Background: an optimization exercise with open tools, aiming at small area. Do not read the settings as production practice. Where RTL was checked, it was by simulation tests only, not by an equivalence proof against the original. Not every run is shown, and edits may drop behaviour that the tests do not exercise. No functional check of the RTL was part of run 8. The clock cells of runs 7 and 8 come from the design's own scripts or RTL, not from TritonCTS. No driver is modelled on the clock port, so clock power and skew are understated where the tree is cut down; a real chip needs a root buffer or a tree.

**design.v**
```verilog
module KEY_INPUT(
	input logic KEY0,
	input logic KEY4,
	input logic KEY3,
	input logic SW1,
	input logic SW2,
	input logic SW3,
	input logic SW4,
	input logic clk,
	input logic rst_n,  
	output logic [7:0]angle1,
	output logic [7:0]angle2,
	output logic [7:0]angle3,
	output logic [7:0]angle4);
	logic [3:0] switches;
	logic [7:0] angle_1, angle_2, angle_3, angle_4;
	assign switches = {SW1,SW2,SW3,SW4};
	always_ff@(posedge clk)
	begin
	if (rst_n == 1'b0)
	begin
		angle_1 <= '0;
		angle_2 <= '0;
		angle_3 <= '0;
		angle_4 <= '0;
	end
	else
	begin
			if (KEY0 == 0)
			begin
				if (switches == 4'b1000 && (angle1 <= 8'd177) && angle_1 == angle1)  
				begin
					angle_1 <= angle1+4'd3;
					if (angle_1 > 180)
						angle_1 <= 180;
				end
				else if (switches == 4'b0100 && (angle2 <= 8'd177) && angle_2 == angle2)  
				begin
					angle_2 <= angle2+4'd3;
					if (angle_2 > 180)
						angle_2 <= 180;
				end
				else if (switches == 4'b0010 && (angle3 <= 8'd177) && angle_3 == angle3)  
				begin
						angle_3 <= angle3+4'd3;
					if (angle_3 > 180)
						angle_3 <= 180;
				end
				else if (switches == 4'b0001 && (angle4 <= 8'd177) && angle_4 == angle4)  
				begin
					angle_4 <= angle4+4'd3;
					if (angle_4 > 180)
						angle_4 <= 180;
				end
			end
			else if (KEY3 == 0)
			begin
				if (switches == 4'b1000 && (angle1 >= 8'd3) && angle_1 == angle1)  
				begin
					angle_1 <= angle1-4'd3;
					if (angle_1 > 180)
						angle_1 <= 0;
				end
				else if (switches == 4'b0100 && (angle2 >= 8'd3) && angle_2 == angle2)  
				begin
					angle_2 <= angle2-4'd3;
					if (angle_2 > 180)
						angle_2 <= 0;
				end
				else if (switches == 4'b0010 && (angle3 >= 8'd3) && angle_3 == angle3)  
				begin
					angle_3 <= angle3-4'd3;
					if (angle_3 > 180)
						angle_3 <= 0;
				end
				else if (switches == 4'b0001 && (angle4 >= 8'd03) && angle_4 == angle4)  
				begin
					angle_4 <= angle4-4'd3;
					if (angle_4 > 180)
						angle_4 <= 0;
				end
			end
			else
			begin 
			if (switches == 4'b1000 && angle_1 == angle1)  
				begin
					angle_1 <= angle_1;
				end
			else if (switches == 4'b0100 && angle_2 == angle2)  
				begin
					angle_2 <= angle_2;
				end
			else if (switches == 4'b0010 && angle_3 == angle3)  
				begin
					angle_3 <= angle_3;
				end
			else if (switches == 4'b0001 && angle_4 == angle4)  
				begin
					angle_4 <= angle_4;
				end
			end
			if (KEY4 == 0 && KEY0 == 1 && KEY3 ==1) 
			begin
				if (switches == 4'b1000 && angle_1 == angle1 && KEY0 == 1 && KEY3 ==1)  
				begin
					angle_1 <= 8'd10;
				end
				else if (switches == 4'b0100 && angle_2 == angle2 && KEY0 == 1 && KEY3 ==1)  
				begin
					angle_2 <= 8'd10;
				end
				else if (switches == 4'b0010 && angle_3 == angle3 && KEY0 == 1 && KEY3 ==1)  
				begin
						angle_3 <= 8'd100;
				end
				else if (switches == 4'b0001 && angle_4 == angle4 && KEY0 == 1 && KEY3 ==1)  
				begin
					angle_4 <= 8'd10;
				end
			end
	end
	end
	always_ff@(posedge clk)
	begin
	if (rst_n == 1'b0)
	begin
		angle1 <= '0;
		angle2 <= '0;
		angle3 <= '0;
		angle4 <= '0;
	end
	else
	begin
	if (KEY0 == 1 && KEY4 == 1 && KEY3 == 1)
	begin
		if (switches == 4'b1000 && angle_1 != angle1)  
		begin
			angle1 <= angle_1;
		end
		else if (switches == 4'b0100 && angle_2 != angle2)  
		begin
			angle2 <= angle_2;
		end
		else if (switches == 4'b0010 && angle_3 != angle3)  
		begin
			angle3 <= angle_3;
		end
		else if (switches == 4'b0001 && angle_4 != angle4)  
		begin
			angle4 <= angle_4;
		end
	end
	else
	begin
		if (switches == 4'b1000)  
		begin
			angle1 <= angle1;
		end
		else if (switches == 4'b0100)  
		begin
			angle2 <= angle2;
		end
		else if (switches == 4'b0010)  
		begin
			angle3 <= angle3;
		end
		else if (switches == 4'b0001)  
		begin
			angle4 <= angle4;
		end
	end
	end
	end
endmodule
module PWM_SERVO_CONTROL (
	output logic servo1,
	output logic servo2,
	output logic servo3,
	output logic servo4,
	input logic clk,
	input logic rst_n,  
	input logic nextangle,  
	input logic [7:0]angle1,
	input logic [7:0]angle2,
	input logic [7:0]angle3,
	input logic [7:0]angle4);
	logic [17:0]timer_t1;  
	logic [17:0]timer_t2;
	logic [17:0]timer_t3;
	logic [17:0]timer_t4;
	localparam logic [19:0]mxvlue = 20'd1000000;  
	typedef int unsigned state_t1;
	state_t1 state1;
	state_t1 next_state1;
	always_comb begin : timer_1_state_logic
		next_state1 = state1;
		case (state1)
			mxvlue: next_state1 = 0;
			default: next_state1 = (state1 + 1);
		endcase
	end
	always_ff @(posedge clk) 
	begin
		if (rst_n == 1'b0)
			begin
				timer_t1 <= '0;
				timer_t2 <= '0;
				timer_t3 <= '0;
				timer_t4 <= '0;
				state1 <= '0;
				servo1 <= 0;
				servo2 <= 0;
				servo3 <= 0;
				servo4 <= 0;
			end
		else if(nextangle == 1'd1)
			begin
				timer_t1 <= 16'd50000 + angle1 * 10'd275;
				timer_t2 <= 16'd50000 + angle2 * 10'd275;
				timer_t3 <= 17'd50000 + angle3 * 10'd275;
				timer_t4 <= 16'd50000 + angle4 * 10'd275;
				state1 <= next_state1;
				if (state1 > mxvlue-timer_t1)
					servo1 <= 1;
				else
					servo1 <= 0;
				if (state1 > mxvlue-timer_t2)
					servo2 <= 1;
				else
					servo2 <= 0;
				if (state1 > mxvlue-timer_t3)
					servo3 <= 1;
				else
					servo3 <= 0;
				if (state1 > mxvlue-timer_t4)
					servo4 <= 1;
				else
					servo4 <= 0;
			end
		else
			begin
				state1 <= next_state1;
				if (state1 > mxvlue-timer_t1)
					servo1 <= 1;
				else
					servo1 <= 0;
				if (state1 > mxvlue-timer_t2)
					servo2 <= 1;
				else
					servo2 <= 0;
				if (state1 > mxvlue-timer_t3)
					servo3 <= 1;
				else
					servo3 <= 0;
				if (state1 > mxvlue-timer_t4)
					servo4 <= 1;
				else
					servo4 <= 0;
			end
	end
endmodule
module ANGLE_DECODE(
	input logic [7:0]angle1,
	input logic [7:0]angle2,
	input logic [7:0]angle3,
	input logic [7:0]angle4,
	input logic SW1,
	input logic SW2,
	input logic SW3,
	input logic SW4,
	input logic clk,
	input logic rst_n,  
	output logic [11:0]angle_out);
	logic [3:0] switches;
	logic [7:0] angle1_1, angle1_2, angle1_3, angle2_1, angle2_2, angle2_3, angle3_1, angle3_2, angle3_3, angle4_1, angle4_2, angle4_3;
	logic [11:0] angle_out_1, angle_out_2, angle_out_3, angle_out_4;
	assign switches = {SW1,SW2,SW3,SW4};
	always@(posedge clk)
	begin
		if (rst_n == 1'b0)
		begin
			angle1_1 <= '0;
			angle1_2 <= '0;
			angle1_3 <= '0;
			angle2_1 <= '0;
			angle2_2 <= '0;
			angle2_3 <= '0;
			angle3_1 <= '0;
			angle3_2 <= '0;
			angle3_3 <= '0;
			angle4_1 <= '0;
			angle4_2 <= '0;
			angle4_3 <= '0;
			angle_out_1 <= '0;
			angle_out_2 <= '0;
			angle_out_3 <= '0;
			angle_out_4 <= '0;
			angle_out <= '0;
		end
		else
		case(switches)
			4'b1000:
			begin
				angle1_1 <= (angle1 / 8'd100)% 8'd10;
				angle1_2 <= (angle1/ 8'd10) % 8'd10;
				angle1_3 <= angle1 % 8'd10;
				angle_out_1 <= {angle1_1[3:0], angle1_2[3:0], angle1_3[3:0]};
				angle_out <= angle_out_1;
			end
			4'b0100:
			begin
				angle2_1 <= (angle2 / 8'd100) % 8'd10;
				angle2_2 <= (angle2 / 8'd10) % 8'd10;
				angle2_3 <= angle2 % 8'd10;
				angle_out_2 <= {angle2_1[3:0], angle2_2[3:0], angle2_3[3:0]};
				angle_out <= angle_out_2;
			end
			4'b0010:
			begin
				angle3_1 <= (angle3 / 8'd100) % 8'd10;
				angle3_2 <= (angle3 / 8'd10) % 8'd10;
				angle3_3 <= angle3 % 8'd10;
				angle_out_3 <= {angle3_1[3:0], angle3_2[3:0], angle3_3[3:0]};
				angle_out <= angle_out_3;
			end
			4'b0001:
			begin
				angle4_1 <= (angle4 / 8'd100) % 8'd10;
				angle4_2 <= (angle4 / 8'd10) % 8'd10;
				angle4_3 <= angle4 % 8'd10;
				angle_out_4 <= {angle4_1[3:0], angle4_2[3:0], angle4_3[3:0]};
				angle_out <= angle_out_4;
			end
			default: angle_out <= angle_out;
		endcase
	end
endmodule
module LED_7seg(
	 input [11:0] Data_in,
	 input clk,
	 output [6:0] seg_H, seg_M, seg_L
);
reg [6:0] SevenSeg_H;
reg [6:0] SevenSeg_M;
reg [6:0] SevenSeg_L;
always @(*)
begin
	case(Data_in[3:0])
	 4'h0: SevenSeg_L = 7'b0000001;		 
    4'h1: SevenSeg_L = 7'b1001111;		 
    4'h2: SevenSeg_L = 7'b0010010;		 
    4'h3: SevenSeg_L = 7'b0000110;		 
    4'h4: SevenSeg_L = 7'b1001100;		 
    4'h5: SevenSeg_L = 7'b0100100;		 
    4'h6: SevenSeg_L = 7'b0100000;		 
    4'h7: SevenSeg_L = 7'b0001111;		 
    4'h8: SevenSeg_L = 7'b0000000;		 
    4'h9: SevenSeg_L = 7'b0001100;		 
	 4'ha: SevenSeg_L = 7'b0001000;		 
	 4'hb: SevenSeg_L = 7'b1100000;		 
	 4'hc: SevenSeg_L = 7'b0110001;		 
	 4'hd: SevenSeg_L = 7'b1000010;		 
	 4'he: SevenSeg_L = 7'b0110000;		 
	 4'hf: SevenSeg_L = 7'b0111000;		 
	endcase
	case(Data_in[7:4])
	 4'h0: SevenSeg_M = 7'b0000001;		 
    4'h1: SevenSeg_M = 7'b1001111;		 
    4'h2: SevenSeg_M = 7'b0010010;		 
    4'h3: SevenSeg_M = 7'b0000110;		 
    4'h4: SevenSeg_M = 7'b1001100;		 
    4'h5: SevenSeg_M = 7'b0100100;		 
    4'h6: SevenSeg_M = 7'b0100000;		 
    4'h7: SevenSeg_M = 7'b0001111;		 
    4'h8: SevenSeg_M = 7'b0000000;		 
    4'h9: SevenSeg_M = 7'b0001100;		 
	 4'ha: SevenSeg_M = 7'b0001000;		 
	 4'hb: SevenSeg_M = 7'b1100000;		 
	 4'hc: SevenSeg_M = 7'b0110001;		 
	 4'hd: SevenSeg_M = 7'b1000010;		 
	 4'he: SevenSeg_M = 7'b0110000;		 
	 4'hf: SevenSeg_M = 7'b0111000;		 
	 endcase
	 case(Data_in[11:8])
	 4'h0: SevenSeg_H = 7'b0000001;		 
    4'h1: SevenSeg_H = 7'b1001111;		 
    4'h2: SevenSeg_H = 7'b0010010;		 
    4'h3: SevenSeg_H = 7'b0000110;		 
    4'h4: SevenSeg_H = 7'b1001100;		 
    4'h5: SevenSeg_H = 7'b0100100;		 
    4'h6: SevenSeg_H = 7'b0100000;		 
    4'h7: SevenSeg_H = 7'b0001111;		 
    4'h8: SevenSeg_H = 7'b0000000;		 
    4'h9: SevenSeg_H = 7'b0001100;		 
	 4'ha: SevenSeg_H = 7'b0001000;		 
	 4'hb: SevenSeg_H = 7'b1100000;		 
	 4'hc: SevenSeg_H = 7'b0110001;		 
	 4'hd: SevenSeg_H = 7'b1000010;		 
	 4'he: SevenSeg_H = 7'b0110000;		 
	 4'hf: SevenSeg_H = 7'b0111000;		 
	endcase
end
assign {seg_H[0],seg_H[1],seg_H[2],seg_H[3],seg_H[4],seg_H[5],seg_H[6]} = SevenSeg_H;
assign {seg_M[0],seg_M[1],seg_M[2],seg_M[3],seg_M[4],seg_M[5],seg_M[6]} = SevenSeg_M;
assign {seg_L[0],seg_L[1],seg_L[2],seg_L[3],seg_L[4],seg_L[5],seg_L[6]} = SevenSeg_L;
endmodule
module servo_ctrl_top (
	input  logic       clk,
	input  logic       rst_n,
	input  logic       KEY0,
	input  logic       KEY3,
	input  logic       KEY4,
	input  logic       SW0,
	input  logic       SW1,
	input  logic       SW2,
	input  logic       SW3,
	input  logic       SW4,
	output logic       servo1,
	output logic       servo2,
	output logic       servo3,
	output logic       servo4,
	output logic [6:0] seg_H,
	output logic [6:0] seg_M,
	output logic [6:0] seg_L);
	logic [7:0]  angle1, angle2, angle3, angle4;
	logic [11:0] angle_out;
	KEY_INPUT KEY_INPUT (
		.KEY0(KEY0), .KEY4(KEY4), .KEY3(KEY3),
		.SW1(SW1), .SW2(SW2), .SW3(SW3), .SW4(SW4),
		.clk(clk), .rst_n(rst_n),
		.angle1(angle1), .angle2(angle2), .angle3(angle3), .angle4(angle4));
	PWM_SERVO_CONTROL PWM_SERVO_CONTROL (
		.servo1(servo1), .servo2(servo2), .servo3(servo3), .servo4(servo4),
		.clk(clk), .rst_n(rst_n), .nextangle(SW0),
		.angle1(angle1), .angle2(angle2), .angle3(angle3), .angle4(angle4));
	ANGLE_DECODE ANGLE_DECODE (
		.angle1(angle1), .angle2(angle2), .angle3(angle3), .angle4(angle4),
		.SW1(SW1), .SW2(SW2), .SW3(SW3), .SW4(SW4),
		.clk(clk), .rst_n(rst_n), .angle_out(angle_out));
	LED_7seg LED_7seg (
		.Data_in(angle_out), .clk(clk),
		.seg_H(seg_H), .seg_M(seg_M), .seg_L(seg_L));
endmodule
```
**run.sh**
```bash
#!/bin/bash
# synth_recipe.tcl (not shown) runs the flow's synth.tcl, then flattens the netlist and writes it again
# the make line also repeats each setting of config.mk as NAME=value (left out here)
make -C /OpenROAD-flow-scripts/flow DESIGN_CONFIG=/design/flow/config.mk WORK_HOME=/design/flow/orfs CLKGATE_MAP_FILE= SYNTH_SCRIPT=/design/flow/synth_recipe.tcl finish
```
**constraint.sdc**
```tcl
create_clock -name core_clock -period 20.0 [get_ports {clk}]
set_input_delay 4.0000 -clock core_clock [delete_from_list [all_inputs] [get_ports {clk}]]
set_output_delay 4.0000 -clock core_clock [all_outputs]
set_load 0.01 [all_outputs]
```
**config.mk**
```make
export PLATFORM = sky130hd
export DESIGN_NAME = servo_ctrl_top
export DESIGN_NICKNAME = servo_ctrl_top
export VERILOG_FILES = /design/flow/design.v
export SDC_FILE = /design/flow/constraint.sdc
export NUM_CORES = 4
export LEC_CHECK = 0
export CAP_MARGIN = 20
export CORE_MARGIN = 2
export CORE_UTILIZATION = 40
export SLEW_MARGIN = 20
```
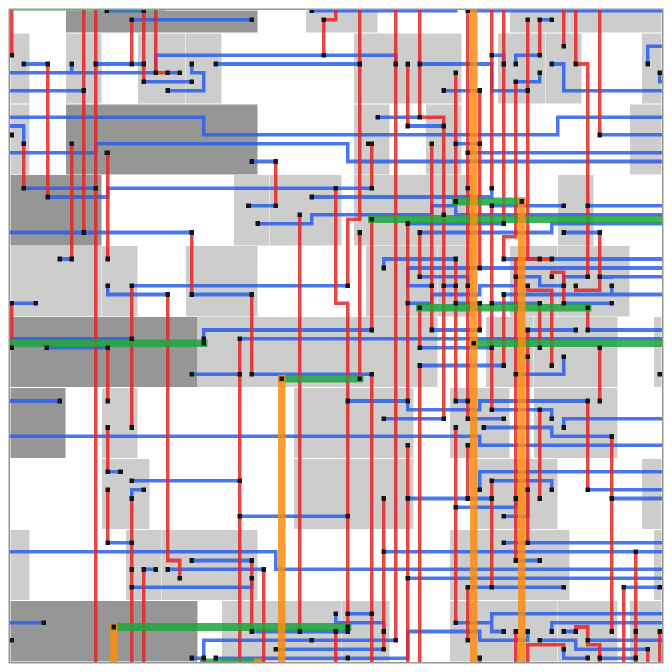
Run 1: layout detail
Window x 117 to 142, y 169 to 194 microns. Cells in grey, sequential cells in the stronger grey; small squares are vias.
Key: red = met2; green = met3; blue = met1; orange = met4
Sequential cells in the window: 3. 43 logic cells have their middle in the window. Netlist names of flops here include `KEY_INPUT.angle4` (3). Most frequent: nor2_1 (7), nand2_1 (6), ha_1 (5).

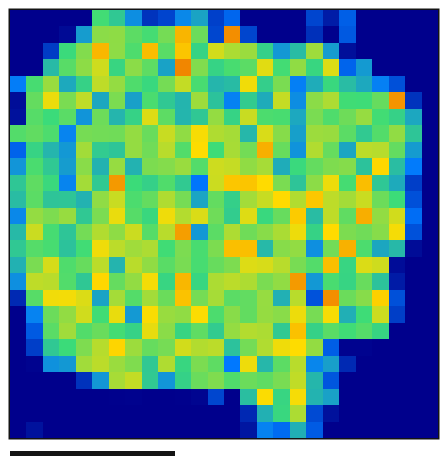
Run 1: local utilization
Scale bar: 100 microns. The die is cut into 26 by 26 equal tiles; dark blue is low, red is high, 0 to 100% covered.
The emptiest ninth of the die: lower right. The fullest tile reaches 85%. The densest ninth of the die: centre. The mean over all tiles is 41%. 4.7% of the tiles are over 75% full. 22% of the tiles are nearly empty.
fin util: 0.440
core area: 64,600 sq um

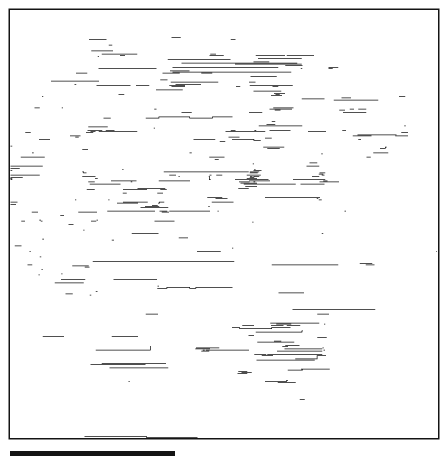
Run 1: the metal 3 layer
Scale bar: 100 microns.
The layer holds 4.3% of the routed length. The wires run mostly horizontal. 185 nets have wire on it. The layer carries 2,960 microns of wire. The longest straight run is 85.6 microns.
GRT met3 Usage: 0.0259
Routed WL: 69,600 microns
vias after detailed routing: 23,100

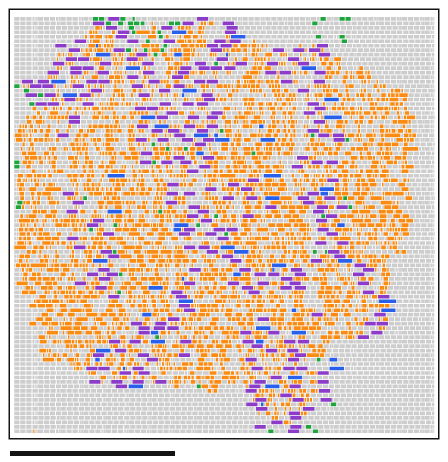
Run 1: cells coloured by class
Scale bar: 100 microns. Fill, decap, tap and diode cells in grey.
Key: green = other buffers and delay cells [cells 67]; purple = flip-flops [cells 281]; orange = all other logic [cells 2,873]; blue = clock drivers and dummy loads [cells 59]
fraction of area in registers: 0.198
Rows: 93
design area: 28,400 sq um

## run 1: synthesized netlist by cell type, drive strengths merged (20+ instances only)
| master | instances |
|---|---|
| ha | 367 |
| nor2 | 329 |
| nand2 | 306 |
| dfxtp | 281 |
| a21oi | 226 |
| inv | 206 |
| o21ai | 196 |
| xnor2 | 156 |
| mux2i | 94 |
| clkbuf | 91 |
| xor2 | 89 |
| nor3 | 71 |
| nand3 | 70 |
| a211oi | 61 |
| o21a | 46 |
| a31oi | 40 |
| a21o | 36 |
| buf | 36 |
| or3 | 36 |
| nand4 | 34 |
| nor2b | 33 |
| and2 | 30 |
| nand2b | 30 |
| o211ai | 26 |
| fa | 24 |
| nor4 | 24 |
| and3 | 22 |
| o31ai | 22 |
| or2 | 21 |
| a21boi | 20 |
## run 1: worst max-delay path, delay by kind of cell
family	cells	cell delay (ps)
buffers and inverters	3	1000
AOI/OAI and AO/OA	5	980
adders and majority gates	1	280
and+or+nand+nor	3	1560
## run 1: sequential cells by signal, indices dropped and copies added, names as in the netlist, 5 cells and up
signal,count
PWM_SERVO_CONTROL.timer_t1,18
PWM_SERVO_CONTROL.timer_t4,18
LED_7seg.SevenSeg_M,7
KEY_INPUT.angle3,8
ANGLE_DECODE.angle_out_2,10
KEY_INPUT.angle_3,8
LED_7seg.SevenSeg_L,7
PWM_SERVO_CONTROL.timer_t3,18
KEY_INPUT.angle_1,8
KEY_INPUT.angle4,8
KEY_INPUT.angle_2,8
LED_7seg.SevenSeg_H,5
KEY_INPUT.angle2,8
ANGLE_DECODE.angle_out_3,10
PWM_SERVO_CONTROL.state1,32
KEY_INPUT.angle1,8
PWM_SERVO_CONTROL.timer_t2,18
ANGLE_DECODE.angle_out,10
ANGLE_DECODE.angle_out_4,10
ANGLE_DECODE.angle_out_1,10
KEY_INPUT.angle_4,8
## run 1: worst min-delay path by stage
stage / slack, ps / cells past startpoint / end
6_report: 450 / 2 / ANGLE_DECODE.angle_out_2[2]$_SDFFE_PN0N_
5_1_grt: 470 / 2 / ANGLE_DECODE.angle_out_1[2]$_SDFFE_PN0N_
4_1_cts: 450 / 2 / ANGLE_DECODE.angle_out_2[2]$_SDFFE_PN0N_
3_5_place_dp: 440 / 2 / ANGLE_DECODE.angle_out_2[2]$_SDFFE_PN0N_
3_3_place_gp: 440 / 2 / ANGLE_DECODE.angle_out_2[1]$_SDFFE_PN0N_
2_1_floorplan: 430 / 2 / ANGLE_DECODE.angle_out_3[7]$_SDFFE_PN0N_
## run 1: stage by stage
stage / instance area [sq um] / worst slack, ps
6_report: 28400 / 12600
5_1_grt: 28400 / 12210
4_1_cts: 28400 / 12310
3_5_place_dp: 27200 / 11710
3_3_place_gp: 27200 / 11710
2_1_floorplan: 26100 / 13320
## run 1: kinds of logic (layout without fill, tap and decap cells)
kind of cell	after synthesis	count (layout)	share of synthesized area
flip-flops	281	281	0.215
buffers and inverters	340	339	0.0537
multiplexers	100	100	0.0391
other	1	1	0.000143
AO/OA/AOI/OAI	858	858	0.222
adder cells (fa/ha/maj)	391	391	0.194
XOR/XNOR	245	245	0.0828
AND/OR/NAND/NOR	1065	1065	0.193
## run 1: layout by cell type (no fill, tap or decap), types with 38 or more instances in the layout
| master | netlist | routed |
|---|---|---|
| ha_1 | 367 | 367 |
| nor2_1 | 327 | 327 |
| nand2_1 | 305 | 305 |
| dfxtp_1 | 281 | 281 |
| a21oi_1 | 220 | 220 |
| inv_1 | 199 | 199 |
| o21ai_0 | 174 | 173 |
| xnor2_1 | 155 | 155 |
| mux2i_1 | 93 | 93 |
| xor2_1 | 89 | 89 |
| nor3_1 | 70 | 70 |
| nand3_1 | 69 | 69 |
| a211oi_1 | 57 | 57 |
| o21a_1 | 42 | 42 |
| a31oi_1 | 38 | 38 |
## run 1: area by class of cell
class	count	area (sq um)	area share
multi-input combinational	2660	19200	0.675
sequential	281	5630	0.198
timing repair buffer	67	573	0.0202
inverter	213	808	0.0284
clock buffer	50	1000	0.0352
clock inverter	9	170	0.00599
tap	855	1070	0.0376
==> run_results.csv, run 1 <==
group,metric,value,unit
drt,drtIter0Drc,1681,
setup_path,worstPathRequired,20440,ps
grt,met1_usage,0.273,
placement,globalplace.congestion,0.893,
sta,slew-limit-headroom,0.281,
setup_path,r2r_cells,19,
outcome,status,"no timing/DRC/antenna violations",
clock_tree,post_cts_resized,0,
run,max-cap-violations,0,
setup_path,crit_path_end,"LED_7seg.SevenSeg_M[3]$_DFF_P_",
sta,fin_crit_sh,0.370,
finish,nets,3658,
sta,finalHoldViolations,0,
sta,setup_violations,0,
grt,top_usage_layer,"met2",
grt,overflow,0,
die,die_x,260,microns
placement,hpwl,51200,microns
clock_tree,cts_root_buf,"clkbuf_16",
die,die_height,260,microns
yosys,syn_avg_cell_area,7.97,sq um
yosys,synth_top_area_frac,0.215,
yosys,ys_warn_count,4,
die,die-area,67400,sq um
sta,min_period,7400,ps
yosys,ys_seq_area_frac,0.215,
finish,antenna_cells,0,
setup_path,critPathMaxFanout,39,
clock_tree,cts_sinks,281,
drt,ant_nets,0,
yosys,async_flop_share,0,
setup_path,slowest_stage,"nor3_1",
placement,io_buffer_count,33,
setup_path,critPathCaptureType,"flop",
drt,drt-pass1-iter-count,6,
worst_hold_path,min_from,"ANGLE_DECODE.angle2_3[2]$_SDFFE_PN0N_",
yosys,synth_cell_type_count,119,
grt,grt_use_met2,0.342,
grt,grt_pass1_wl,114000,microns
worst_hold_path,hp-class,"reg2reg",
finish,fillers,6531,
sta,hold_ws,447,ps
drt,wl_per_cell,16.8,microns
yosys,syn_area,26100,sq um
setup_path,rr_startpoint,"KEY_INPUT.angle3[3]$_SDFFE_PN0P_",
sta,rsz0062_at_grt,"no",
clock_tree,cts_tree,"done",
yosys,synthCells,3281,
yosys,ys_seq_elements,281,
grt,grt_max_degree,73,
setup_path,regToRegEndpoint,"ANGLE_DECODE.angle3_2[2]$_SDFFE_PN0N_",
sta,tightest_slew,1070,ps
grt,grt_pass1_vias,21800,
yosys,synth-main-ff-cell,"dfxtp_1",
setup_path,crit_arrival,7850,ps
grt,grtUsageTotal,0.204,
setup_path,cpPeakStageDelay,880,ps
clock_tree,cts_buffers,34,
placement,place_inst,4076,
yosys,synth_area_leaders,"dfxtp_1 22%, ha_1 18%, xnor2_1 5.2%, nor2_1 4.7%, nand2_1 4.4%",
clock_tree,cts_hold_buf,0,
drt,wl_met2,31700,microns
drt,wl_met1,33100,microns
setup_path,critPathKind,"in2reg",
grt,antenna_found_initial,0,
clock_tree,cts_max_path_buffers,3,
sta,fin_tns_setup,0,ps
clock_tree,clk_pin_slew,60,ps
finish,area_delta_synth_final,8.71,%
clock_tree,insertion_delay,550,ps
finish,drive_gt1_frac,0.0567,
yosys,synth_top_cell_by_area,"dfxtp_1",
sta,max_freq,0.135,GHz
setup_path,r2r_setup_slack,13880,ps
drt,viasPerCell,5.58,
drt,dr_wl_met3,2960,microns
finish,final_cells,4135,
yosys,synth_edf_count,0,
drt,highest_layer,"met4",
clock_tree,h-tree-depth,2,
drt,drc,0,
die,start_util,0.405,
die,ios,35,
setup_path,startpoint_type,"input port",
setup_path,crit_path_cell_trace,"clkdlybuf4s50_1 -> nor4b_2 -> buf_4 -> nor3_1 -> nand2_1 -> o21ai_0 -> a21oi_1 -> inv_1 -> ha_1 -> a211oi_1 -> a31oi_1 -> o22a_1",
sta,skew,23.2,ps
clock_tree,cts_setup_buffers,0,
sta,final-max-slew-violation-count,0,
setup_path,crit_path_start,"SW3",
Run 1, wires after detailed routing:
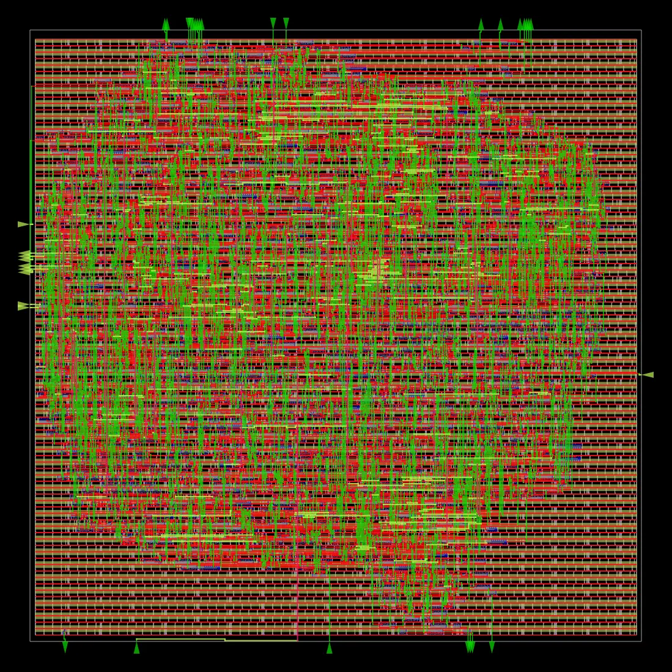

==> run 2: a larger rewrite; changed files in full <==
removed: run.sh
==> design.v <==
module KEY_INPUT(
	input  logic            clk,
	input  logic            rst_n,
	input  logic            KEY0,
	input  logic            KEY3,
	input  logic            KEY4,
	input  logic            SW1,
	input  logic            SW2,
	input  logic            SW3,
	input  logic            SW4,
	output logic [3:0][5:0] aq,
	output logic [3:0]      ar,
	output logic [5:0]      dq,
	output logic            dr);
	localparam logic [1:0] NONE = 2'd0, UP = 2'd1, DOWN = 2'd2, PRESET = 2'd3;
	logic [3:0][1:0] op;
	logic [3:0]      f;
	logic [3:0][5:0] vq;
	logic [3:0]      vr;
	logic [3:0] sel;
	assign sel[0] = SW1 & ~SW2 & ~SW3 & ~SW4;
	assign sel[1] = ~SW1 & SW2 & ~SW3 & ~SW4;
	assign sel[2] = ~SW1 & ~SW2 & SW3 & ~SW4;
	assign sel[3] = ~SW1 & ~SW2 & ~SW3 & SW4;
	wire any = |sel;
	wire keys_up = KEY0 & KEY3 & KEY4;
	logic [5:0] sq, svq;
	logic       sr, svr, sf;
	logic [1:0] sop;
	always_comb begin
		sq = '0; sr = 1'b0; svq = '0; svr = 1'b0; sop = '0; sf = 1'b0;
		for (int j = 0; j < 4; j++)
			if (sel[j]) begin
				sq  = sq  | aq[j];
				sr  = sr  | ar[j];
				svq = svq | vq[j];
				svr = svr | vr[j];
				sop = sop | op[j];
				sf  = sf  | f[j];
			end
	end
	wire [5:0] presetq = sel[2] ? 6'd33 : 6'd3;    
	wire pend = (sop != NONE);
	wire commit = keys_up & pend;
	logic [5:0] nq;
	logic       nr;
	always_comb begin
		nr = sr;
		case (sop)
			UP:      nq = sq + 6'd1;
			DOWN:    nq = sq - 6'd1;
			PRESET:  begin nq = presetq; nr = 1'b1; end
			default: nq = sq;
		endcase
	end
	logic [1:0] nop;
	always_comb begin
		if (keys_up)
			nop = NONE;
		else if (pend)
			nop = sop;
		else if (!KEY0)
			nop = ({1'b0, sq} + {6'd0, sr} <= 7'd59) ? UP : NONE;
		else if (!KEY3)
			nop = (sq != 6'd0) ? DOWN : NONE;
		else
			nop = (sq == presetq && sr) ? NONE : PRESET;
	end
	wire [6:0] wa = {nq, nr} & {7{rst_n}};
	wire [6:0] wv = (sf ? {sq, sr} : {svq, svr}) & {7{rst_n}};
	wire [1:0] wop = nop & {2{rst_n}};
	wire       wf = ~commit | ~rst_n;
	always_ff @(posedge clk)
		for (int j = 0; j < 4; j++) begin
			if (!rst_n || (sel[j] && commit))
				{aq[j], ar[j]} <= wa;
			if (!rst_n || sel[j]) begin
				{vq[j], vr[j]} <= wv;
				op[j] <= wop;
				f[j] <= wf;
			end
		end
	always_ff @(posedge clk)
		if (!rst_n || any)
			{dq, dr} <= {svq, svr} & {7{rst_n}};
endmodule
module PWM_SERVO_CONTROL (
	input  logic            clk,
	input  logic            rst_n,
	input  logic            nextangle,
	input  logic [3:0][5:0] pq,
	input  logic [3:0]      pr,
	output logic [3:0]      servo);
	logic [9:0]  n;
	logic [10:0] m;
	logic        on;    
	wire frame_end = m[10] & m[7] & m[5] & m[4] & m[3] & m[2] & n[6] & n[5] & n[2];
	wire n_end = n[9] & n[8] & n[5] & n[4] & n[3];
	always_ff @(posedge clk) begin
		if (!rst_n) begin
			n <= '0;
			m <= '0;
		end else if (frame_end) begin
			n <= '0;
			m <= '0;
		end else if (n_end) begin
			n <= '0;
			m <= m + 11'd1;
		end else
			n <= n + 10'd1;
	end
	wire big = (m[10:6] >= 5'd18);
	wire mid = (m[10:6] == 5'd17);
	wire t0 = (n > 10'd425);
	wire t1 = (n > 10'd150);
	logic [3:0] hit;
	always_comb
		for (int j = 0; j < 4; j++)
			hit[j] = big | (mid & (({1'b0, pq[j]} + {1'b0, m[5:0]} + {6'd0, pr[j] ? t1 : t0}) >= 7'd64));
	always_ff @(posedge clk) begin
		if (!rst_n) begin
			on <= 1'b0;
			servo <= '0;
		end else begin
			on <= on | nextangle;
			servo <= on ? hit : 4'b0;
		end
	end
endmodule
module ANGLE_DECODE(
	input  logic [5:0]  q,
	input  logic        r,
	output logic [11:0] bcd);
	logic [7:0] a, rem;
	logic       h;
	always_comb begin
		a = {1'b0, q, 1'b0} + {2'b0, q} + {7'd0, r};
		h = (a >= 8'd100);
		rem = h ? a - 8'd100 : a;
		bcd = {3'b0, h, 4'(rem / 8'd10), 4'(rem % 8'd10)};
	end
endmodule
module LED_7seg(
	 input [11:0] Data_in,
	 input clk,
	 output [6:0] seg_H, seg_M, seg_L
);
reg [6:0] SevenSeg_H;
reg [6:0] SevenSeg_M;
reg [6:0] SevenSeg_L;
always @(*)
begin
	case(Data_in[3:0])
	 4'h0: SevenSeg_L = 7'b0000001;		 
    4'h1: SevenSeg_L = 7'b1001111;		 
    4'h2: SevenSeg_L = 7'b0010010;		 
    4'h3: SevenSeg_L = 7'b0000110;		 
    4'h4: SevenSeg_L = 7'b1001100;		 
    4'h5: SevenSeg_L = 7'b0100100;		 
    4'h6: SevenSeg_L = 7'b0100000;		 
    4'h7: SevenSeg_L = 7'b0001111;		 
    4'h8: SevenSeg_L = 7'b0000000;		 
    4'h9: SevenSeg_L = 7'b0001100;		 
	 4'ha: SevenSeg_L = 7'b0001000;		 
	 4'hb: SevenSeg_L = 7'b1100000;		 
	 4'hc: SevenSeg_L = 7'b0110001;		 
	 4'hd: SevenSeg_L = 7'b1000010;		 
	 4'he: SevenSeg_L = 7'b0110000;		 
	 4'hf: SevenSeg_L = 7'b0111000;		 
	endcase
	case(Data_in[7:4])
	 4'h0: SevenSeg_M = 7'b0000001;		 
    4'h1: SevenSeg_M = 7'b1001111;		 
    4'h2: SevenSeg_M = 7'b0010010;		 
    4'h3: SevenSeg_M = 7'b0000110;		 
    4'h4: SevenSeg_M = 7'b1001100;		 
    4'h5: SevenSeg_M = 7'b0100100;		 
    4'h6: SevenSeg_M = 7'b0100000;		 
    4'h7: SevenSeg_M = 7'b0001111;		 
    4'h8: SevenSeg_M = 7'b0000000;		 
    4'h9: SevenSeg_M = 7'b0001100;		 
	 4'ha: SevenSeg_M = 7'b0001000;		 
	 4'hb: SevenSeg_M = 7'b1100000;		 
	 4'hc: SevenSeg_M = 7'b0110001;		 
	 4'hd: SevenSeg_M = 7'b1000010;		 
	 4'he: SevenSeg_M = 7'b0110000;		 
	 4'hf: SevenSeg_M = 7'b0111000;		 
	 endcase
	 case(Data_in[11:8])
	 4'h0: SevenSeg_H = 7'b0000001;		 
    4'h1: SevenSeg_H = 7'b1001111;		 
    4'h2: SevenSeg_H = 7'b0010010;		 
    4'h3: SevenSeg_H = 7'b0000110;		 
    4'h4: SevenSeg_H = 7'b1001100;		 
    4'h5: SevenSeg_H = 7'b0100100;		 
    4'h6: SevenSeg_H = 7'b0100000;		 
    4'h7: SevenSeg_H = 7'b0001111;		 
    4'h8: SevenSeg_H = 7'b0000000;		 
    4'h9: SevenSeg_H = 7'b0001100;		 
	 4'ha: SevenSeg_H = 7'b0001000;		 
	 4'hb: SevenSeg_H = 7'b1100000;		 
	 4'hc: SevenSeg_H = 7'b0110001;		 
	 4'hd: SevenSeg_H = 7'b1000010;		 
	 4'he: SevenSeg_H = 7'b0110000;		 
	 4'hf: SevenSeg_H = 7'b0111000;		 
	endcase
end
assign {seg_H[0],seg_H[1],seg_H[2],seg_H[3],seg_H[4],seg_H[5],seg_H[6]} = SevenSeg_H;
assign {seg_M[0],seg_M[1],seg_M[2],seg_M[3],seg_M[4],seg_M[5],seg_M[6]} = SevenSeg_M;
assign {seg_L[0],seg_L[1],seg_L[2],seg_L[3],seg_L[4],seg_L[5],seg_L[6]} = SevenSeg_L;
endmodule
module servo_ctrl_top (
	input  logic       clk,
	input  logic       rst_n,
	input  logic       KEY0,
	input  logic       KEY3,
	input  logic       KEY4,
	input  logic       SW0,
	input  logic       SW1,
	input  logic       SW2,
	input  logic       SW3,
	input  logic       SW4,
	output logic       servo1,
	output logic       servo2,
	output logic       servo3,
	output logic       servo4,
	output logic [6:0] seg_H,
	output logic [6:0] seg_M,
	output logic [6:0] seg_L);
	logic [3:0][5:0] aq;    
	logic [3:0]      ar;
	logic [3:0][5:0] pq;    
	logic [3:0]      pr;
	logic [5:0]      dq;    
	logic            dr;
	KEY_INPUT KEY_INPUT (
		.clk(clk), .rst_n(rst_n), .KEY0(KEY0), .KEY3(KEY3), .KEY4(KEY4),
		.SW1(SW1), .SW2(SW2), .SW3(SW3), .SW4(SW4),
		.aq(aq), .ar(ar), .dq(dq), .dr(dr));
	always_ff @(posedge clk)
		if (SW0) begin
			pq <= aq;
			pr <= ar;
		end
	PWM_SERVO_CONTROL PWM_SERVO_CONTROL (
		.clk(clk), .rst_n(rst_n), .nextangle(SW0), .pq(pq), .pr(pr),
		.servo({servo4, servo3, servo2, servo1}));
	logic [11:0] bcd;
	ANGLE_DECODE ANGLE_DECODE (.q(dq), .r(dr), .bcd(bcd));
	LED_7seg LED_7seg (
		.Data_in(bcd), .clk(clk),
		.seg_H(seg_H), .seg_M(seg_M), .seg_L(seg_L));
endmodule
==> flow/run.sh <==
#!/bin/bash
# Standard layout, unchanged.
bash standard.sh > standard.log 2>&1
==> standard.sh <==
#!/bin/bash
# synth_recipe.tcl (not shown) runs the flow's synth.tcl, then flattens the netlist and writes it again
# the make line also repeats each setting of config.mk as NAME=value (left out here)
make -C /OpenROAD-flow-scripts/flow DESIGN_CONFIG=/design/flow/config.mk WORK_HOME=/design/flow/orfs CLKGATE_MAP_FILE= SYNTH_SCRIPT=/design/flow/synth_recipe.tcl "${@:-finish}"
==> config.mk <==
export PLATFORM = sky130hd
export DESIGN_NAME = servo_ctrl_top
export DESIGN_NICKNAME = servo_ctrl_top
export VERILOG_FILES = /design/flow/design.v
export SDC_FILE = /design/flow/constraint.sdc
export NUM_CORES = 4
export LEC_CHECK = 0
export ABC_AREA = 1
export CAP_MARGIN = 20
export CORE_MARGIN = 2
export CORE_UTILIZATION = 40
export SLEW_MARGIN = 20
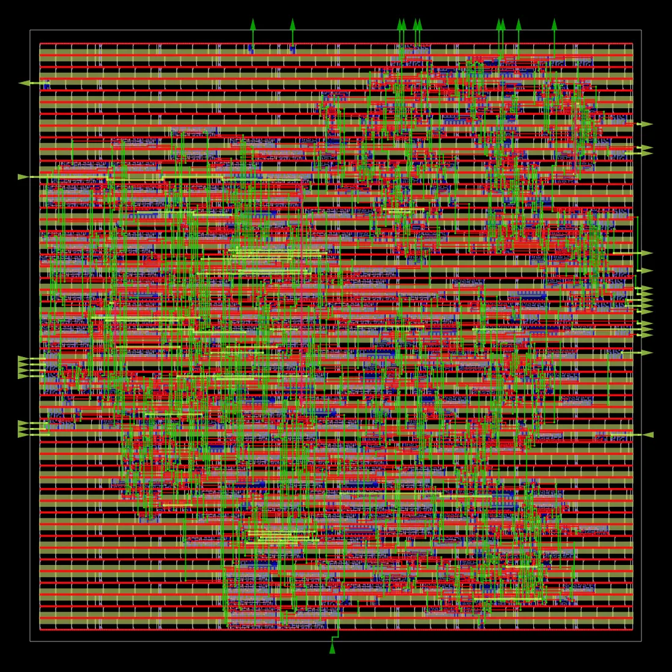
Run 2: wires after detailed routing
DR WL met3: 609 microns
Routed WL: 15,100 microns
overall global routing resource usage: 0.159
WL per Instance: 14.0 microns

==> run_results.csv, run 2 <==
group,metric,value,unit
run,max-cap-violations,0,
sta,rsz0062_at_grt,"no",
setup_path,cpPeakStageDelay,520,ps
die,rows,50,
placement,place_inst,1047,
setup_path,worst-path-buf-inv,6,
setup_path,cp.depth,35,
sta,finalHoldViolations,0,
yosys,synth-main-ff-cell,"edfxtp_1",
setup_path,crit_arrival,5630,ps
clock_tree,cts_hold_buf,0,
sta,final-max-slew-violation-count,0,
drt,ant_nets,0,
clock_tree,cts_setup_buffers,0,
grt,overflow,0,
sta,slew-limit-headroom,0.477,
setup_path,slowest_stage,"clkdlybuf4s50_1",
outcome,status,"no timing/DRC/antenna violations",
die,ios,35,
yosys,synth_edf_count,103,
yosys,synth_area_leaders,"edfxtp_1 41%, ha_1 8.2%, dfxtp_1 6.8%, nand2_1 6.3%, inv_1 4.7%",
setup_path,critPathMaxFanout,14,
setup_path,crit_path_start,"KEY_INPUT.dq[0]$_DFFE_PP_",
finish,fillers,1752,
yosys,ys_warn_count,5,
clock_tree,cts_buffers,17,
drt,viasPerCell,5.04,
yosys,ys_seq_area_frac,0.475,
yosys,ys_top_cells_by_count,"127 x nand2_1, 103 x edfxtp_1, 96 x inv_1",
finish,final_cells,1080,
grt,grt_pass1_wl,25300,microns
yosys,synthCells,793,
grt,grt_max_degree,30,
setup_path,critPathKind,"reg2out",
yosys,syn_area,7600,sq um
yosys,async_flop_share,0,
yosys,synth_top_cell_by_area,"edfxtp_1",
placement,dpl_cell_area,8170,sq um
die,start_util,0.406,
finish,drive_gt1_frac,0.123,
clock_tree,cts_max_path_buffers,2,
sta,fin_crit_sh,0.481,
setup_path,regToRegEndpoint,"KEY_INPUT.aq[17]$_DFFE_PP_",
finish,regArea,3610,sq um
yosys,syn_avg_cell_area,9.59,sq um
finish,antenna_cells,0,
grt,antenna_found_initial,0,
clock_tree,cts_root_buf,"clkbuf_16",
setup_path,crit_path_end,"seg_L[3]",
clock_tree,h-tree-depth,4,
placement,hpwl,11100,microns
die,die-area,20100,sq um
setup_path,cp_top_family,"simple AND/OR/NAND/NOR gates",
finish,layout_common_cells,"127 x nand2_1, 103 x edfxtp_1, 96 x inv_1, 57 x nor2_1, 55 x nand3_1",
drt,drtIter0Drc,366,
drt,drt-pass1-iter-count,7,
finish,multiInputGateArea,3480,sq um
die,die_x,142,microns
sta,skew,9.35,ps
worst_hold_path,hp-class,"reg2reg",
yosys,synth_top_area_frac,0.407,
finish,nets,903,
yosys,post-synth-top-count-cell,"nand2_1",
placement,io_buffer_count,31,
sta,min_period,9630,ps
setup_path,critPathCaptureType,"primary output",
clock_tree,insertion_delay,410,ps
clock_tree,post_cts_resized,0,
setup_path,startpoint_type,"flop",
die,core,18700,sq um
finish,finish.utilization,0.467,
setup_path,r2r_cells,16,
setup_path,worstPathRequired,16000,ps
drt,drc,0,
die,die_height,142,microns
finish,mostFrequentLayoutCell,"nand2_1",
sta,tightest_slew,779,ps
setup_path,cp_common_cell,"nand2_1",
sta,fin_tns_setup,0,ps
sta,max_freq,0.104,GHz
finish,area_delta_synth_final,14.9,%
yosys,ys_seq_elements,129,
yosys,synth_cell_type_count,55,
placement,globalplace.congestion,0.816,
grt,grt_pass1_vias,5203,
setup_path,rr_startpoint,"KEY_INPUT.op[3]$_DFFE_PP_",
clock_tree,clk_pin_slew,60,ps
clock_tree,cts_sinks,129,
setup_path,r2r_setup_slack,16640,ps
sta,setup_violations,0,
clock_tree,cts_tree,"done",
finish,fin_area,8740,sq um
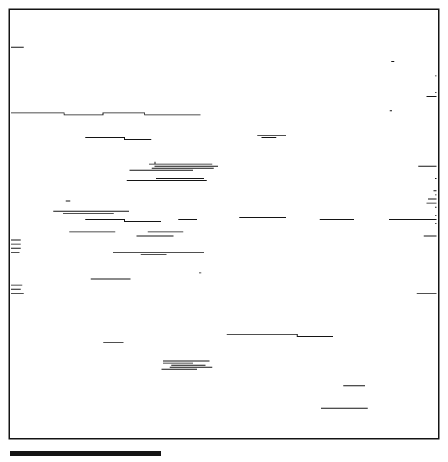
Run 2: the metal 3 layer
Scale bar: 50 microns.
The layer carries 610 microns of wire. 44 nets have wire on it. The wires run mostly horizontal. The longest straight run is 29.9 microns. The layer holds 4.0% of the routed length.
vias after detailed routing: 5,446
GRT met3 Usage: 0.0348

==> run 2: cell types whose count changed after synthesis, sizes merged, moves of 80 or more <==
cell	before	now
nor2	329	60
a21oi	226	58
o21ai	196	33
edfxtp	0	103
xor2	89	9
clkbuf	91	11
xnor2	156	1
inv	206	109
mux2i	94	0
dfxtp	281	26
ha	367	50
nand2	306	155
==> run 2: cell type report <==
cell class,instances,area share
clock buffer,17,0.0487
sequential,129,0.413
timing repair buffer,38,0.0412
inverter,111,0.0482
clock inverter,15,0.0162
multi-input combinational,536,0.399
tap,234,0.0335
==> run 2: through the flow <==
step	hold WS (ps)	worst slack [ps]
floorplan	426	11780
global placement	434	10940
detailed placement	439	10800
CTS	455	10330
global route	466	9780
finish	454	10370
==> run 2: layer usage <==
metal  track usage  vias to the layer above  part of all wire
met1         0.214                     2503              0.48
met5             0                        -                 0
met3        0.0348                        6             0.040
li1              -                     2839                 -
met2         0.254                       98              0.47
met4        0.0558                        0            0.0052
==> run 2: worst min path at each step <==
| stage | start | endpoint | slack [ps] | depth (start not counted) |
|---|---|---|---|---|
| after floorplan | KEY_INPUT.aq[20]$_DFFE_PP_ | pq[20]$_DFFE_PP_ | 430 | 0 |
| after global placement | KEY_INPUT.aq[7]$_DFFE_PP_ | pq[7]$_DFFE_PP_ | 430 | 0 |
| after detailed placement | KEY_INPUT.aq[15]$_DFFE_PP_ | pq[15]$_DFFE_PP_ | 440 | 0 |
| after CTS | KEY_INPUT.aq[8]$_DFFE_PP_ | pq[8]$_DFFE_PP_ | 450 | 0 |
| after global routing | KEY_INPUT.aq[7]$_DFFE_PP_ | pq[7]$_DFFE_PP_ | 470 | 0 |
| final | KEY_INPUT.aq[8]$_DFFE_PP_ | pq[8]$_DFFE_PP_ | 450 | 0 |
==> run 2: logic make-up (layout without fill, tap and decap cells) <==
logic type	count (synthesis)	count (layout)	synth area share
simple gates	314	314	0.205
compound gates	149	149	0.131
flops	129	129	0.475
buf+inv	129	181	0.0678
fa+ha+maj	60	60	0.109
xor+xnor	10	10	0.0115
other cells	2	3	0.000988
Run 2, cells coloured by class:
Scale bar: 50 microns. Fill, decap, tap and diode cells in grey.
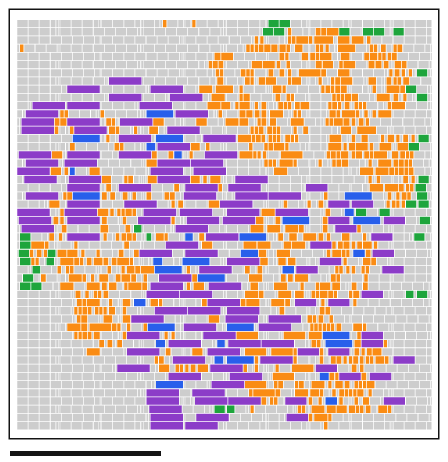

--- run 3 (diff from run 2) ---
--- a/design.v
+++ b/design.v
@@ -14,9 +14,9 @@
 	output logic            dr);
 	localparam logic [1:0] NONE = 2'd0, UP = 2'd1, DOWN = 2'd2, PRESET = 2'd3;
 	logic [3:0][1:0] op;
-	logic [3:0]      f;
-	logic [3:0][5:0] vq;
-	logic [3:0]      vr;
+	logic [3:0][1:0] ph;
+	logic [3:0][5:0] oq;
+	logic [3:0]      orr;
 	logic [3:0] sel;
 	assign sel[0] = SW1 & ~SW2 & ~SW3 & ~SW4;
 	assign sel[1] = ~SW1 & SW2 & ~SW3 & ~SW4;
@@ -24,19 +24,19 @@
 	assign sel[3] = ~SW1 & ~SW2 & ~SW3 & SW4;
 	wire any = |sel;
 	wire keys_up = KEY0 & KEY3 & KEY4;
-	logic [5:0] sq, svq;
-	logic       sr, svr, sf;
-	logic [1:0] sop;
-	always_comb begin
-		sq = '0; sr = 1'b0; svq = '0; svr = 1'b0; sop = '0; sf = 1'b0;
+	logic [5:0] sq, soq;
+	logic       sr, sor;
+	logic [1:0] sop, sph;
+	always_comb begin
+		sq = '0; sr = 1'b0; soq = '0; sor = 1'b0; sop = '0; sph = '0;
 		for (int j = 0; j < 4; j++)
 			if (sel[j]) begin
 				sq  = sq  | aq[j];
 				sr  = sr  | ar[j];
-				svq = svq | vq[j];
-				svr = svr | vr[j];
+				soq = soq | oq[j];
+				sor = sor | orr[j];
 				sop = sop | op[j];
-				sf  = sf  | f[j];
+				sph = sph | ph[j];
 			end
 	end
 	wire [5:0] presetq = sel[2] ? 6'd33 : 6'd3;    
@@ -66,23 +66,40 @@
 		else
 			nop = (sq == presetq && sr) ? NONE : PRESET;
 	end
-	wire [6:0] wa = {nq, nr} & {7{rst_n}};
-	wire [6:0] wv = (sf ? {sq, sr} : {svq, svr}) & {7{rst_n}};
-	wire [1:0] wop = nop & {2{rst_n}};
-	wire       wf = ~commit | ~rst_n;
+	wire [1:0] nph = commit ? 2'd2 : (sph == 2'd2 ? 2'd1 : 2'd0);
+	always_ff @(posedge clk) begin
+		if (!rst_n) begin
+			aq <= '0;
+			ar <= '0;
+			op <= '0;
+			ph <= '0;
+		end else begin
+			for (int j = 0; j < 4; j++)
+				if (sel[j]) begin
+					op[j] <= nop;
+					ph[j] <= nph;
+					if (commit) begin
+						aq[j] <= nq;
+						ar[j] <= nr;
+					end
+				end
+		end
+	end
 	always_ff @(posedge clk)
-		for (int j = 0; j < 4; j++) begin
-			if (!rst_n || (sel[j] && commit))
-				{aq[j], ar[j]} <= wa;
-			if (!rst_n || sel[j]) begin
-				{vq[j], vr[j]} <= wv;
-				op[j] <= wop;
-				f[j] <= wf;
+		for (int j = 0; j < 4; j++)
+			if (sel[j] && commit) begin
+				oq[j]  <= sq;
+				orr[j] <= sr;
 			end
-		end
-	always_ff @(posedge clk)
-		if (!rst_n || any)
-			{dq, dr} <= {svq, svr} & {7{rst_n}};
+	always_ff @(posedge clk) begin
+		if (!rst_n) begin
+			dq <= '0;
+			dr <= 1'b0;
+		end else if (any) begin
+			dq <= (sph == 2'd0) ? sq : soq;
+			dr <= (sph == 2'd0) ? sr : sor;
+		end
+	end
 endmodule
 module PWM_SERVO_CONTROL (
 	input  logic            clk,
==> run.sh (new file) <==
#!/bin/bash
# synth_recipe.tcl (not shown) runs the flow's synth.tcl, then flattens the netlist and writes it again
# the make line also repeats each setting of config.mk as NAME=value (left out here)
make -C /OpenROAD-flow-scripts/flow DESIGN_CONFIG=/design/flow/config.mk WORK_HOME=/design/flow/orfs CLKGATE_MAP_FILE= SYNTH_SCRIPT=/design/flow/synth_recipe.tcl finish
removed: flow/run.sh
removed: standard.sh
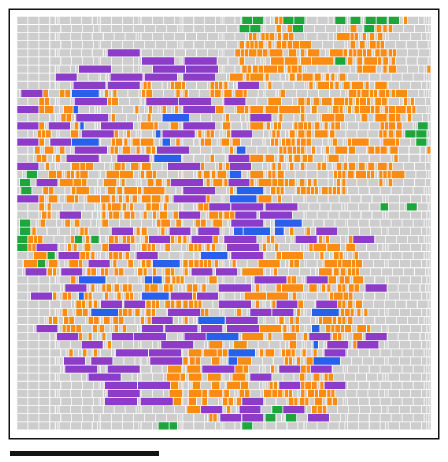
Run 3: cells coloured by class
Scale bar: 50 microns. Fill, decap, tap and diode cells in grey.
Key: purple = flip-flops [cells 133]; blue = clock drivers and dummy loads [cells 32]; orange = all other logic [cells 800]; green = other buffers and delay cells [cells 37]
design area: 8940 sq um
fraction of area in registers: 0.361
core area: 19,300 sq um
fin util: 0.464

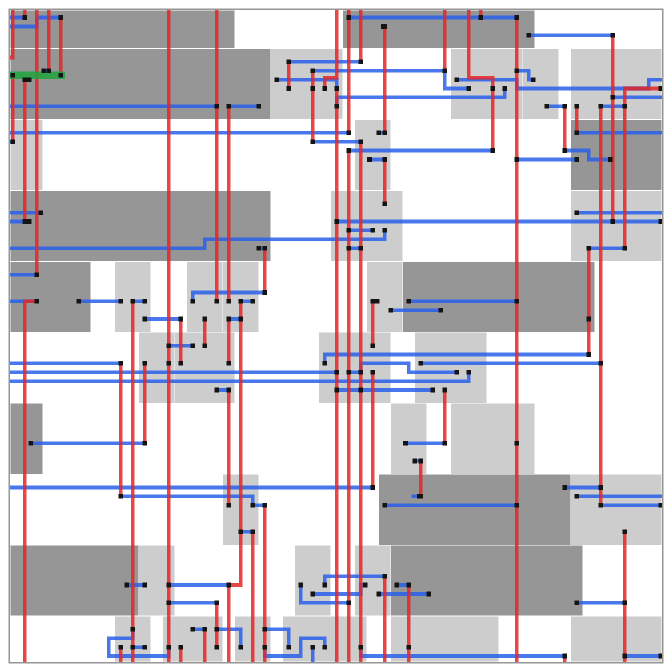
Run 3: layout detail
Window x 59 to 84, y 88 to 113 microns. Cells in grey, sequential cells in the stronger grey; small squares are vias.
Key: red = met2; blue = met1; green = met3
Most frequent: nand2_1 (9), inv_1 (5), o211ai_1 (5). Netlist names of flops here include `KEY_INPUT.dq` (4), `KEY_INPUT.oq` (2). Sequential cells in the window: 7. 35 logic cells have their middle in the window.

==> run_results.csv, run 3 <==
group,metric,value,unit
sta,rsz0062_at_grt,"no",
grt,grt_max_degree,30,
yosys,async_flop_share,0,
grt,grt_pass1_wl,28400,microns
setup_path,critPathCaptureType,"primary output",
clock_tree,clk_pin_slew,60,ps
drt,viasPerCell,4.98,
finish,mostFrequentLayoutCell,"nand2_1",
grt,antenna_found_initial,0,
placement,place_inst,1235,
die,ios,35,
sta,final-max-slew-violation-count,0,
finish,area_delta_synth_final,14.7,%
clock_tree,post_cts_resized,0,
sta,tightest_slew,1050,ps
drt,drtIter0Drc,337,
finish,layout_common_cells,"159 x nand2_1, 135 x inv_1, 77 x dfxtp_1, 76 x nor2_1, 68 x a21oi_1",
run,max-cap-violations,0,
outcome,status,"no timing/DRC/antenna violations",
yosys,syn_avg_cell_area,8.14,sq um
setup_path,critPathMaxFanout,14,
setup_path,cp_common_cell,"nand2_2",
yosys,ys_seq_area_frac,0.414,
sta,slew-limit-headroom,0.298,
placement,post-place-ws,10750,ps
sta,min_period,9670,ps
worst_hold_path,hp-class,"reg2reg",
yosys,synth_edf_count,56,
die,die-area,20600,sq um
yosys,post-synth-top-count-cell,"nand2_1",
grt,grtUsageTotal,0.173,
drt,drt-pass1-iter-count,5,
clock_tree,cts_hold_buf,0,
drt,wl_per_cell,13.2,microns
clock_tree,cts_max_path_buffers,2,
yosys,synth_top_cell_by_area,"edfxtp_1",
sta,finalHoldViolations,0,
setup_path,crit_arrival,5670,ps
sta,max_freq,0.103,GHz
drt,num_vias,6315,
sta,hold_ws,430,ps
yosys,ys_top_cells_by_count,"159 x nand2_1, 135 x inv_1, 77 x dfxtp_1, 77 x nor2_1, 68 x a21oi_1",
setup_path,startpoint_type,"flop",
placement,io_buffer_count,31,
clock_tree,h-tree-depth,4,
grt,grt_pass1_vias,5992,
drt,drt_wl_total,16800,microns
setup_path,worst-path-buf-inv,7,
setup_path,cpPeakStageDelay,520,ps
sta,setup_slack,10330,ps
yosys,syn_area,7790,sq um
clock_tree,cts_sinks,133,
yosys,synthCells,957,
clock_tree,cts_buffers,17,
die,die_height,144,microns
sta,skew,15.2,ps
yosys,synth_area_leaders,"edfxtp_1 22%, dfxtp_1 20%, ha_1 8.2%, nand2_1 7.7%, inv_1 6.5%",
sta,fin_tns_setup,0,ps
yosys,synth_cell_type_count,49,
yosys,synth-main-ff-cell,"dfxtp_1",
die,die_x,144,microns
clock_tree,cts_tree,"done",
setup_path,worstPathRequired,16000,ps
clock_tree,cts_setup_buffers,0,
placement,globalplace.congestion,0.872,
setup_path,critPathKind,"reg2out",
clock_tree,insertion_delay,420,ps
finish,drive_gt1_frac,0.0988,
clock_tree,cts_root_buf,"clkbuf_16",
drt,ant_nets,0,
finish,nets,1060,
grt,overflow,0,
placement,hpwl,12100,microns
yosys,ys_warn_count,5,
setup_path,cp_top_family,"simple AND/OR/NAND/NOR gates",
sta,setup_violations,0,
setup_path,slowest_stage,"clkdlybuf4s50_1",
sta,fin_crit_sh,0.483,
yosys,synth_top_area_frac,0.216,
yosys,ys_seq_elements,133,
die,start_util,0.404,
finish,antenna_cells,0,
drt,drc,0,
die,rows,51,
finish,final_cells,1267,
-- run 3: path summary, 6_finish.rpt --
path         cells past startpoint                            to                          from  slack [ps]
max                             42                      seg_L[3]  KEY_INPUT.dq[0]$_SDFFE_PN0P_       10330
max reg2reg                     18  KEY_INPUT.aq[5]$_SDFFE_PN0P_  KEY_INPUT.op[1]$_SDFFE_PN0P_       17040
min                              0               pr[2]$_DFFE_PP_  KEY_INPUT.ar[2]$_SDFFE_PN0P_         430
min reg2reg                      0               pr[2]$_DFFE_PP_  KEY_INPUT.ar[2]$_SDFFE_PN0P_         430
-- run 3: worst register-to-register path, cell delays in order (launching register included) --
cell and delay, ps:
dfxtp_1 300, nand2_1 50, inv_1 40, a221oi_1 220
o21a_1 190, inv_1 80, ha_1 250, ha_1 360
a21oi_1 180, inv_1 50, a31oi_1 140, inv_1 80
nand2_1 80, nand2_1 50, a21oi_1 150, xor2_1 80
o21ai_0 390, o21ai_0 140, inv_1 70
-- run 3: cell type report --
| class | count | area, sq um |
|---|---|---|
| multi-input cells | 649 | 3900 |
| repair buffers | 37 | 355 |
| flip-flops and latches | 133 | 3220 |
| inverters | 151 | 567 |
| well taps | 265 | 332 |
| clock inverters | 14 | 128 |
| clock buffers | 18 | 429 |
| fillers | 1902 | 10300 |
-- run 3: metrics by stage --
step	area [sq um]	util
floorplan	7800	-
global placement	8380	0.435
detailed placement	8380	0.435
CTS	8940	0.464
global route	8940	0.464
finish	8940	0.464
-- run 3: cell families (layout without fill, tap and decap cells) --
| logic type | count (synthesis) | in the layout | synth area share |
|---|---|---|---|
| simple gates | 378 | 378 | 0.229 |
| compound gates | 195 | 195 | 0.146 |
| buf+inv | 176 | 220 | 0.0881 |
| flops | 133 | 133 | 0.414 |
| fa+ha+maj | 61 | 61 | 0.108 |
| xor+xnor | 12 | 12 | 0.0144 |
| other cells | 2 | 3 | 0.000964 |
-- run 3: layer usage --
metal	wire [microns]	global-route usage	vias to the layer above
met5	0	0	-
met4	252	0.0526	0
met3	523	0.0333	21
met2	7800	0.290	93
met1	8210	0.226	2943
li1	-	-	3258
Run 3, local utilization:
Scale bar: 50 microns. The die is cut into 14 by 14 equal tiles; dark blue is low, red is high, 0 to 100% covered.
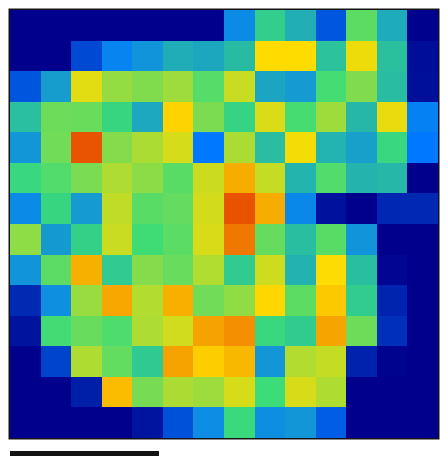

--- run 4 (diff from run 3) ---
--- a/design.v
+++ b/design.v
@@ -14,9 +14,9 @@
 	output logic            dr);
 	localparam logic [1:0] NONE = 2'd0, UP = 2'd1, DOWN = 2'd2, PRESET = 2'd3;
 	logic [3:0][1:0] op;
-	logic [3:0][1:0] ph;
-	logic [3:0][5:0] oq;
-	logic [3:0]      orr;
+	logic [3:0]      f;
+	logic [3:0][5:0] vq;
+	logic [3:0]      vr;
 	logic [3:0] sel;
 	assign sel[0] = SW1 & ~SW2 & ~SW3 & ~SW4;
 	assign sel[1] = ~SW1 & SW2 & ~SW3 & ~SW4;
@@ -24,19 +24,19 @@
 	assign sel[3] = ~SW1 & ~SW2 & ~SW3 & SW4;
 	wire any = |sel;
 	wire keys_up = KEY0 & KEY3 & KEY4;
-	logic [5:0] sq, soq;
-	logic       sr, sor;
-	logic [1:0] sop, sph;
-	always_comb begin
-		sq = '0; sr = 1'b0; soq = '0; sor = 1'b0; sop = '0; sph = '0;
+	logic [5:0] sq, svq;
+	logic       sr, svr, sf;
+	logic [1:0] sop;
+	always_comb begin
+		sq = '0; sr = 1'b0; svq = '0; svr = 1'b0; sop = '0; sf = 1'b0;
 		for (int j = 0; j < 4; j++)
 			if (sel[j]) begin
 				sq  = sq  | aq[j];
 				sr  = sr  | ar[j];
-				soq = soq | oq[j];
-				sor = sor | orr[j];
+				svq = svq | vq[j];
+				svr = svr | vr[j];
 				sop = sop | op[j];
-				sph = sph | ph[j];
+				sf  = sf  | f[j];
 			end
 	end
 	wire [5:0] presetq = sel[2] ? 6'd33 : 6'd3;    
@@ -66,40 +66,23 @@
 		else
 			nop = (sq == presetq && sr) ? NONE : PRESET;
 	end
-	wire [1:0] nph = commit ? 2'd2 : (sph == 2'd2 ? 2'd1 : 2'd0);
-	always_ff @(posedge clk) begin
-		if (!rst_n) begin
-			aq <= '0;
-			ar <= '0;
-			op <= '0;
-			ph <= '0;
-		end else begin
-			for (int j = 0; j < 4; j++)
-				if (sel[j]) begin
-					op[j] <= nop;
-					ph[j] <= nph;
-					if (commit) begin
-						aq[j] <= nq;
-						ar[j] <= nr;
-					end
-				end
+	wire [6:0] wa = {nq, nr} & {7{rst_n}};
+	wire [6:0] wv = (sf ? {sq, sr} : {svq, svr}) & {7{rst_n}};
+	wire [1:0] wop = nop & {2{rst_n}};
+	wire       wf = ~commit | ~rst_n;
+	always_ff @(posedge clk)
+		for (int j = 0; j < 4; j++) begin
+			if (!rst_n || (sel[j] && commit))
+				{aq[j], ar[j]} <= wa;
+			if (!rst_n || sel[j]) begin
+				{vq[j], vr[j]} <= wv;
+				op[j] <= wop;
+				f[j] <= wf;
+			end
 		end
-	end
 	always_ff @(posedge clk)
-		for (int j = 0; j < 4; j++)
-			if (sel[j] && commit) begin
-				oq[j]  <= sq;
-				orr[j] <= sr;
-			end
-	always_ff @(posedge clk) begin
-		if (!rst_n) begin
-			dq <= '0;
-			dr <= 1'b0;
-		end else if (any) begin
-			dq <= (sph == 2'd0) ? sq : soq;
-			dr <= (sph == 2'd0) ? sr : sor;
-		end
-	end
+		if (!rst_n || any)
+			{dq, dr} <= {svq, svr} & {7{rst_n}};
 endmodule
 module PWM_SERVO_CONTROL (
 	input  logic            clk,
==> flow/run.sh (new file) <==
#!/bin/bash
# Own layout flow: the standard synthesis, its combinational logic re-mapped
# with a stronger ABC script (registers untouched), then the standard ORFS
# layout with smaller port and clock buffers.  Each tool logs to its own file.
set -euo pipefail
HERE=$(pwd)
RES=$HERE/orfs/results/sky130hd/servo_ctrl_top/base
LIB=$FLOW_HOME/platforms/sky130hd/lib/sky130_fd_sc_hd__tt_025C_1v80.lib

# 1. standard synthesis, unchanged
bash standard.sh synth > synth_std.log 2>&1
cp $RES/1_2_yosys.v $HERE/std_synth.v

# 2. re-map the combinational logic
mkdir -p $HERE/resyn
python3 flow/libfuncs.py $LIB > $HERE/resyn/comb_cells.v
python3 flow/ffstubs.py $LIB > $HERE/resyn/ff_stubs.v
DU=$(grep -o -- "-dont_use [A-Za-z0-9_]*" orfs/logs/sky130hd/servo_ctrl_top/base/1_2_yosys.log | sort -u | tr '\n' ' ')
export RESYN_DIR=$HERE/resyn RESYN_IN=$HERE/std_synth.v RESYN_OUT=$HERE/resyn/resyn.v \
  RESYN_TOP=$FLOW_TOP RESYN_ABC=$HERE/flow/resyn.abc RESYN_LIB=$LIB RESYN_DONT_USE="$DU"
if yosys -c flow/resyn.tcl > resyn.log 2>&1; then
  cp $HERE/resyn/resyn.v $RES/1_2_yosys.v
  rm -f $RES/1_synth.odb $RES/1_synth.sdc
else
  echo "resynthesis failed, keeping the standard netlist" >> resyn.log
fi

# 3. layout
bash standard.sh \
  "BUFFER_PORTS_ARGS=-buffer_cell sky130_fd_sc_hd__buf_1" \
  "CTS_ARGS=-sink_clustering_enable -repair_clock_nets -dont_use_dummy_load -buf_list sky130_fd_sc_hd__clkbuf_8" \
  finish > layout.log 2>&1
==> flow/ffstubs.py (new file) <==
#!/usr/bin/env python3
# Writes blackbox stubs for the sequential cells of a liberty file.
import re, sys
lib = open(sys.argv[1]).read()
out = []
for m in re.finditer(r'\n\s*cell\s*\(\s*"?(\w+)"?\s*\)\s*\{', lib):
    name = m.group(1)
    i = m.end(); depth = 1
    while depth:
        c = lib[i]
        if c == '{': depth += 1
        elif c == '}': depth -= 1
        i += 1
    body = lib[m.end():i]
    if not re.search(r'\b(ff|latch|statetable)\s*\(', body):
        continue
    pins = [p for p in re.findall(r'\n\s*pin\s*\(\s*"?(\w+)"?\s*\)\s*\{[^{}]*?direction\s*:\s*"?(\w+)"?', body) if p[1] in ("input","output")]
    seen=set(); pins=[p for p in pins if not (p[0] in seen or seen.add(p[0]))]
    ports = ", ".join(p[0] for p in pins)
    s = [f"(* blackbox *)\nmodule {name}({ports});"]
    for p, d in pins: s.append(f"  {d} {p};")
    s.append("endmodule")
    out.append("\n".join(s))
print("\n\n".join(out))
==> flow/libfuncs.py (new file) <==
#!/usr/bin/env python3
# Writes Verilog modules for the combinational cells of a liberty file,
# from each output pin's function.
import re, sys
lib = open(sys.argv[1]).read()
out = []
pos = 0
for m in re.finditer(r'\n\s*cell\s*\(\s*"?(\w+)"?\s*\)\s*\{', lib):
    name = m.group(1)
    # find the cell body by brace matching
    i = m.end(); depth = 1
    while depth:
        c = lib[i]
        if c == '{': depth += 1
        elif c == '}': depth -= 1
        i += 1
    body = lib[m.end():i]
    if re.search(r'\b(ff|latch|statetable)\s*\(', body):
        continue
    pins = []
    for pm in re.finditer(r'\n\s*pin\s*\(\s*"?(\w+)"?\s*\)\s*\{', body):
        j = pm.end(); d = 1
        while d:
            c = body[j]
            if c == '{': d += 1
            elif c == '}': d -= 1
            j += 1
        pb = body[pm.end():j]
        dm = re.search(r'direction\s*:\s*"?(\w+)"?', pb)
        fm = re.search(r'\bfunction\s*:\s*"([^"]*)"', pb)
        pins.append((pm.group(1), dm.group(1) if dm else None, fm.group(1) if fm else None))
    if not pins: continue
    outs = [p for p in pins if p[1] == 'output']
    if not outs or any(p[2] is None for p in outs): continue
    ins = [p for p in pins if p[1] == 'input']
    def conv(f):
        f = f.replace('!', '~').replace('*', '&').replace('+', '|')
        # juxtaposition (space) means AND in liberty
        f = re.sub(r'(\w|\))\s+(?=[\w(~])', r'\1 & ', f)
        return f
    ports = ", ".join([p[0] for p in ins] + [p[0] for p in outs])
    s = [f"module {name}({ports});"]
    for p in ins: s.append(f"  input {p[0]};")
    for p in outs: s.append(f"  output {p[0]};")
    for p in outs: s.append(f"  assign {p[0]} = {conv(p[2])};")
    s.append("endmodule")
    out.append("\n".join(s))
print("\n\n".join(out))
==> flow/resyn.abc (new file) <==
strash
&get -n
&deepsyn -T 60
&put
dch -f
map -a
==> flow/resyn.tcl (new file) <==
# Re-maps the combinational logic of the standard synthesis netlist with a
# stronger ABC script.  Flip-flop cells are kept as they are (blackboxes), so
# the registers keep their names and cell types.
yosys read_verilog $::env(RESYN_DIR)/comb_cells.v
yosys read_verilog $::env(RESYN_DIR)/ff_stubs.v
yosys read_verilog $::env(RESYN_IN)
yosys hierarchy -top $::env(RESYN_TOP)
yosys flatten
yosys opt_clean -purge
yosys techmap
yosys opt -fast
yosys abc -script $::env(RESYN_ABC) -liberty $::env(RESYN_LIB) {*}$::env(RESYN_DONT_USE)
yosys opt_clean -purge
yosys hilomap -singleton -hicell sky130_fd_sc_hd__conb_1 HI -locell sky130_fd_sc_hd__conb_1 LO
yosys insbuf -buf sky130_fd_sc_hd__buf_4 A X
yosys splitnets
yosys opt_clean -purge
yosys rename -hide w:*\$*
yosys check -assert -mapped
yosys tee -o $::env(RESYN_OUT).stat stat -liberty $::env(RESYN_LIB)
yosys write_verilog -noattr -nohex -nodec $::env(RESYN_OUT)
==> standard.sh (new file) <==
#!/bin/bash
# synth_recipe.tcl (not shown) runs the flow's synth.tcl, then flattens the netlist and writes it again
# the make line also repeats each setting of config.mk as NAME=value (left out here)
make -C /OpenROAD-flow-scripts/flow DESIGN_CONFIG=/design/flow/config.mk WORK_HOME=/design/flow/orfs CLKGATE_MAP_FILE= SYNTH_SCRIPT=/design/flow/synth_recipe.tcl "${@:-finish}"
removed: run.sh
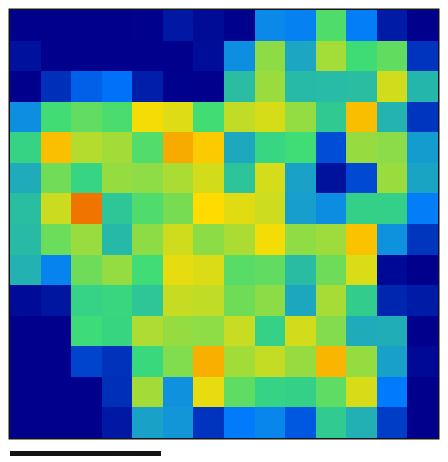
Run 4: local utilization
Scale bar: 50 microns. The die is cut into 14 by 14 equal tiles; dark blue is low, red is high, 0 to 100% covered.
4.6% of the tiles are over 75% full. 16% of the tiles are nearly empty. The densest ninth of the die: centre. The emptiest ninth of the die: lower left. The mean over all tiles is 39%. The fullest tile reaches 87%.
starting density of the core: 0.406
core area: 18,700 sq um

==> run_results.csv, run 4 <==
group,metric,value,unit
sta,fin_tns_setup,0,ps
clock_tree,cts_tree,"done",
clock_tree,clk_pin_slew,70,ps
finish,antenna_cells,0,
grt,grt_pass1_vias,5229,
yosys,post-synth-top-count-cell,"nand2_1",
yosys,synth_cell_type_count,55,
clock_tree,cts_root_buf,"clkbuf_8",
clock_tree,h-tree-depth,4,
setup_path,r2r_cells,16,
setup_path,rr_startpoint,"KEY_INPUT.op[3]$_DFFE_PP_",
grt,grt_max_degree,30,
finish,area_delta_synth_final,7.95,%
worst_hold_path,min_from,"KEY_INPUT.aq[14]$_DFFE_PP_",
sta,slew-limit-headroom,0.485,
finish,fillers,1787,
yosys,async_flop_share,0,
clock_tree,cts_setup_buffers,0,
clock_tree,cts_sinks,129,
setup_path,cp_common_cell,"nand2_1",
yosys,ys_warn_count,5,
finish,mostFrequentLayoutCell,"nand2_1",
grt,grt_pass1_wl,25400,microns
yosys,syn_area,7600,sq um
finish,drive_gt1_frac,0.106,
yosys,synth_edf_count,103,
finish,nets,902,
worst_hold_path,hold_end,"pq[14]$_DFFE_PP_",
worst_hold_path,hp-class,"reg2reg",
setup_path,crit_path_start,"KEY_INPUT.dq[0]$_DFFE_PP_",
finish,layout_common_cells,"127 x nand2_1, 103 x edfxtp_1, 96 x inv_1, 57 x nor2_1, 55 x nand3_1",
yosys,syn_avg_cell_area,9.59,sq um
clock_tree,insertion_delay,450,ps
clock_tree,post_cts_resized,0,
setup_path,startpoint_type,"flop",
sta,fin_crit_sh,0.462,
placement,hpwl,11100,microns
yosys,synth_area_leaders,"edfxtp_1 41%, ha_1 8.2%, dfxtp_1 6.8%, nand2_1 6.3%, inv_1 4.7%",
yosys,synth_top_cell_by_area,"edfxtp_1",
setup_path,crit_arrival,5240,ps
yosys,ys_seq_elements,129,
die,die_height,142,microns
sta,max_freq,0.108,GHz
outcome,status,"no timing/DRC/antenna violations",
drt,drt-pass1-iter-count,5,
sta,finalHoldViolations,0,
setup_path,regToRegEndpoint,"KEY_INPUT.aq[11]$_DFFE_PP_",
yosys,synth-main-ff-cell,"edfxtp_1",
clock_tree,cts_hold_buf,0,
die,ios,35,
run,max-cap-violations,0,
placement,globalplace.congestion,0.821,
setup_path,slowest_stage,"edfxtp_1",
yosys,synth_top_area_frac,0.407,
drt,drc,0,
yosys,ys_top_cells_by_count,"127 x nand2_1, 103 x edfxtp_1, 96 x inv_1",
yosys,synthCells,793,
sta,skew,42.0,ps
die,die-area,20100,sq um
setup_path,r2r_setup_slack,16530,ps
drt,wl_per_cell,14.2,microns
sta,tightest_slew,768,ps
clock_tree,cts_max_path_buffers,2,
setup_path,cpPeakStageDelay,440,ps
drt,drtIter0Drc,332,
sta,rsz0062_at_grt,"no",
sta,setup_violations,0,
grt,grtUsageTotal,0.159,
drt,drt_wl_total,15100,microns
setup_path,worstPathRequired,16000,ps
worst_hold_path,hold_path_depth,0,
drt,viasPerCell,5.14,
setup_path,worst-path-buf-inv,6,
clock_tree,cts_buffers,17,
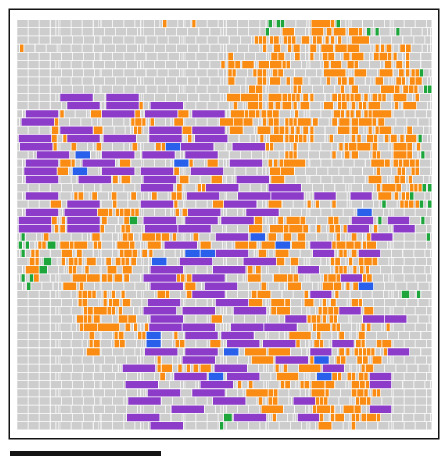
Run 4: cells coloured by class
Scale bar: 50 microns. Fill, decap, tap and diode cells in grey.
Key: blue = cells driving clock nets [cells 17]; orange = all other logic [cells 647]; purple = flip-flops [cells 129]; green = other buffers and delay cells [cells 37]
fraction of area in registers: 0.440
fin util: 0.439
Rows: 50
design area: 8210 sq um

==> run 4: logic make-up (layout without fill, tap and decap cells) <==
| family | Yosys count | count (layout) | synth area share |
|---|---|---|---|
| AO/OA/AOI/OAI | 149 | 149 | 0.131 |
| XOR/XNOR | 10 | 10 | 0.0115 |
| adder cells (fa/ha/maj) | 60 | 60 | 0.109 |
| buffers and inverters | 129 | 165 | 0.0678 |
| flip-flops | 129 | 129 | 0.475 |
| other | 2 | 3 | 0.000988 |
| AND/OR/NAND/NOR | 314 | 314 | 0.205 |
==> run 4: worst max path at each step <==
stage                    end  cells past startpoint
global route        seg_L[3]                     35
finish              seg_L[3]                     35
detailed placement  seg_L[3]                     35
CTS                 seg_L[3]                     35
floorplan           seg_L[3]                     36
global placement    seg_L[3]                     35
==> run 4: layout make-up <==
class / count / area [sq um] / share of cell area
Multi-Input combinational cell: 536 / 3480 / 0.425
Sequential cell: 129 / 3610 / 0.440
Clock buffer: 17 / 234 / 0.0285
Tap cell: 234 / 293 / 0.0357
Timing Repair Buffer: 37 / 161 / 0.0197
Inverter: 111 / 422 / 0.0514
==> run 4: per-stage QoR <==
stage               worst slack (ps)  instances  cell area, sq um   util  hold WS [ps]
floorplan                      11780        794              7610      -           426
global placement               11310       1047              7970  0.426           432
detailed placement             11160       1047              7970  0.426           439
CTS                            10700       1064              8210  0.439           431
global route                   10130       1064              8210  0.439           447
finish                         10760       1064              8210  0.439           432
==> run 4: metal layers <==
layer | wire (microns) | GRT usage
met1 | 7390 | 0.220
met2 | 7020 | 0.256
met3 | 541 | 0.0341
met4 | 155 | 0.0400
met5 | 0 | 0
Run 4, wires after detailed routing:
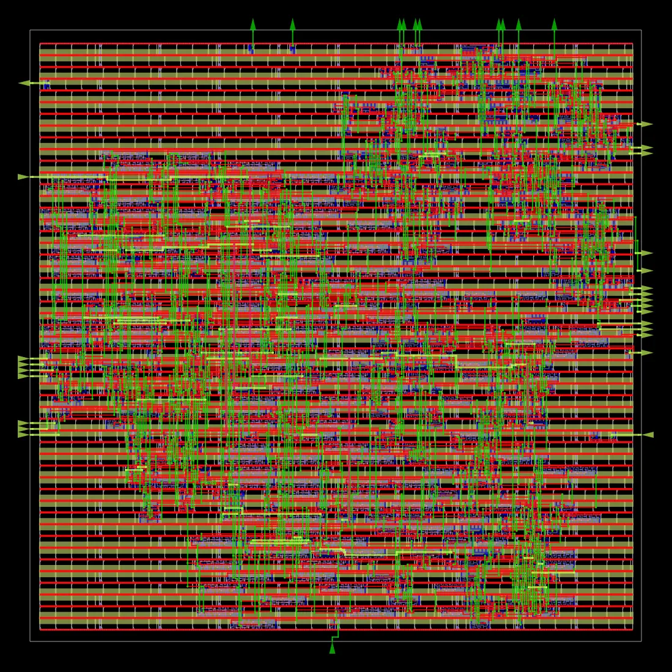

--- run 5 (diff from run 4) ---
--- a/flow/resyn.tcl
+++ b/flow/resyn.tcl
@@ -6,10 +6,18 @@
 yosys read_verilog $::env(RESYN_IN)
 yosys hierarchy -top $::env(RESYN_TOP)
 yosys flatten
+# plain names for the combinational nets (ABC mishandles escaped names
+# with brackets); ports and register outputs keep theirs
+yosys select -set keepw t:*df* %x:+\[Q\] t:*df* %d
+yosys select -set hidew w:* i:* o:* %u %d @keepw %d
+yosys rename -hide @hidew
+# drop the cell models, so that the mapped cells are library cells again
+yosys hierarchy -top $::env(RESYN_TOP)
 yosys opt_clean -purge
 yosys techmap
 yosys opt -fast
 yosys abc -script $::env(RESYN_ABC) -liberty $::env(RESYN_LIB) {*}$::env(RESYN_DONT_USE)
+yosys read_liberty -lib -nooverwrite $::env(RESYN_LIB)
 yosys opt_clean -purge
 yosys hilomap -singleton -hicell sky130_fd_sc_hd__conb_1 HI -locell sky130_fd_sc_hd__conb_1 LO
 yosys insbuf -buf sky130_fd_sc_hd__buf_4 A X
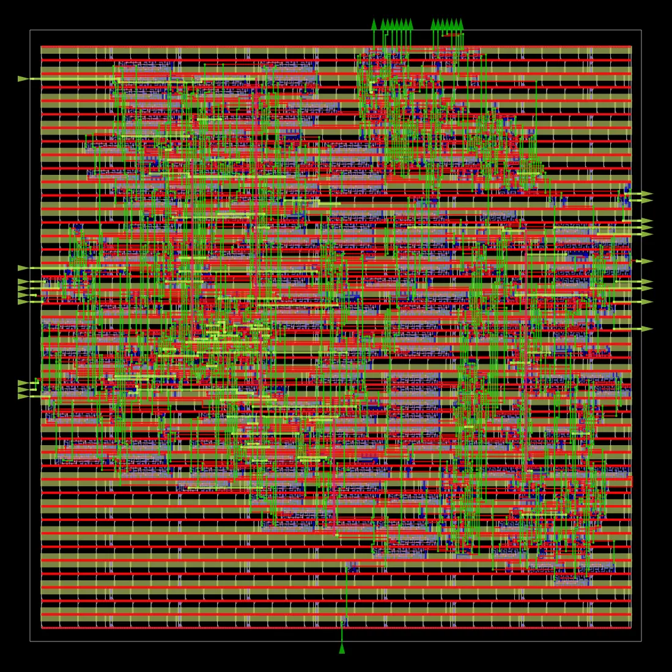
Run 5: wires after detailed routing
met2 WL: 5860 microns
vias after detailed routing: 4,200

==> run_results.csv, run 5 <==
group,metric,value,unit
drt,drc,0,
setup_path,worstPathRequired,16000,ps
finish,mostFrequentLayoutCell,"edfxtp_1",
worst_hold_path,hold_path_depth,1,
die,ios,35,
finish,drive_gt1_frac,0.0473,
setup_path,cp_common_cell,"nand2_1",
placement,hpwl,8980,microns
die,die_x,123,microns
sta,min_period,7550,ps
yosys,syn_area,5670,sq um
setup_path,crit_path_end,"seg_M[6]",
finish,multiInputGateArea,1730,sq um
setup_path,startpoint_type,"flop",
drt,drtIter0Drc,328,
setup_path,critPathMaxFanout,5,
yosys,syn_avg_cell_area,10.1,sq um
placement,io_buffer_count,31,
sta,tightest_slew,688,ps
yosys,ys_warn_count,5,
worst_hold_path,hp-class,"reg2reg",
sta,final-max-slew-violation-count,0,
setup_path,cpPeakStageDelay,460,ps
drt,ant_nets,0,
finish,layout_common_cells,"103 x edfxtp_1, 85 x nand2_1, 82 x nor2_1, 76 x clkinv_1, 46 x o21ai_0",
grt,overflow,0,
setup_path,critPathKind,"reg2out",
sta,finalHoldViolations,0,
drt,wl_per_cell,15.4,microns
setup_path,regToRegEndpoint,"KEY_INPUT.aq[17]$_DFFE_PP_",
clock_tree,post_cts_resized,0,
finish,regArea,3610,sq um
clock_tree,cts_sinks,129,
setup_path,r2r_setup_slack,17570,ps
sta,max_freq,0.132,GHz
die,core,13900,sq um
finish,antenna_cells,0,
die,start_util,0.408,
sta,rsz0062_at_grt,"no",
setup_path,rr_startpoint,"KEY_INPUT.aq[1]$_DFFE_PP_",
finish,fillers,1343,
grt,antenna_found_initial,0,
drt,viasPerCell,5.30,
finish,nets,625,
clock_tree,cts_buffers,17,
setup_path,slowest_stage,"nor3_1",
outcome,status,"no timing/DRC/antenna violations",
run,max-cap-violations,0,
setup_path,crit_path_cell_trace,"clkinv_1 -> nor2_1 -> clkinv_1 -> nand3_1 -> o21ai_0 -> nor3_1 -> nor2_1 -> nand2_1 -> nand2_1 -> a21oi_1 -> xor2_1 -> clkinv_1 -> nand2_1 -> o21a_1 -> nand2_1 -> o31ai_1 -> buf_1",
yosys,synthCells,563,
setup_path,crit_arrival,3550,ps
sta,fin_tns_setup,0,ps
clock_tree,cts_hold_buf,0,
clock_tree,cts_setup_buffers,0,
grt,grt_max_degree,30,
sta,slew-limit-headroom,0.536,
setup_path,worst-path-buf-inv,4,
setup_path,critPathCaptureType,"primary output",
grt,grtUsageTotal,0.172,
sta,fin_crit_sh,0.377,
placement,globalplace.congestion,0.930,
die,die-area,15100,sq um
clock_tree,insertion_delay,430,ps
setup_path,cp.depth,17,
setup_path,crit_path_start,"KEY_INPUT.dq[5]$_DFFE_PP_",
placement,dpl_cell_area,6020,sq um
setup_path,cp_top_family,"simple AND/OR/NAND/NOR gates",
clock_tree,h-tree-depth,4,
clock_tree,cts_root_buf,"clkbuf_8",
finish,area_delta_synth_final,10.4,%
die,die_height,123,microns
clock_tree,cts_tree,"done",
die,rows,43,
clock_tree,clk_pin_slew,60,ps
drt,drt-pass1-iter-count,8,
sta,setup_violations,0,
finish,fin_area,6260,sq um
grt,grt_pass1_vias,4129,
grt,grt_pass1_wl,19800,microns
clock_tree,cts_max_path_buffers,2,
setup_path,r2r_cells,9,
sta,skew,23.4,ps
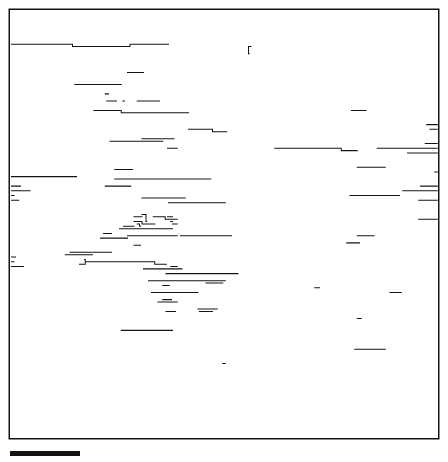
Run 5: the metal 3 layer
Scale bar: 20 microns.
The layer carries 624 microns of wire. The layer holds 5.1% of the routed length. The wires run mostly horizontal. The longest straight run is 27.6 microns.
GRT met3 Usage: 0.0452
Routed WL: 12,200 microns

## run 5: worst register-to-register path: cells and delay by family, from the launching register on
family	cells	cell delay, ps
XOR/XNOR	2	350
AO/OA/AOI/OAI	5	1240
flip-flops	1	430
AND/OR/NAND/NOR	2	210
## run 5: metrics by stage
stage	std cells	setup WS (ps)	utilization	hold WS [ps]
6_report	793	12450	0.451	444
4_1_cts	793	12460	0.451	453
5_1_grt	793	12070	0.451	464
3_5_place_dp	776	12960	0.434	435
3_3_place_gp	776	13060	0.434	426
2_1_floorplan	564	13410	-	414
## run 5: final cells by class
cell class | count | share of cell area
well taps | 180 | 0.0360
clock buffers | 17 | 0.0374
flip-flops and latches | 129 | 0.578
multi-input cells | 353 | 0.276
inverters | 76 | 0.0456
repair buffers | 38 | 0.0270
## run 5: routing by layer
metal,wire length (microns),track usage
met5,0,0
met1,5540,0.218
met3,623,0.0452
met4,175,0.0703
met2,5860,0.281
## run 5: worst min-delay path by stage
stage / startpoint / end / slack (ps)
4_1_cts: PWM_SERVO_CONTROL.n[0]$_SDFF_PP0_ / PWM_SERVO_CONTROL.n[0]$_SDFF_PP0_ / 450
3_5_place_dp: PWM_SERVO_CONTROL.n[0]$_SDFF_PP0_ / PWM_SERVO_CONTROL.n[0]$_SDFF_PP0_ / 430
3_3_place_gp: PWM_SERVO_CONTROL.n[0]$_SDFF_PP0_ / PWM_SERVO_CONTROL.n[0]$_SDFF_PP0_ / 430
2_1_floorplan: PWM_SERVO_CONTROL.n[0]$_SDFF_PP0_ / PWM_SERVO_CONTROL.n[0]$_SDFF_PP0_ / 410
5_1_grt: KEY_INPUT.aq[2]$_DFFE_PP_ / pq[2]$_DFFE_PP_ / 460
6_report: PWM_SERVO_CONTROL.n[0]$_SDFF_PP0_ / PWM_SERVO_CONTROL.n[0]$_SDFF_PP0_ / 440
Run 5, local utilization:
Scale bar: 20 microns. The die is cut into 12 by 12 equal tiles; dark blue is low, red is high, 0 to 100% covered.
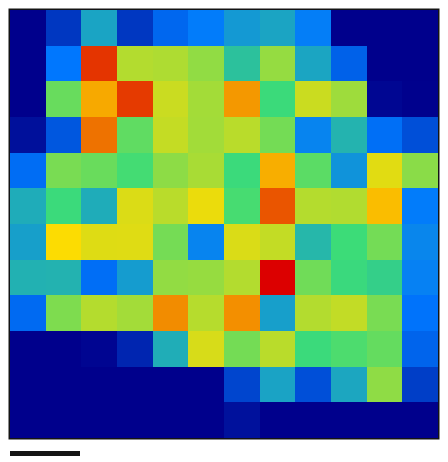

--- run 6 (diff from run 5) ---
--- a/flow/run.sh
+++ b/flow/run.sh
@@ -28,5 +28,5 @@
 # 3. layout
 bash standard.sh \
   "BUFFER_PORTS_ARGS=-buffer_cell sky130_fd_sc_hd__buf_1" \
-  "CTS_ARGS=-sink_clustering_enable -repair_clock_nets -dont_use_dummy_load -buf_list sky130_fd_sc_hd__clkbuf_8" \
+  "CTS_ARGS=-sink_clustering_enable -repair_clock_nets -dont_use_dummy_load -buf_list sky130_fd_sc_hd__clkbuf_4" \
   finish > layout.log 2>&1
==> flow/resyn.abc (replaced) <==
strash
&get -n
&deepsyn -T 60
&dch -f
&nf -R 1000
&put
--- a/flow/resyn.tcl
+++ b/flow/resyn.tcl
@@ -20,7 +20,7 @@
 yosys read_liberty -lib -nooverwrite $::env(RESYN_LIB)
 yosys opt_clean -purge
 yosys hilomap -singleton -hicell sky130_fd_sc_hd__conb_1 HI -locell sky130_fd_sc_hd__conb_1 LO
-yosys insbuf -buf sky130_fd_sc_hd__buf_4 A X
+yosys insbuf -buf sky130_fd_sc_hd__buf_1 A X
 yosys splitnets
 yosys opt_clean -purge
 yosys rename -hide w:*\$*
--- a/config.mk
+++ b/config.mk
@@ -8,5 +8,5 @@
 export ABC_AREA = 1
 export CAP_MARGIN = 20
 export CORE_MARGIN = 2
-export CORE_UTILIZATION = 40
+export CORE_UTILIZATION = 65
 export SLEW_MARGIN = 20
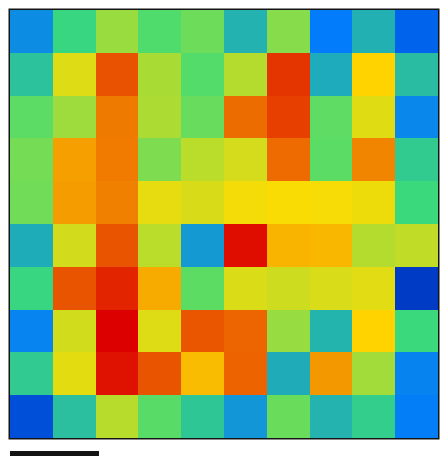
Run 6: local utilization
Scale bar: 20 microns. The die is cut into 10 by 10 equal tiles; dark blue is low, red is high, 0 to 100% covered.
The fullest tile reaches 100%. 28% of the tiles are over 75% full. The mean over all tiles is 63%.
starting density of the core: 0.670
core area: 8220 sq um
fin util: 0.719

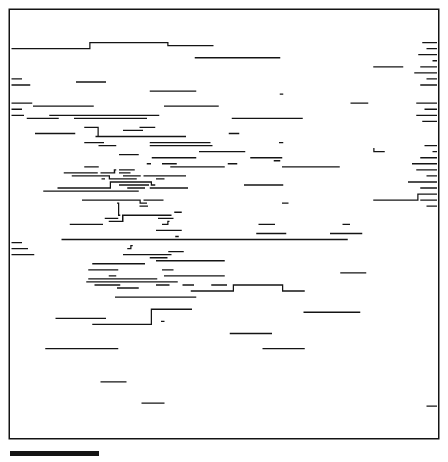
Run 6: the metal 3 layer
Scale bar: 20 microns.
The layer holds 8.3% of the routed length. The wires run mostly horizontal. 94 nets have wire on it.
Routed WL: 11,700 microns
GRT met3 Usage: 0.0752
vias after detailed routing: 3,986

==> run_results.csv, run 6 <==
group,metric,value,unit
run,max-cap-violations,0,
grt,grt_pass1_wl,17800,microns
outcome,status,"no timing/DRC/antenna violations",
clock_tree,cts_tree,"done",
clock_tree,cts_setup_buffers,0,
drt,ant_nets,0,
die,die-area,9230,sq um
yosys,ys_warn_count,5,
placement,hpwl,8270,microns
clock_tree,cts_max_path_buffers,2,
drt,drtIter0Drc,390,
clock_tree,cts_root_buf,"clkbuf_4",
drt,drt-pass1-iter-count,8,
sta,fin_crit_sh,0.376,
sta,setup_violations,0,
finish,layout_common_cells,"103 x edfxtp_1, 61 x nand2_1, 45 x nor2_1, 31 x buf_1, 26 x dfxtp_1",
finish,mostFrequentLayoutCell,"edfxtp_1",
clock_tree,cts_sinks,129,
placement,io_buffer_count,31,
finish,fillers,599,
sta,skew,56.5,ps
die,die_height,96.1,microns
sta,fin_tns_setup,0,ps
yosys,synthCells,458,
sta,final-max-slew-violation-count,0,
yosys,syn_avg_cell_area,12.0,sq um
setup_path,critPathCaptureType,"primary output",
grt,overflow,0,
setup_path,worstPathRequired,16000,ps
placement,globalplace.congestion,0.894,
grt,grtUsageTotal,0.267,
sta,min_period,7520,ps
clock_tree,h-tree-depth,4,
drt,viasPerCell,6.50,
clock_tree,cts_buffers,17,
grt,antenna_found_initial,1,
die,die_x,96.1,microns
die,ios,35,
sta,rsz0062_at_grt,"no",
drt,drc,0,
setup_path,critPathKind,"reg2out",
sta,hold_ws,472,ps
sta,tightest_slew,997,ps
sta,setup_slack,12480,ps
placement,post-place-ws,12680,ps
drt,wl_per_cell,19.0,microns
yosys,syn_area,5510,sq um
worst_hold_path,hold_path_depth,1,
grt,grt_pass1_vias,3574,
finish,drive_gt1_frac,0.0454,
grt,grt_max_degree,30,
die,rows,33,
sta,max_freq,0.133,GHz
clock_tree,cts_hold_buf,0,
clock_tree,clk_pin_slew,90,ps
clock_tree,post_cts_resized,0,
worst_hold_path,hp-class,"reg2reg",
sta,finalHoldViolations,0,
finish,nets,519,
finish,area_delta_synth_final,7.29,%
sta,slew-limit-headroom,0.329,
setup_path,r2r_cells,10,
setup_path,critPathMaxFanout,9,
clock_tree,insertion_delay,520,ps
setup_path,startpoint_type,"flop",
setup_path,crit_arrival,3520,ps
==> run 6: cell count changes in the layout (fill, tap and decap cells not counted), sizes merged, moves of 8 or more <==
| cell | previous run | this run |
|---|---|---|
| a21oi | 31 | 23 |
| a222oi | 0 | 23 |
| a22o | 0 | 8 |
| a22oi | 30 | 5 |
| and2 | 0 | 12 |
| clkinv | 76 | 7 |
| nand2 | 85 | 61 |
| nand3 | 17 | 4 |
| nor2 | 82 | 45 |
| o21ai | 47 | 23 |
| xnor2 | 0 | 11 |
==> run 6: per-layer routing <==
| metal | track usage | routed length (microns) | vias up |
|---|---|---|---|
| li1 | - | - | 1870 |
| met1 | 0.347 | 4820 | 1865 |
| met2 | 0.432 | 5680 | 228 |
| met3 | 0.0752 | 972 | 23 |
| met4 | 0.0964 | 202 | 0 |
| met5 | 0 | 0 | - |
==> run 6: layout make-up <==
type | instances | area [sq um] | area share
diodes | 1 | 2.50 | 0.000423
clock buffers | 17 | 128 | 0.0216
inverters | 7 | 26.3 | 0.00445
multi-input cells | 317 | 1850 | 0.313
flip-flops and latches | 129 | 3610 | 0.611
well taps | 105 | 131 | 0.0222
repair buffers | 37 | 159 | 0.0269
==> run 6: critical path, stage by stage (launching register included) <==
cell and delay, ps:
edfxtp_1 510, nand2b_1 230, nand2_1 100, o32ai_1 90, or3_1 480, and2_0 210
a21oi_1 200, o21a_1 200, xor2_1 360, nand2_1 130, o21a_1 200, a32o_1 200
buf_1 120
==> run 6: final timing paths <==
check	slack (ps)	endpoint	from
max	12480	seg_M[6]	KEY_INPUT.dq[4]$_DFFE_PP_
min	470	PWM_SERVO_CONTROL.n[0]$_SDFF_PP0_	PWM_SERVO_CONTROL.n[0]$_SDFF_PP0_
max reg2reg	17010	KEY_INPUT.aq[17]$_DFFE_PP_	KEY_INPUT.op[6]$_DFFE_PP_
min reg2reg	470	PWM_SERVO_CONTROL.n[0]$_SDFF_PP0_	PWM_SERVO_CONTROL.n[0]$_SDFF_PP0_
==> run 6: per-stage QoR <==
stage	cells	instance area [sq um]
after floorplan	459	5510
after global placement	594	5770
after detailed placement	594	5770
after CTS	611	5900
after global routing	613	5910
final	613	5910
Run 6, layout detail:
Window x 36 to 61, y 55 to 80 microns. Cells in grey, sequential cells in the stronger grey; small squares are vias.
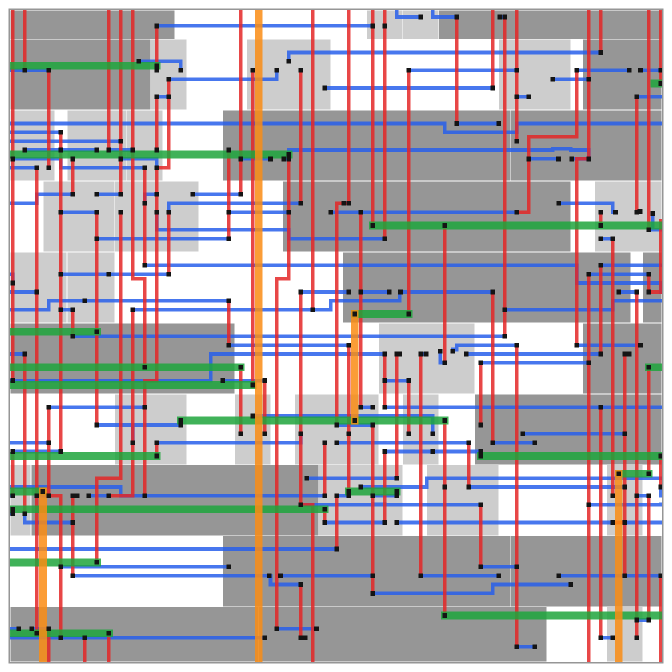

--- run 7 (diff from run 6) ---
--- a/flow/run.sh
+++ b/flow/run.sh
@@ -1,7 +1,7 @@
 #!/bin/bash
 # Own layout flow: the standard synthesis, its combinational logic re-mapped
 # with a stronger ABC script (registers untouched), then the standard ORFS
-# layout with smaller port and clock buffers.  Each tool logs to its own file.
+# layout with smaller port buffers and a small hand-built clock tree.  Each tool logs to its own file.
 set -euo pipefail
 HERE=$(pwd)
 RES=$HERE/orfs/results/sky130hd/servo_ctrl_top/base
@@ -25,8 +25,12 @@
   echo "resynthesis failed, keeping the standard netlist" >> resyn.log
 fi
 
-# 3. layout
+# 3. layout; the clock tree is built by flow/clock_tree.tcl (a PRE_CTS hook):
+# a root buffer on the clock port drives eight clock buffers, each driving
+# the registers of one region of the placement
+export MANUAL_CTS_NET=clk MANUAL_CTS_GROUPS=8 \
+  MANUAL_CTS_BUF=sky130_fd_sc_hd__clkbuf_8 MANUAL_CTS_ROOT=sky130_fd_sc_hd__clkbuf_4
 bash standard.sh \
   "BUFFER_PORTS_ARGS=-buffer_cell sky130_fd_sc_hd__buf_1" \
-  "CTS_ARGS=-sink_clustering_enable -repair_clock_nets -dont_use_dummy_load -buf_list sky130_fd_sc_hd__clkbuf_4" \
+  "PRE_CTS_TCL=$HERE/flow/clock_tree.tcl" \
   finish > layout.log 2>&1
==> flow/clock_tree.tcl (new file) <==
# PRE_CTS hook: hand-built clock tree.  The clock port drives a few clock
# buffers directly; each drives the registers of one region of the placement
# (recursive bisection).
proc split_groups { pts n axis } {
  if { $n <= 1 || [llength $pts] < 2 } { return [list $pts] }
  set idx [expr { $axis == "x" ? 0 : 1 }]
  set s [lsort -integer -index $idx $pts]
  set half [expr { [llength $s] / 2 }]
  set next [expr { $axis == "x" ? "y" : "x" }]
  set a [split_groups [lrange $s 0 [expr { $half - 1 }]] [expr { $n / 2 }] $next]
  set b [split_groups [lrange $s $half end] [expr { $n / 2 }] $next]
  return [concat $a $b]
}

set block [ord::get_db_block]
set clk_net [$block findNet $::env(MANUAL_CTS_NET)]
set master [[ord::get_db] findMaster $::env(MANUAL_CTS_BUF)]
set pts {}
foreach it [$clk_net getITerms] {
  if { [$it isInputSignal] } {
    set inst [$it getInst]
    set loc [$inst getLocation]
    lappend pts [list [lindex $loc 0] [lindex $loc 1] $it]
  }
}
puts "manual CTS: [llength $pts] clock sinks"
# optional root buffer between the port and the group buffers
set drv_net $clk_net
if { [info exists ::env(MANUAL_CTS_ROOT)] && $::env(MANUAL_CTS_ROOT) != "" } {
  set root [odb::dbInst_create $block [[ord::get_db] findMaster $::env(MANUAL_CTS_ROOT)] "clkbuf_man_root"]
  set drv_net [odb::dbNet_create $block "clknet_man_root"]
  $drv_net setSigType CLOCK
  [$root findITerm A] connect $clk_net
  [$root findITerm X] connect $drv_net
  set sx 0
  set sy 0
  foreach p $pts { incr sx [lindex $p 0]; incr sy [lindex $p 1] }
  $root setLocation [expr { $sx / [llength $pts] }] [expr { $sy / [llength $pts] }]
  $root setPlacementStatus PLACED
}
set i 0
foreach g [split_groups $pts $::env(MANUAL_CTS_GROUPS) x] {
  set buf [odb::dbInst_create $block $master "clkbuf_man_$i"]
  set net [odb::dbNet_create $block "clknet_man_$i"]
  $net setSigType CLOCK
  [$buf findITerm A] connect $drv_net
  [$buf findITerm X] connect $net
  set sx 0
  set sy 0
  foreach p $g {
    set it [lindex $p 2]
    $it disconnect
    $it connect $net
    incr sx [lindex $p 0]
    incr sy [lindex $p 1]
  }
  set n [llength $g]
  $buf setLocation [expr { $sx / $n }] [expr { $sy / $n }]
  $buf setPlacementStatus PLACED
  puts "manual CTS: clkbuf_man_$i drives $n sinks"
  incr i
}
$clk_net setSigType CLOCK
set_propagated_clock [all_clocks]

# the tree is built: make the CTS command that cts.tcl runs next a no-op
rename clock_tree_synthesis orfs_clock_tree_synthesis
proc clock_tree_synthesis { args } {
  puts "clock_tree_synthesis skipped: clock tree built by flow/clock_tree.tcl"
}
--- a/config.mk
+++ b/config.mk
@@ -9,4 +9,5 @@
 export CAP_MARGIN = 20
 export CORE_MARGIN = 2
 export CORE_UTILIZATION = 65
+export GPL_TIMING_DRIVEN = 0
 export SLEW_MARGIN = 20
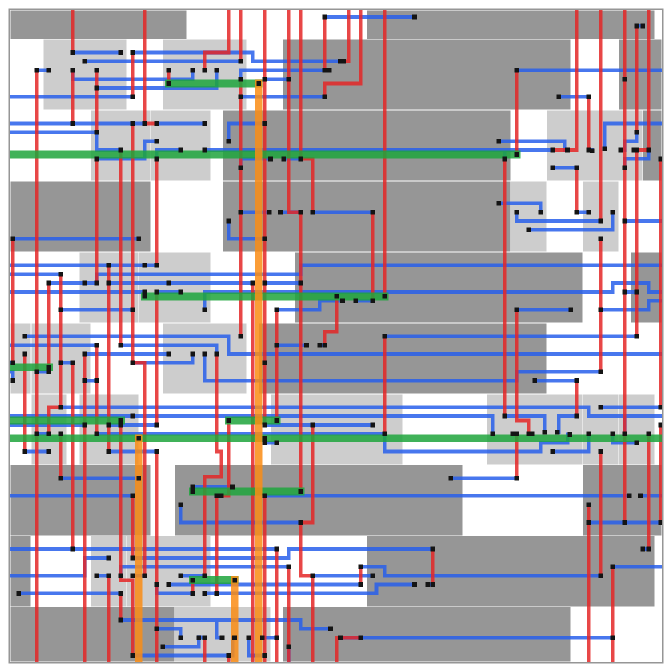
Run 7: layout detail
Window x 36 to 61, y 55 to 80 microns. Cells in grey, sequential cells in the stronger grey; small squares are vias.
Key: red = met2; orange = met4; green = met3; blue = met1
Most frequent: edfxtp_1 (9), nand2_1 (7). Netlist names of flops here include `KEY_INPUT.vr` (4), `KEY_INPUT.vq` (3). 30 logic cells have their middle in the window. Sequential cells in the window: 9.

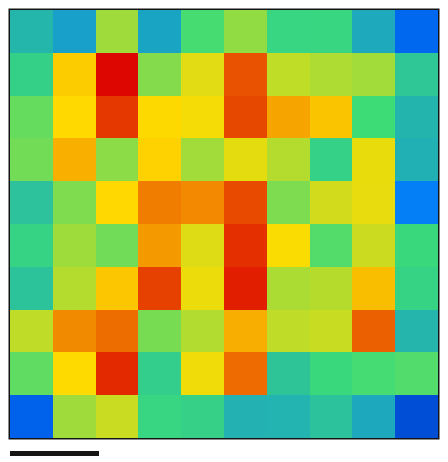
Run 7: local utilization
Scale bar: 20 microns. The die is cut into 10 by 10 equal tiles; dark blue is low, red is high, 0 to 100% covered.
28% of the tiles are over 75% full. The densest ninth of the die: centre. The mean over all tiles is 63%.
fin util: 0.719

==> run_results.csv, run 7 <==
group,metric,value,unit
setup_path,worstPathRequired,16000,ps
die,die_height,96.1,microns
die,rows,33,
placement,dpl_cell_area,5790,sq um
finish,mostFrequentLayoutCell,"edfxtp_1",
finish,nets,514,
grt,use_met3,0.0290,
yosys,syn_avg_cell_area,12.0,sq um
sta,slew-limit-headroom,0.280,
setup_path,critPathMaxFanout,9,
finish,final_cells,607,
setup_path,cpPeakStageDelay,520,ps
setup_path,critPathCaptureType,"primary output",
sta,max_freq,0.133,GHz
die,start_util,0.670,
setup_path,slowest_stage,"edfxtp_1",
setup_path,crit_path_cell_trace,"nand2b_1 -> nand2_1 -> o32ai_1 -> or3_1 -> and2_0 -> a21oi_1 -> o21a_1 -> xor2_1 -> nand2_1 -> o21a_1 -> a32o_1 -> buf_1",
sta,setup_violations,0,
clock_tree,post_cts_resized,0,
die,ios,35,
finish,area_delta_synth_final,7.22,%
grt,overflow,0,
grt,antenna_found_initial,0,
drt,drt_wl_total,10600,microns
placement,hpwl,7460,microns
sta,skew,9.99,ps
yosys,synthCells,458,
run,max-cap-violations,0,
grt,grt_use_met2,0.385,
sta,fin_crit_sh,0.375,
setup_path,rr_startpoint,"KEY_INPUT.op[2]$_DFFE_PP_",
finish,antenna_cells,0,
placement,post-place-ws,12440,ps
yosys,ys_warn_count,5,
drt,viasPerCell,6.22,
outcome,status,"no timing/DRC/antenna violations",
sta,rsz0062_at_grt,"no",
setup_path,worst-path-buf-inv,1,
placement,place_inst,598,
grt,met1_usage,0.335,
sta,finalHoldViolations,0,
grt,grt_pass1_wl,16700,microns
sta,tightest_slew,1080,ps
sta,min_period,7500,ps
drt,ant_nets,0,
placement,globalplace.congestion,0.826,
drt,drtIter0Drc,286,
sta,fin_tns_setup,0,ps
die,core,8220,sq um
grt,top_usage_layer,"met2",
drt,wl_per_cell,17.5,microns
sta,setup_slack,12500,ps
clock_tree,cts_setup_buffers,0,
grt,grt_max_degree,30,
grt,grt_pass1_vias,3381,
setup_path,crit_arrival,3500,ps
setup_path,cp_top_family,"simple AND/OR/NAND/NOR gates",
finish,layout_common_cells,"103 x edfxtp_1, 61 x nand2_1, 45 x nor2_1, 36 x buf_1, 26 x dfxtp_1",
drt,drc,0,
setup_path,crit_path_start,"KEY_INPUT.dq[4]$_DFFE_PP_",
grt,grtUsageTotal,0.236,
worst_hold_path,min_from,"KEY_INPUT.aq[19]$_DFFE_PP_",
sta,final-max-slew-violation-count,0,
setup_path,critPathKind,"reg2out",
yosys,syn_area,5510,sq um
setup_path,startpoint_type,"flop",
clock_tree,cts_hold_buf,0,
finish,fin_area,5910,sq um
finish,drive_gt1_frac,0.0279,
die,die_x,96.1,microns
worst_hold_path,hp-class,"reg2reg",
run 7: changes by cell type in the layout (fill, tap and decap cells not counted), moves of 2 or more:
cell | before | now
o21ai_0 | 22 | 19
clkbuf_8 | 0 | 8
clkbuf_4 | 17 | 1
buf_4 | 5 | 3
o21ai_1 | 1 | 4
buf_1 | 31 | 36
run 7: final timing paths:
path	to	slack (ps)	depth (start not counted)
min reg2reg	pq[19]$_DFFE_PP_	450	0
max	seg_M[6]	12500	12
max reg2reg	KEY_INPUT.aq[11]$_DFFE_PP_	16950	10
min	pq[19]$_DFFE_PP_	450	0
run 7: routing by layer:
layer,wire length (microns),part of all wire
met5,0,0
met4,232,0.022
met3,704,0.066
met2,5000,0.47
met1,4690,0.44
run 7: final cells by class:
class / instances / area, sq um
Timing Repair Buffer: 34 / 140
Multi-Input combinational cell: 317 / 1850
Fill cell: 594 / 2310
Inverter: 7 / 26.3
Tap cell: 105 / 131
Buffer: 15 / 140
Sequential cell: 129 / 3610
run 7: worst reg2reg max path, cell delays in order (launching register included):
cell and delay (ps):
edfxtp_1 390, a222oi_1 340, a21boi_0 650, or2_0 220, o21ai_0 90, a21oi_1 230
and2_0 250, o211ai_1 160, nor2_1 170, xnor2_1 80, a21oi_1 280
run 7: per-stage QoR:
step / hold WS (ps)
5_1_grt: 470
3_3_place_gp: 435
4_1_cts: 457
3_5_place_dp: 435
2_1_floorplan: 425
6_report: 453
Run 7, wires after detailed routing:
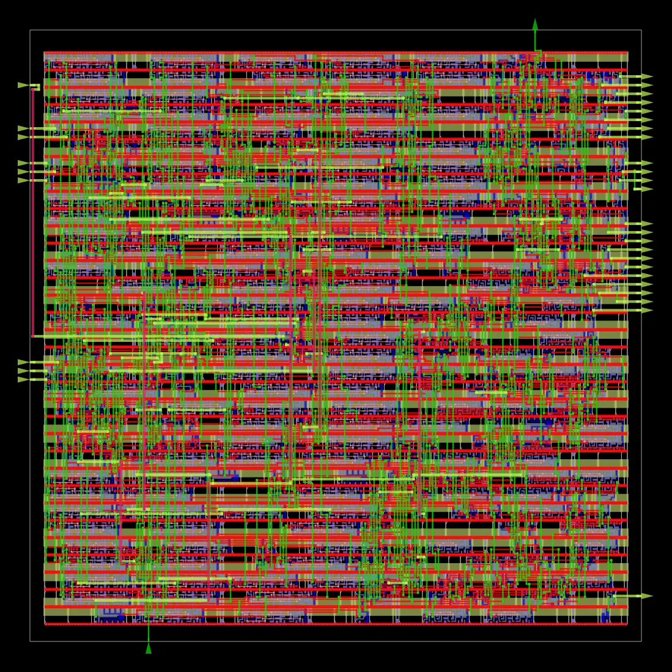

--- run 8 (diff from run 7) ---
--- a/design.v
+++ b/design.v
@@ -67,15 +67,16 @@
 			nop = (sq == presetq && sr) ? NONE : PRESET;
 	end
 	wire [6:0] wa = {nq, nr} & {7{rst_n}};
-	wire [6:0] wv = (sf ? {sq, sr} : {svq, svr}) & {7{rst_n}};
+	wire [6:0] wv = {sq, sr} & {7{rst_n}};
 	wire [1:0] wop = nop & {2{rst_n}};
 	wire       wf = ~commit | ~rst_n;
 	always_ff @(posedge clk)
 		for (int j = 0; j < 4; j++) begin
 			if (!rst_n || (sel[j] && commit))
 				{aq[j], ar[j]} <= wa;
+			if (!rst_n || (sel[j] && sf))
+				{vq[j], vr[j]} <= wv;
 			if (!rst_n || sel[j]) begin
-				{vq[j], vr[j]} <= wv;
 				op[j] <= wop;
 				f[j] <= wf;
 			end
@@ -131,13 +132,20 @@
 	input  logic [5:0]  q,
 	input  logic        r,
 	output logic [11:0] bcd);
-	logic [7:0] a, rem;
-	logic       h;
-	always_comb begin
-		a = {1'b0, q, 1'b0} + {2'b0, q} + {7'd0, r};
-		h = (a >= 8'd100);
-		rem = h ? a - 8'd100 : a;
-		bcd = {3'b0, h, 4'(rem / 8'd10), 4'(rem % 8'd10)};
+	logic [2:0] qt;
+	logic [3:0] qo;
+	logic [4:0] lo;    
+	logic [1:0] c;
+	logic [3:0] ones;
+	logic [4:0] hi;    
+	always_comb begin
+		qt = 3'(q / 6'd10);
+		qo = 4'(q % 6'd10);
+		lo = 5'(qo) * 5'd3 + 5'(r);
+		c = (lo >= 5'd20) ? 2'd2 : (lo >= 5'd10) ? 2'd1 : 2'd0;
+		ones = 4'(lo - 5'(c) * 5'd10);
+		hi = 5'(qt) * 5'd3 + 5'(c);
+		bcd = {3'b0, hi >= 5'd10, 4'(hi >= 5'd10 ? hi - 5'd10 : hi), ones};
 	end
 endmodule
 module LED_7seg(
--- a/config.mk
+++ b/config.mk
@@ -6,8 +6,8 @@
 export NUM_CORES = 4
 export LEC_CHECK = 0
 export ABC_AREA = 1
-export CAP_MARGIN = 20
+export CAP_MARGIN = 0
 export CORE_MARGIN = 2
 export CORE_UTILIZATION = 65
 export GPL_TIMING_DRIVEN = 0
-export SLEW_MARGIN = 20
+export SLEW_MARGIN = 0
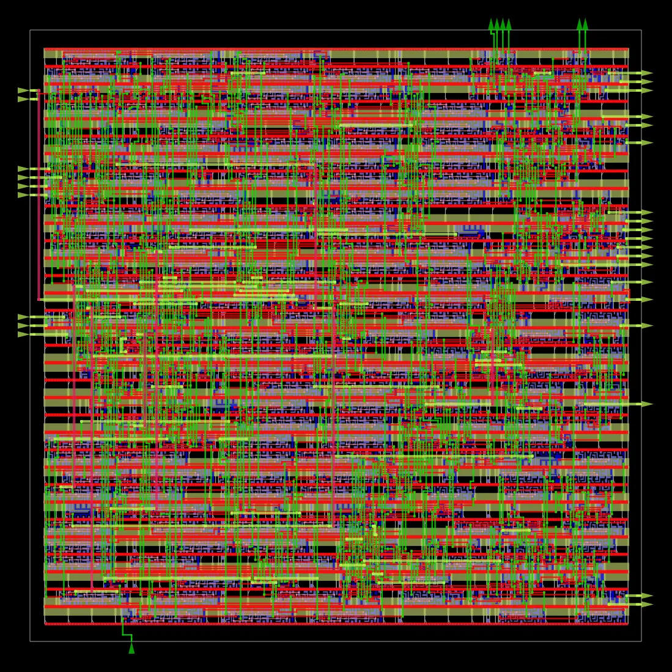
Run 8: wires after detailed routing
max layer used: met4
DR WL met3: 676 microns
met2 WL: 5050 microns
WL per Instance: 17.6 microns
met1 wire length: 4710 microns

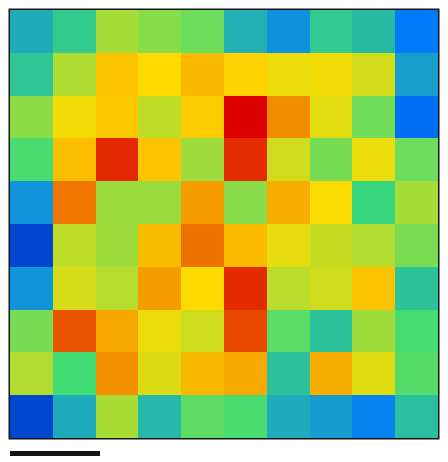
Run 8: local utilization
Scale bar: 20 microns. The die is cut into 10 by 10 equal tiles; dark blue is low, red is high, 0 to 100% covered.
The mean over all tiles is 63%. 29% of the tiles are over 75% full. The fullest tile reaches 100%. The densest ninth of the die: centre.
starting density of the core: 0.665
fin util: 0.713
core area: 8180 sq um

==> run_results.csv, run 8 <==
group,metric,value,unit
die,ios,35,
setup_path,worstPathRequired,16000,ps
finish,drive_gt1_frac,0.0299,
setup_path,crit_path_cell_trace,"nor2b_1 -> xnor2_1 -> a21oi_1 -> a31oi_1 -> nor2b_1 -> nand2_1 -> o21ai_0 -> xnor2_1 -> a221o_1 -> o31ai_1 -> o21a_1 -> nor2_1 -> buf_1",
sta,setup_violations,0,
setup_path,cp_top_family,"compound AO/OA/AOI/OAI gates",
sta,tightest_slew,1340,ps
sta,fin_tns_setup,0,ps
sta,hold_ws,449,ps
clock_tree,post_cts_resized,0,
sta,min_period,7770,ps
finish,fillers,607,
drt,viasPerCell,6.27,
drt,num_vias,3806,
clock_tree,cts_setup_buffers,0,
setup_path,slowest_stage,"xnor2_1",
run,max-cap-violations,0,
outcome,status,"no timing/DRC/antenna violations",
drt,ant_nets,0,
sta,final-max-slew-violation-count,0,
grt,grt_pass1_wl,16600,microns
finish,area_delta_synth_final,7.25,%
die,die_x,95.5,microns
setup_path,crit_path_start,"KEY_INPUT.dq[4]$_DFFE_PP_",
clock_tree,insertion_delay,470,ps
setup_path,crit_arrival,3770,ps
placement,io_buffer_count,31,
die,die-area,9110,sq um
worst_hold_path,hp-class,"reg2reg",
placement,place_inst,597,
placement,hpwl,7340,microns
setup_path,critPathMaxFanout,10,
drt,drt-pass1-iter-count,5,
sta,skew,10.1,ps
drt,drc,0,
setup_path,rr_startpoint,"KEY_INPUT.aq[2]$_DFFE_PP_",
finish,layout_common_cells,"103 x edfxtp_1, 52 x nor2_1, 52 x nand2_1, 36 x a21oi_1, 36 x buf_1",
yosys,ys_warn_count,5,
finish,final_cells,607,
setup_path,worst-path-buf-inv,1,
grt,overflow,0,
drt,drt_wl_total,10700,microns
yosys,synthCells,460,
yosys,syn_avg_cell_area,11.8,sq um
clock_tree,cts_hold_buf,0,
grt,grt_pass1_vias,3396,
clock_tree,clk_pin_slew,100,ps
setup_path,cpPeakStageDelay,620,ps
setup_path,critPathCaptureType,"primary output",
setup_path,cp.depth,13,
sta,rsz0062_at_grt,"no",
grt,grtUsageTotal,0.237,
die,rows,33,
sta,fin_crit_sh,0.389,
drt,drtIter0Drc,404,
finish,antenna_cells,0,
finish,nets,514,
setup_path,startpoint_type,"flop",
sta,finalHoldViolations,0,
yosys,syn_area,5440,sq um
grt,antenna_found_initial,0,
sta,max_freq,0.129,GHz
setup_path,regToRegEndpoint,"KEY_INPUT.aq[11]$_DFFE_PP_",
sta,slew-limit-headroom,0.0962,
setup_path,r2r_cells,7,
finish,mostFrequentLayoutCell,"edfxtp_1",
placement,globalplace.congestion,0.901,
setup_path,r2r_setup_slack,16910,ps
grt,grt_max_degree,30,
setup_path,crit_path_end,"seg_M[3]",
die,die_height,95.5,microns
setup_path,critPathKind,"reg2out",
## run 8: worst min-delay path by stage
stage                                          start  slack (ps)               end  cells after the start
after CTS                  KEY_INPUT.aq[3]$_DFFE_PP_         450   pq[3]$_DFFE_PP_                      0
after floorplan           KEY_INPUT.aq[14]$_DFFE_PP_         420  pq[14]$_DFFE_PP_                      0
after detailed placement  KEY_INPUT.aq[19]$_DFFE_PP_         440  pq[19]$_DFFE_PP_                      0
after global placement    KEY_INPUT.aq[14]$_DFFE_PP_         430  pq[14]$_DFFE_PP_                      0
final                     KEY_INPUT.aq[14]$_DFFE_PP_         450  pq[14]$_DFFE_PP_                      0
after global routing       KEY_INPUT.aq[0]$_DFFE_PP_         460   pq[0]$_DFFE_PP_                      0
## run 8: per-stage QoR
stage / worst slack, ps / instance area (sq um) / utilization
4_1_cts: 12300 / 5810 / 0.711
2_1_floorplan: 13190 / 5440 / -
5_1_grt: 11920 / 5830 / 0.713
3_5_place_dp: 11860 / 5700 / 0.697
3_3_place_gp: 11740 / 5690 / 0.696
6_report: 12230 / 5830 / 0.713
## run 8: cell type report
| cell class | count | area [sq um] | share of cell area |
|---|---|---|---|
| multi-input combinational | 317 | 1780 | 0.306 |
| tap | 105 | 131 | 0.0225 |
| buffer | 15 | 140 | 0.0240 |
| inverter | 9 | 33.8 | 0.00579 |
| sequential | 129 | 3610 | 0.620 |
| timing repair buffer | 32 | 129 | 0.0221 |
## run 8: layer usage
layer	share of wire	up-vias	global-route usage
li1	-	1856	-
met3	0.063	21	0.0277
met1	0.44	1796	0.334
met5	0	-	0
met2	0.47	133	0.403
met4	0.022	0	0.0476

==> gallery <==
Layout detail.
shot_01.png
Window x 58 to 83, y 87 to 112 microns. Cells in grey, sequential cells in the stronger grey; small squares are vias.
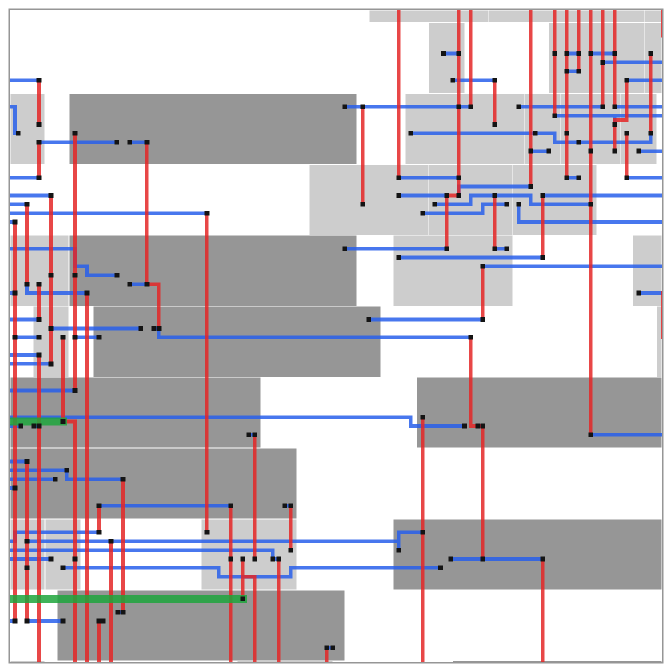
shot_02.png
Window x 49 to 74, y 74 to 99 microns. Cells in grey, sequential cells in the stronger grey; small squares are vias.
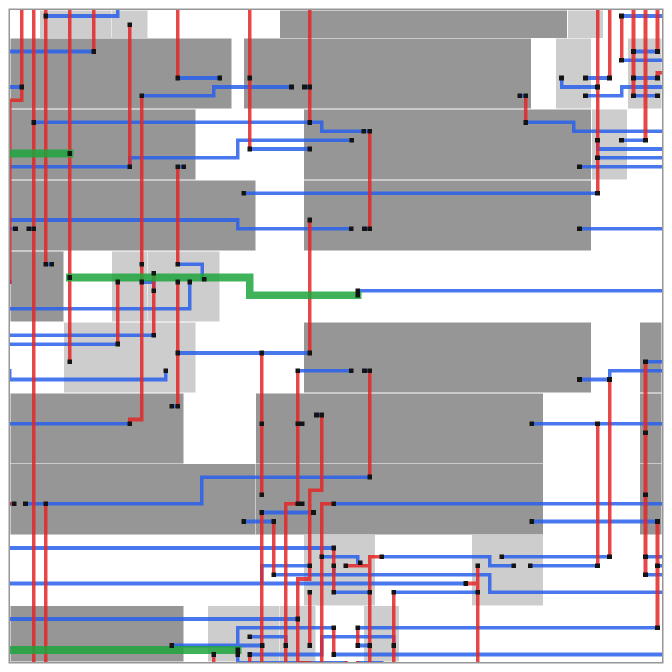
shot_03.png
Window x 58 to 83, y 87 to 112 microns. Cells in grey, sequential cells in the stronger grey; small squares are vias.
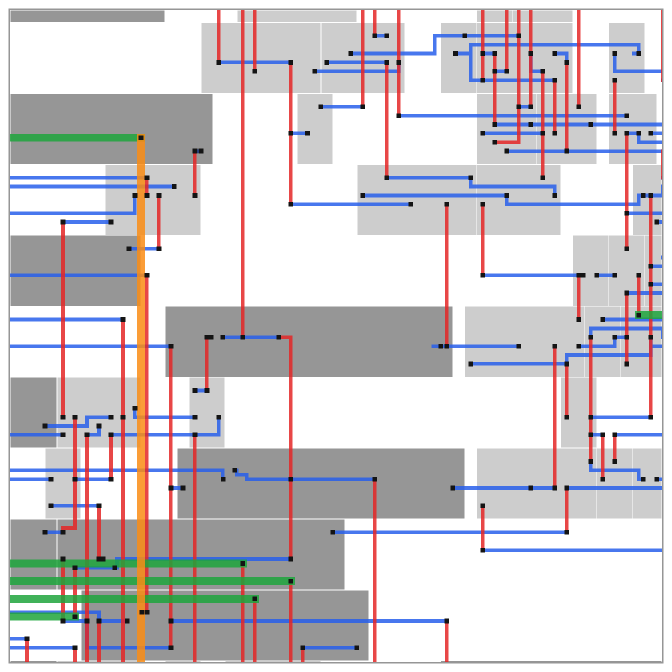
shot_04.png
Window x 35 to 60, y 54 to 79 microns. Cells in grey, sequential cells in the stronger grey; small squares are vias.
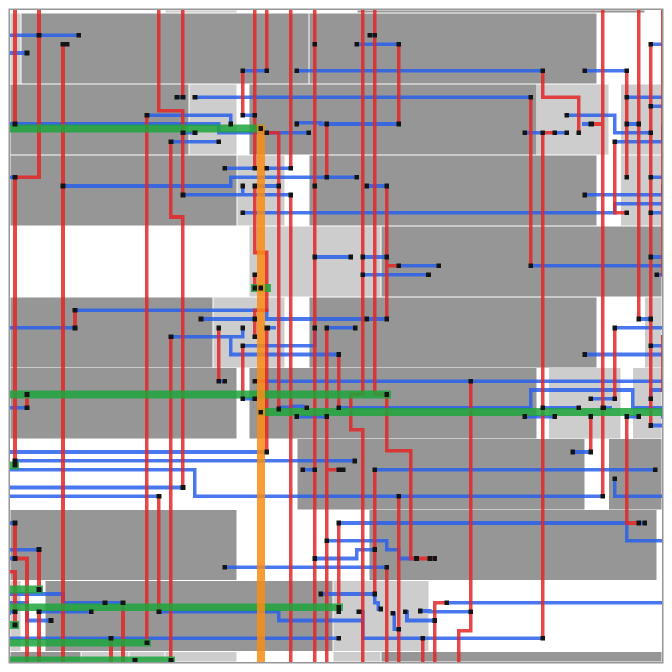
shot_04.png: run 8
shot_03.png: run 2
shot_02.png: run 5
shot_01.png: run 4

Key to shot_03.png:
Key: red = met2; orange = met4; green = met3; blue = met1
Netlist names of flops here include `KEY_INPUT.dq` (3). 30 logic cells have their middle in the window. Sequential cells in the window: 5. Most frequent: edfxtp_1 (5), inv_1 (5).

[separate check: timing with driven ports]
The flow's constraints put no driver on any port. The routed layouts listed below were extracted and timed again, unchanged, in two steps. Step 1 sets driving cells, clkbuf_16 on the clock port and buf_2 on the other inputs (assumed; they add their load-dependent delay and slew). Step 2 moves the port delays by t, midway between the first and last clock arrival at a register: inputs arrive t later, outputs are due t later. That takes back most of the time a late clock gives input paths. Slacks: ideal ports / drivers / drivers and shift; pairs: ideal ports / drivers.
run	t (ns)	setup WS [ns]	hold slack, ns	slew at the worst register clock pin (ns)	worst data-port slew with drivers (ns)
run 1	0.593	12.596 / 12.597 / 12.004	0.447 / 0.447 / 0.447	0.06 / 0.06	0.10
run 2	0.452	10.375 / 10.332 / 10.783	0.454 / 0.454 / 0.454	0.06 / 0.06	0.03
run 3	0.464	10.334 / 10.288 / 10.751	0.430 / 0.430 / 0.430	0.06 / 0.06	0.03
run 4	0.464	10.758 / 10.723 / 11.187	0.432 / 0.432 / 0.432	0.09 / 0.09	0.03
run 5	0.455	12.453 / 12.415 / 12.870	0.444 / 0.444 / 0.444	0.07 / 0.07	0.03
run 6	0.526	12.477 / 12.440 / 12.681	0.472 / 0.472 / 0.472	0.12 / 0.12	0.03
run 7	0.486	12.499 / 12.470 / 12.382	0.453 / 0.453 / 0.453	0.10 / 0.10	0.03
run 8	0.490	12.227 / 12.198 / 12.279	0.449 / 0.449 / 0.449	0.10 / 0.10	0.03
After both steps every run listed still meets setup and hold. The setup slack of run 1, which loses most, moves by +0.001 ns with the drivers and by -0.592 ns with both steps.
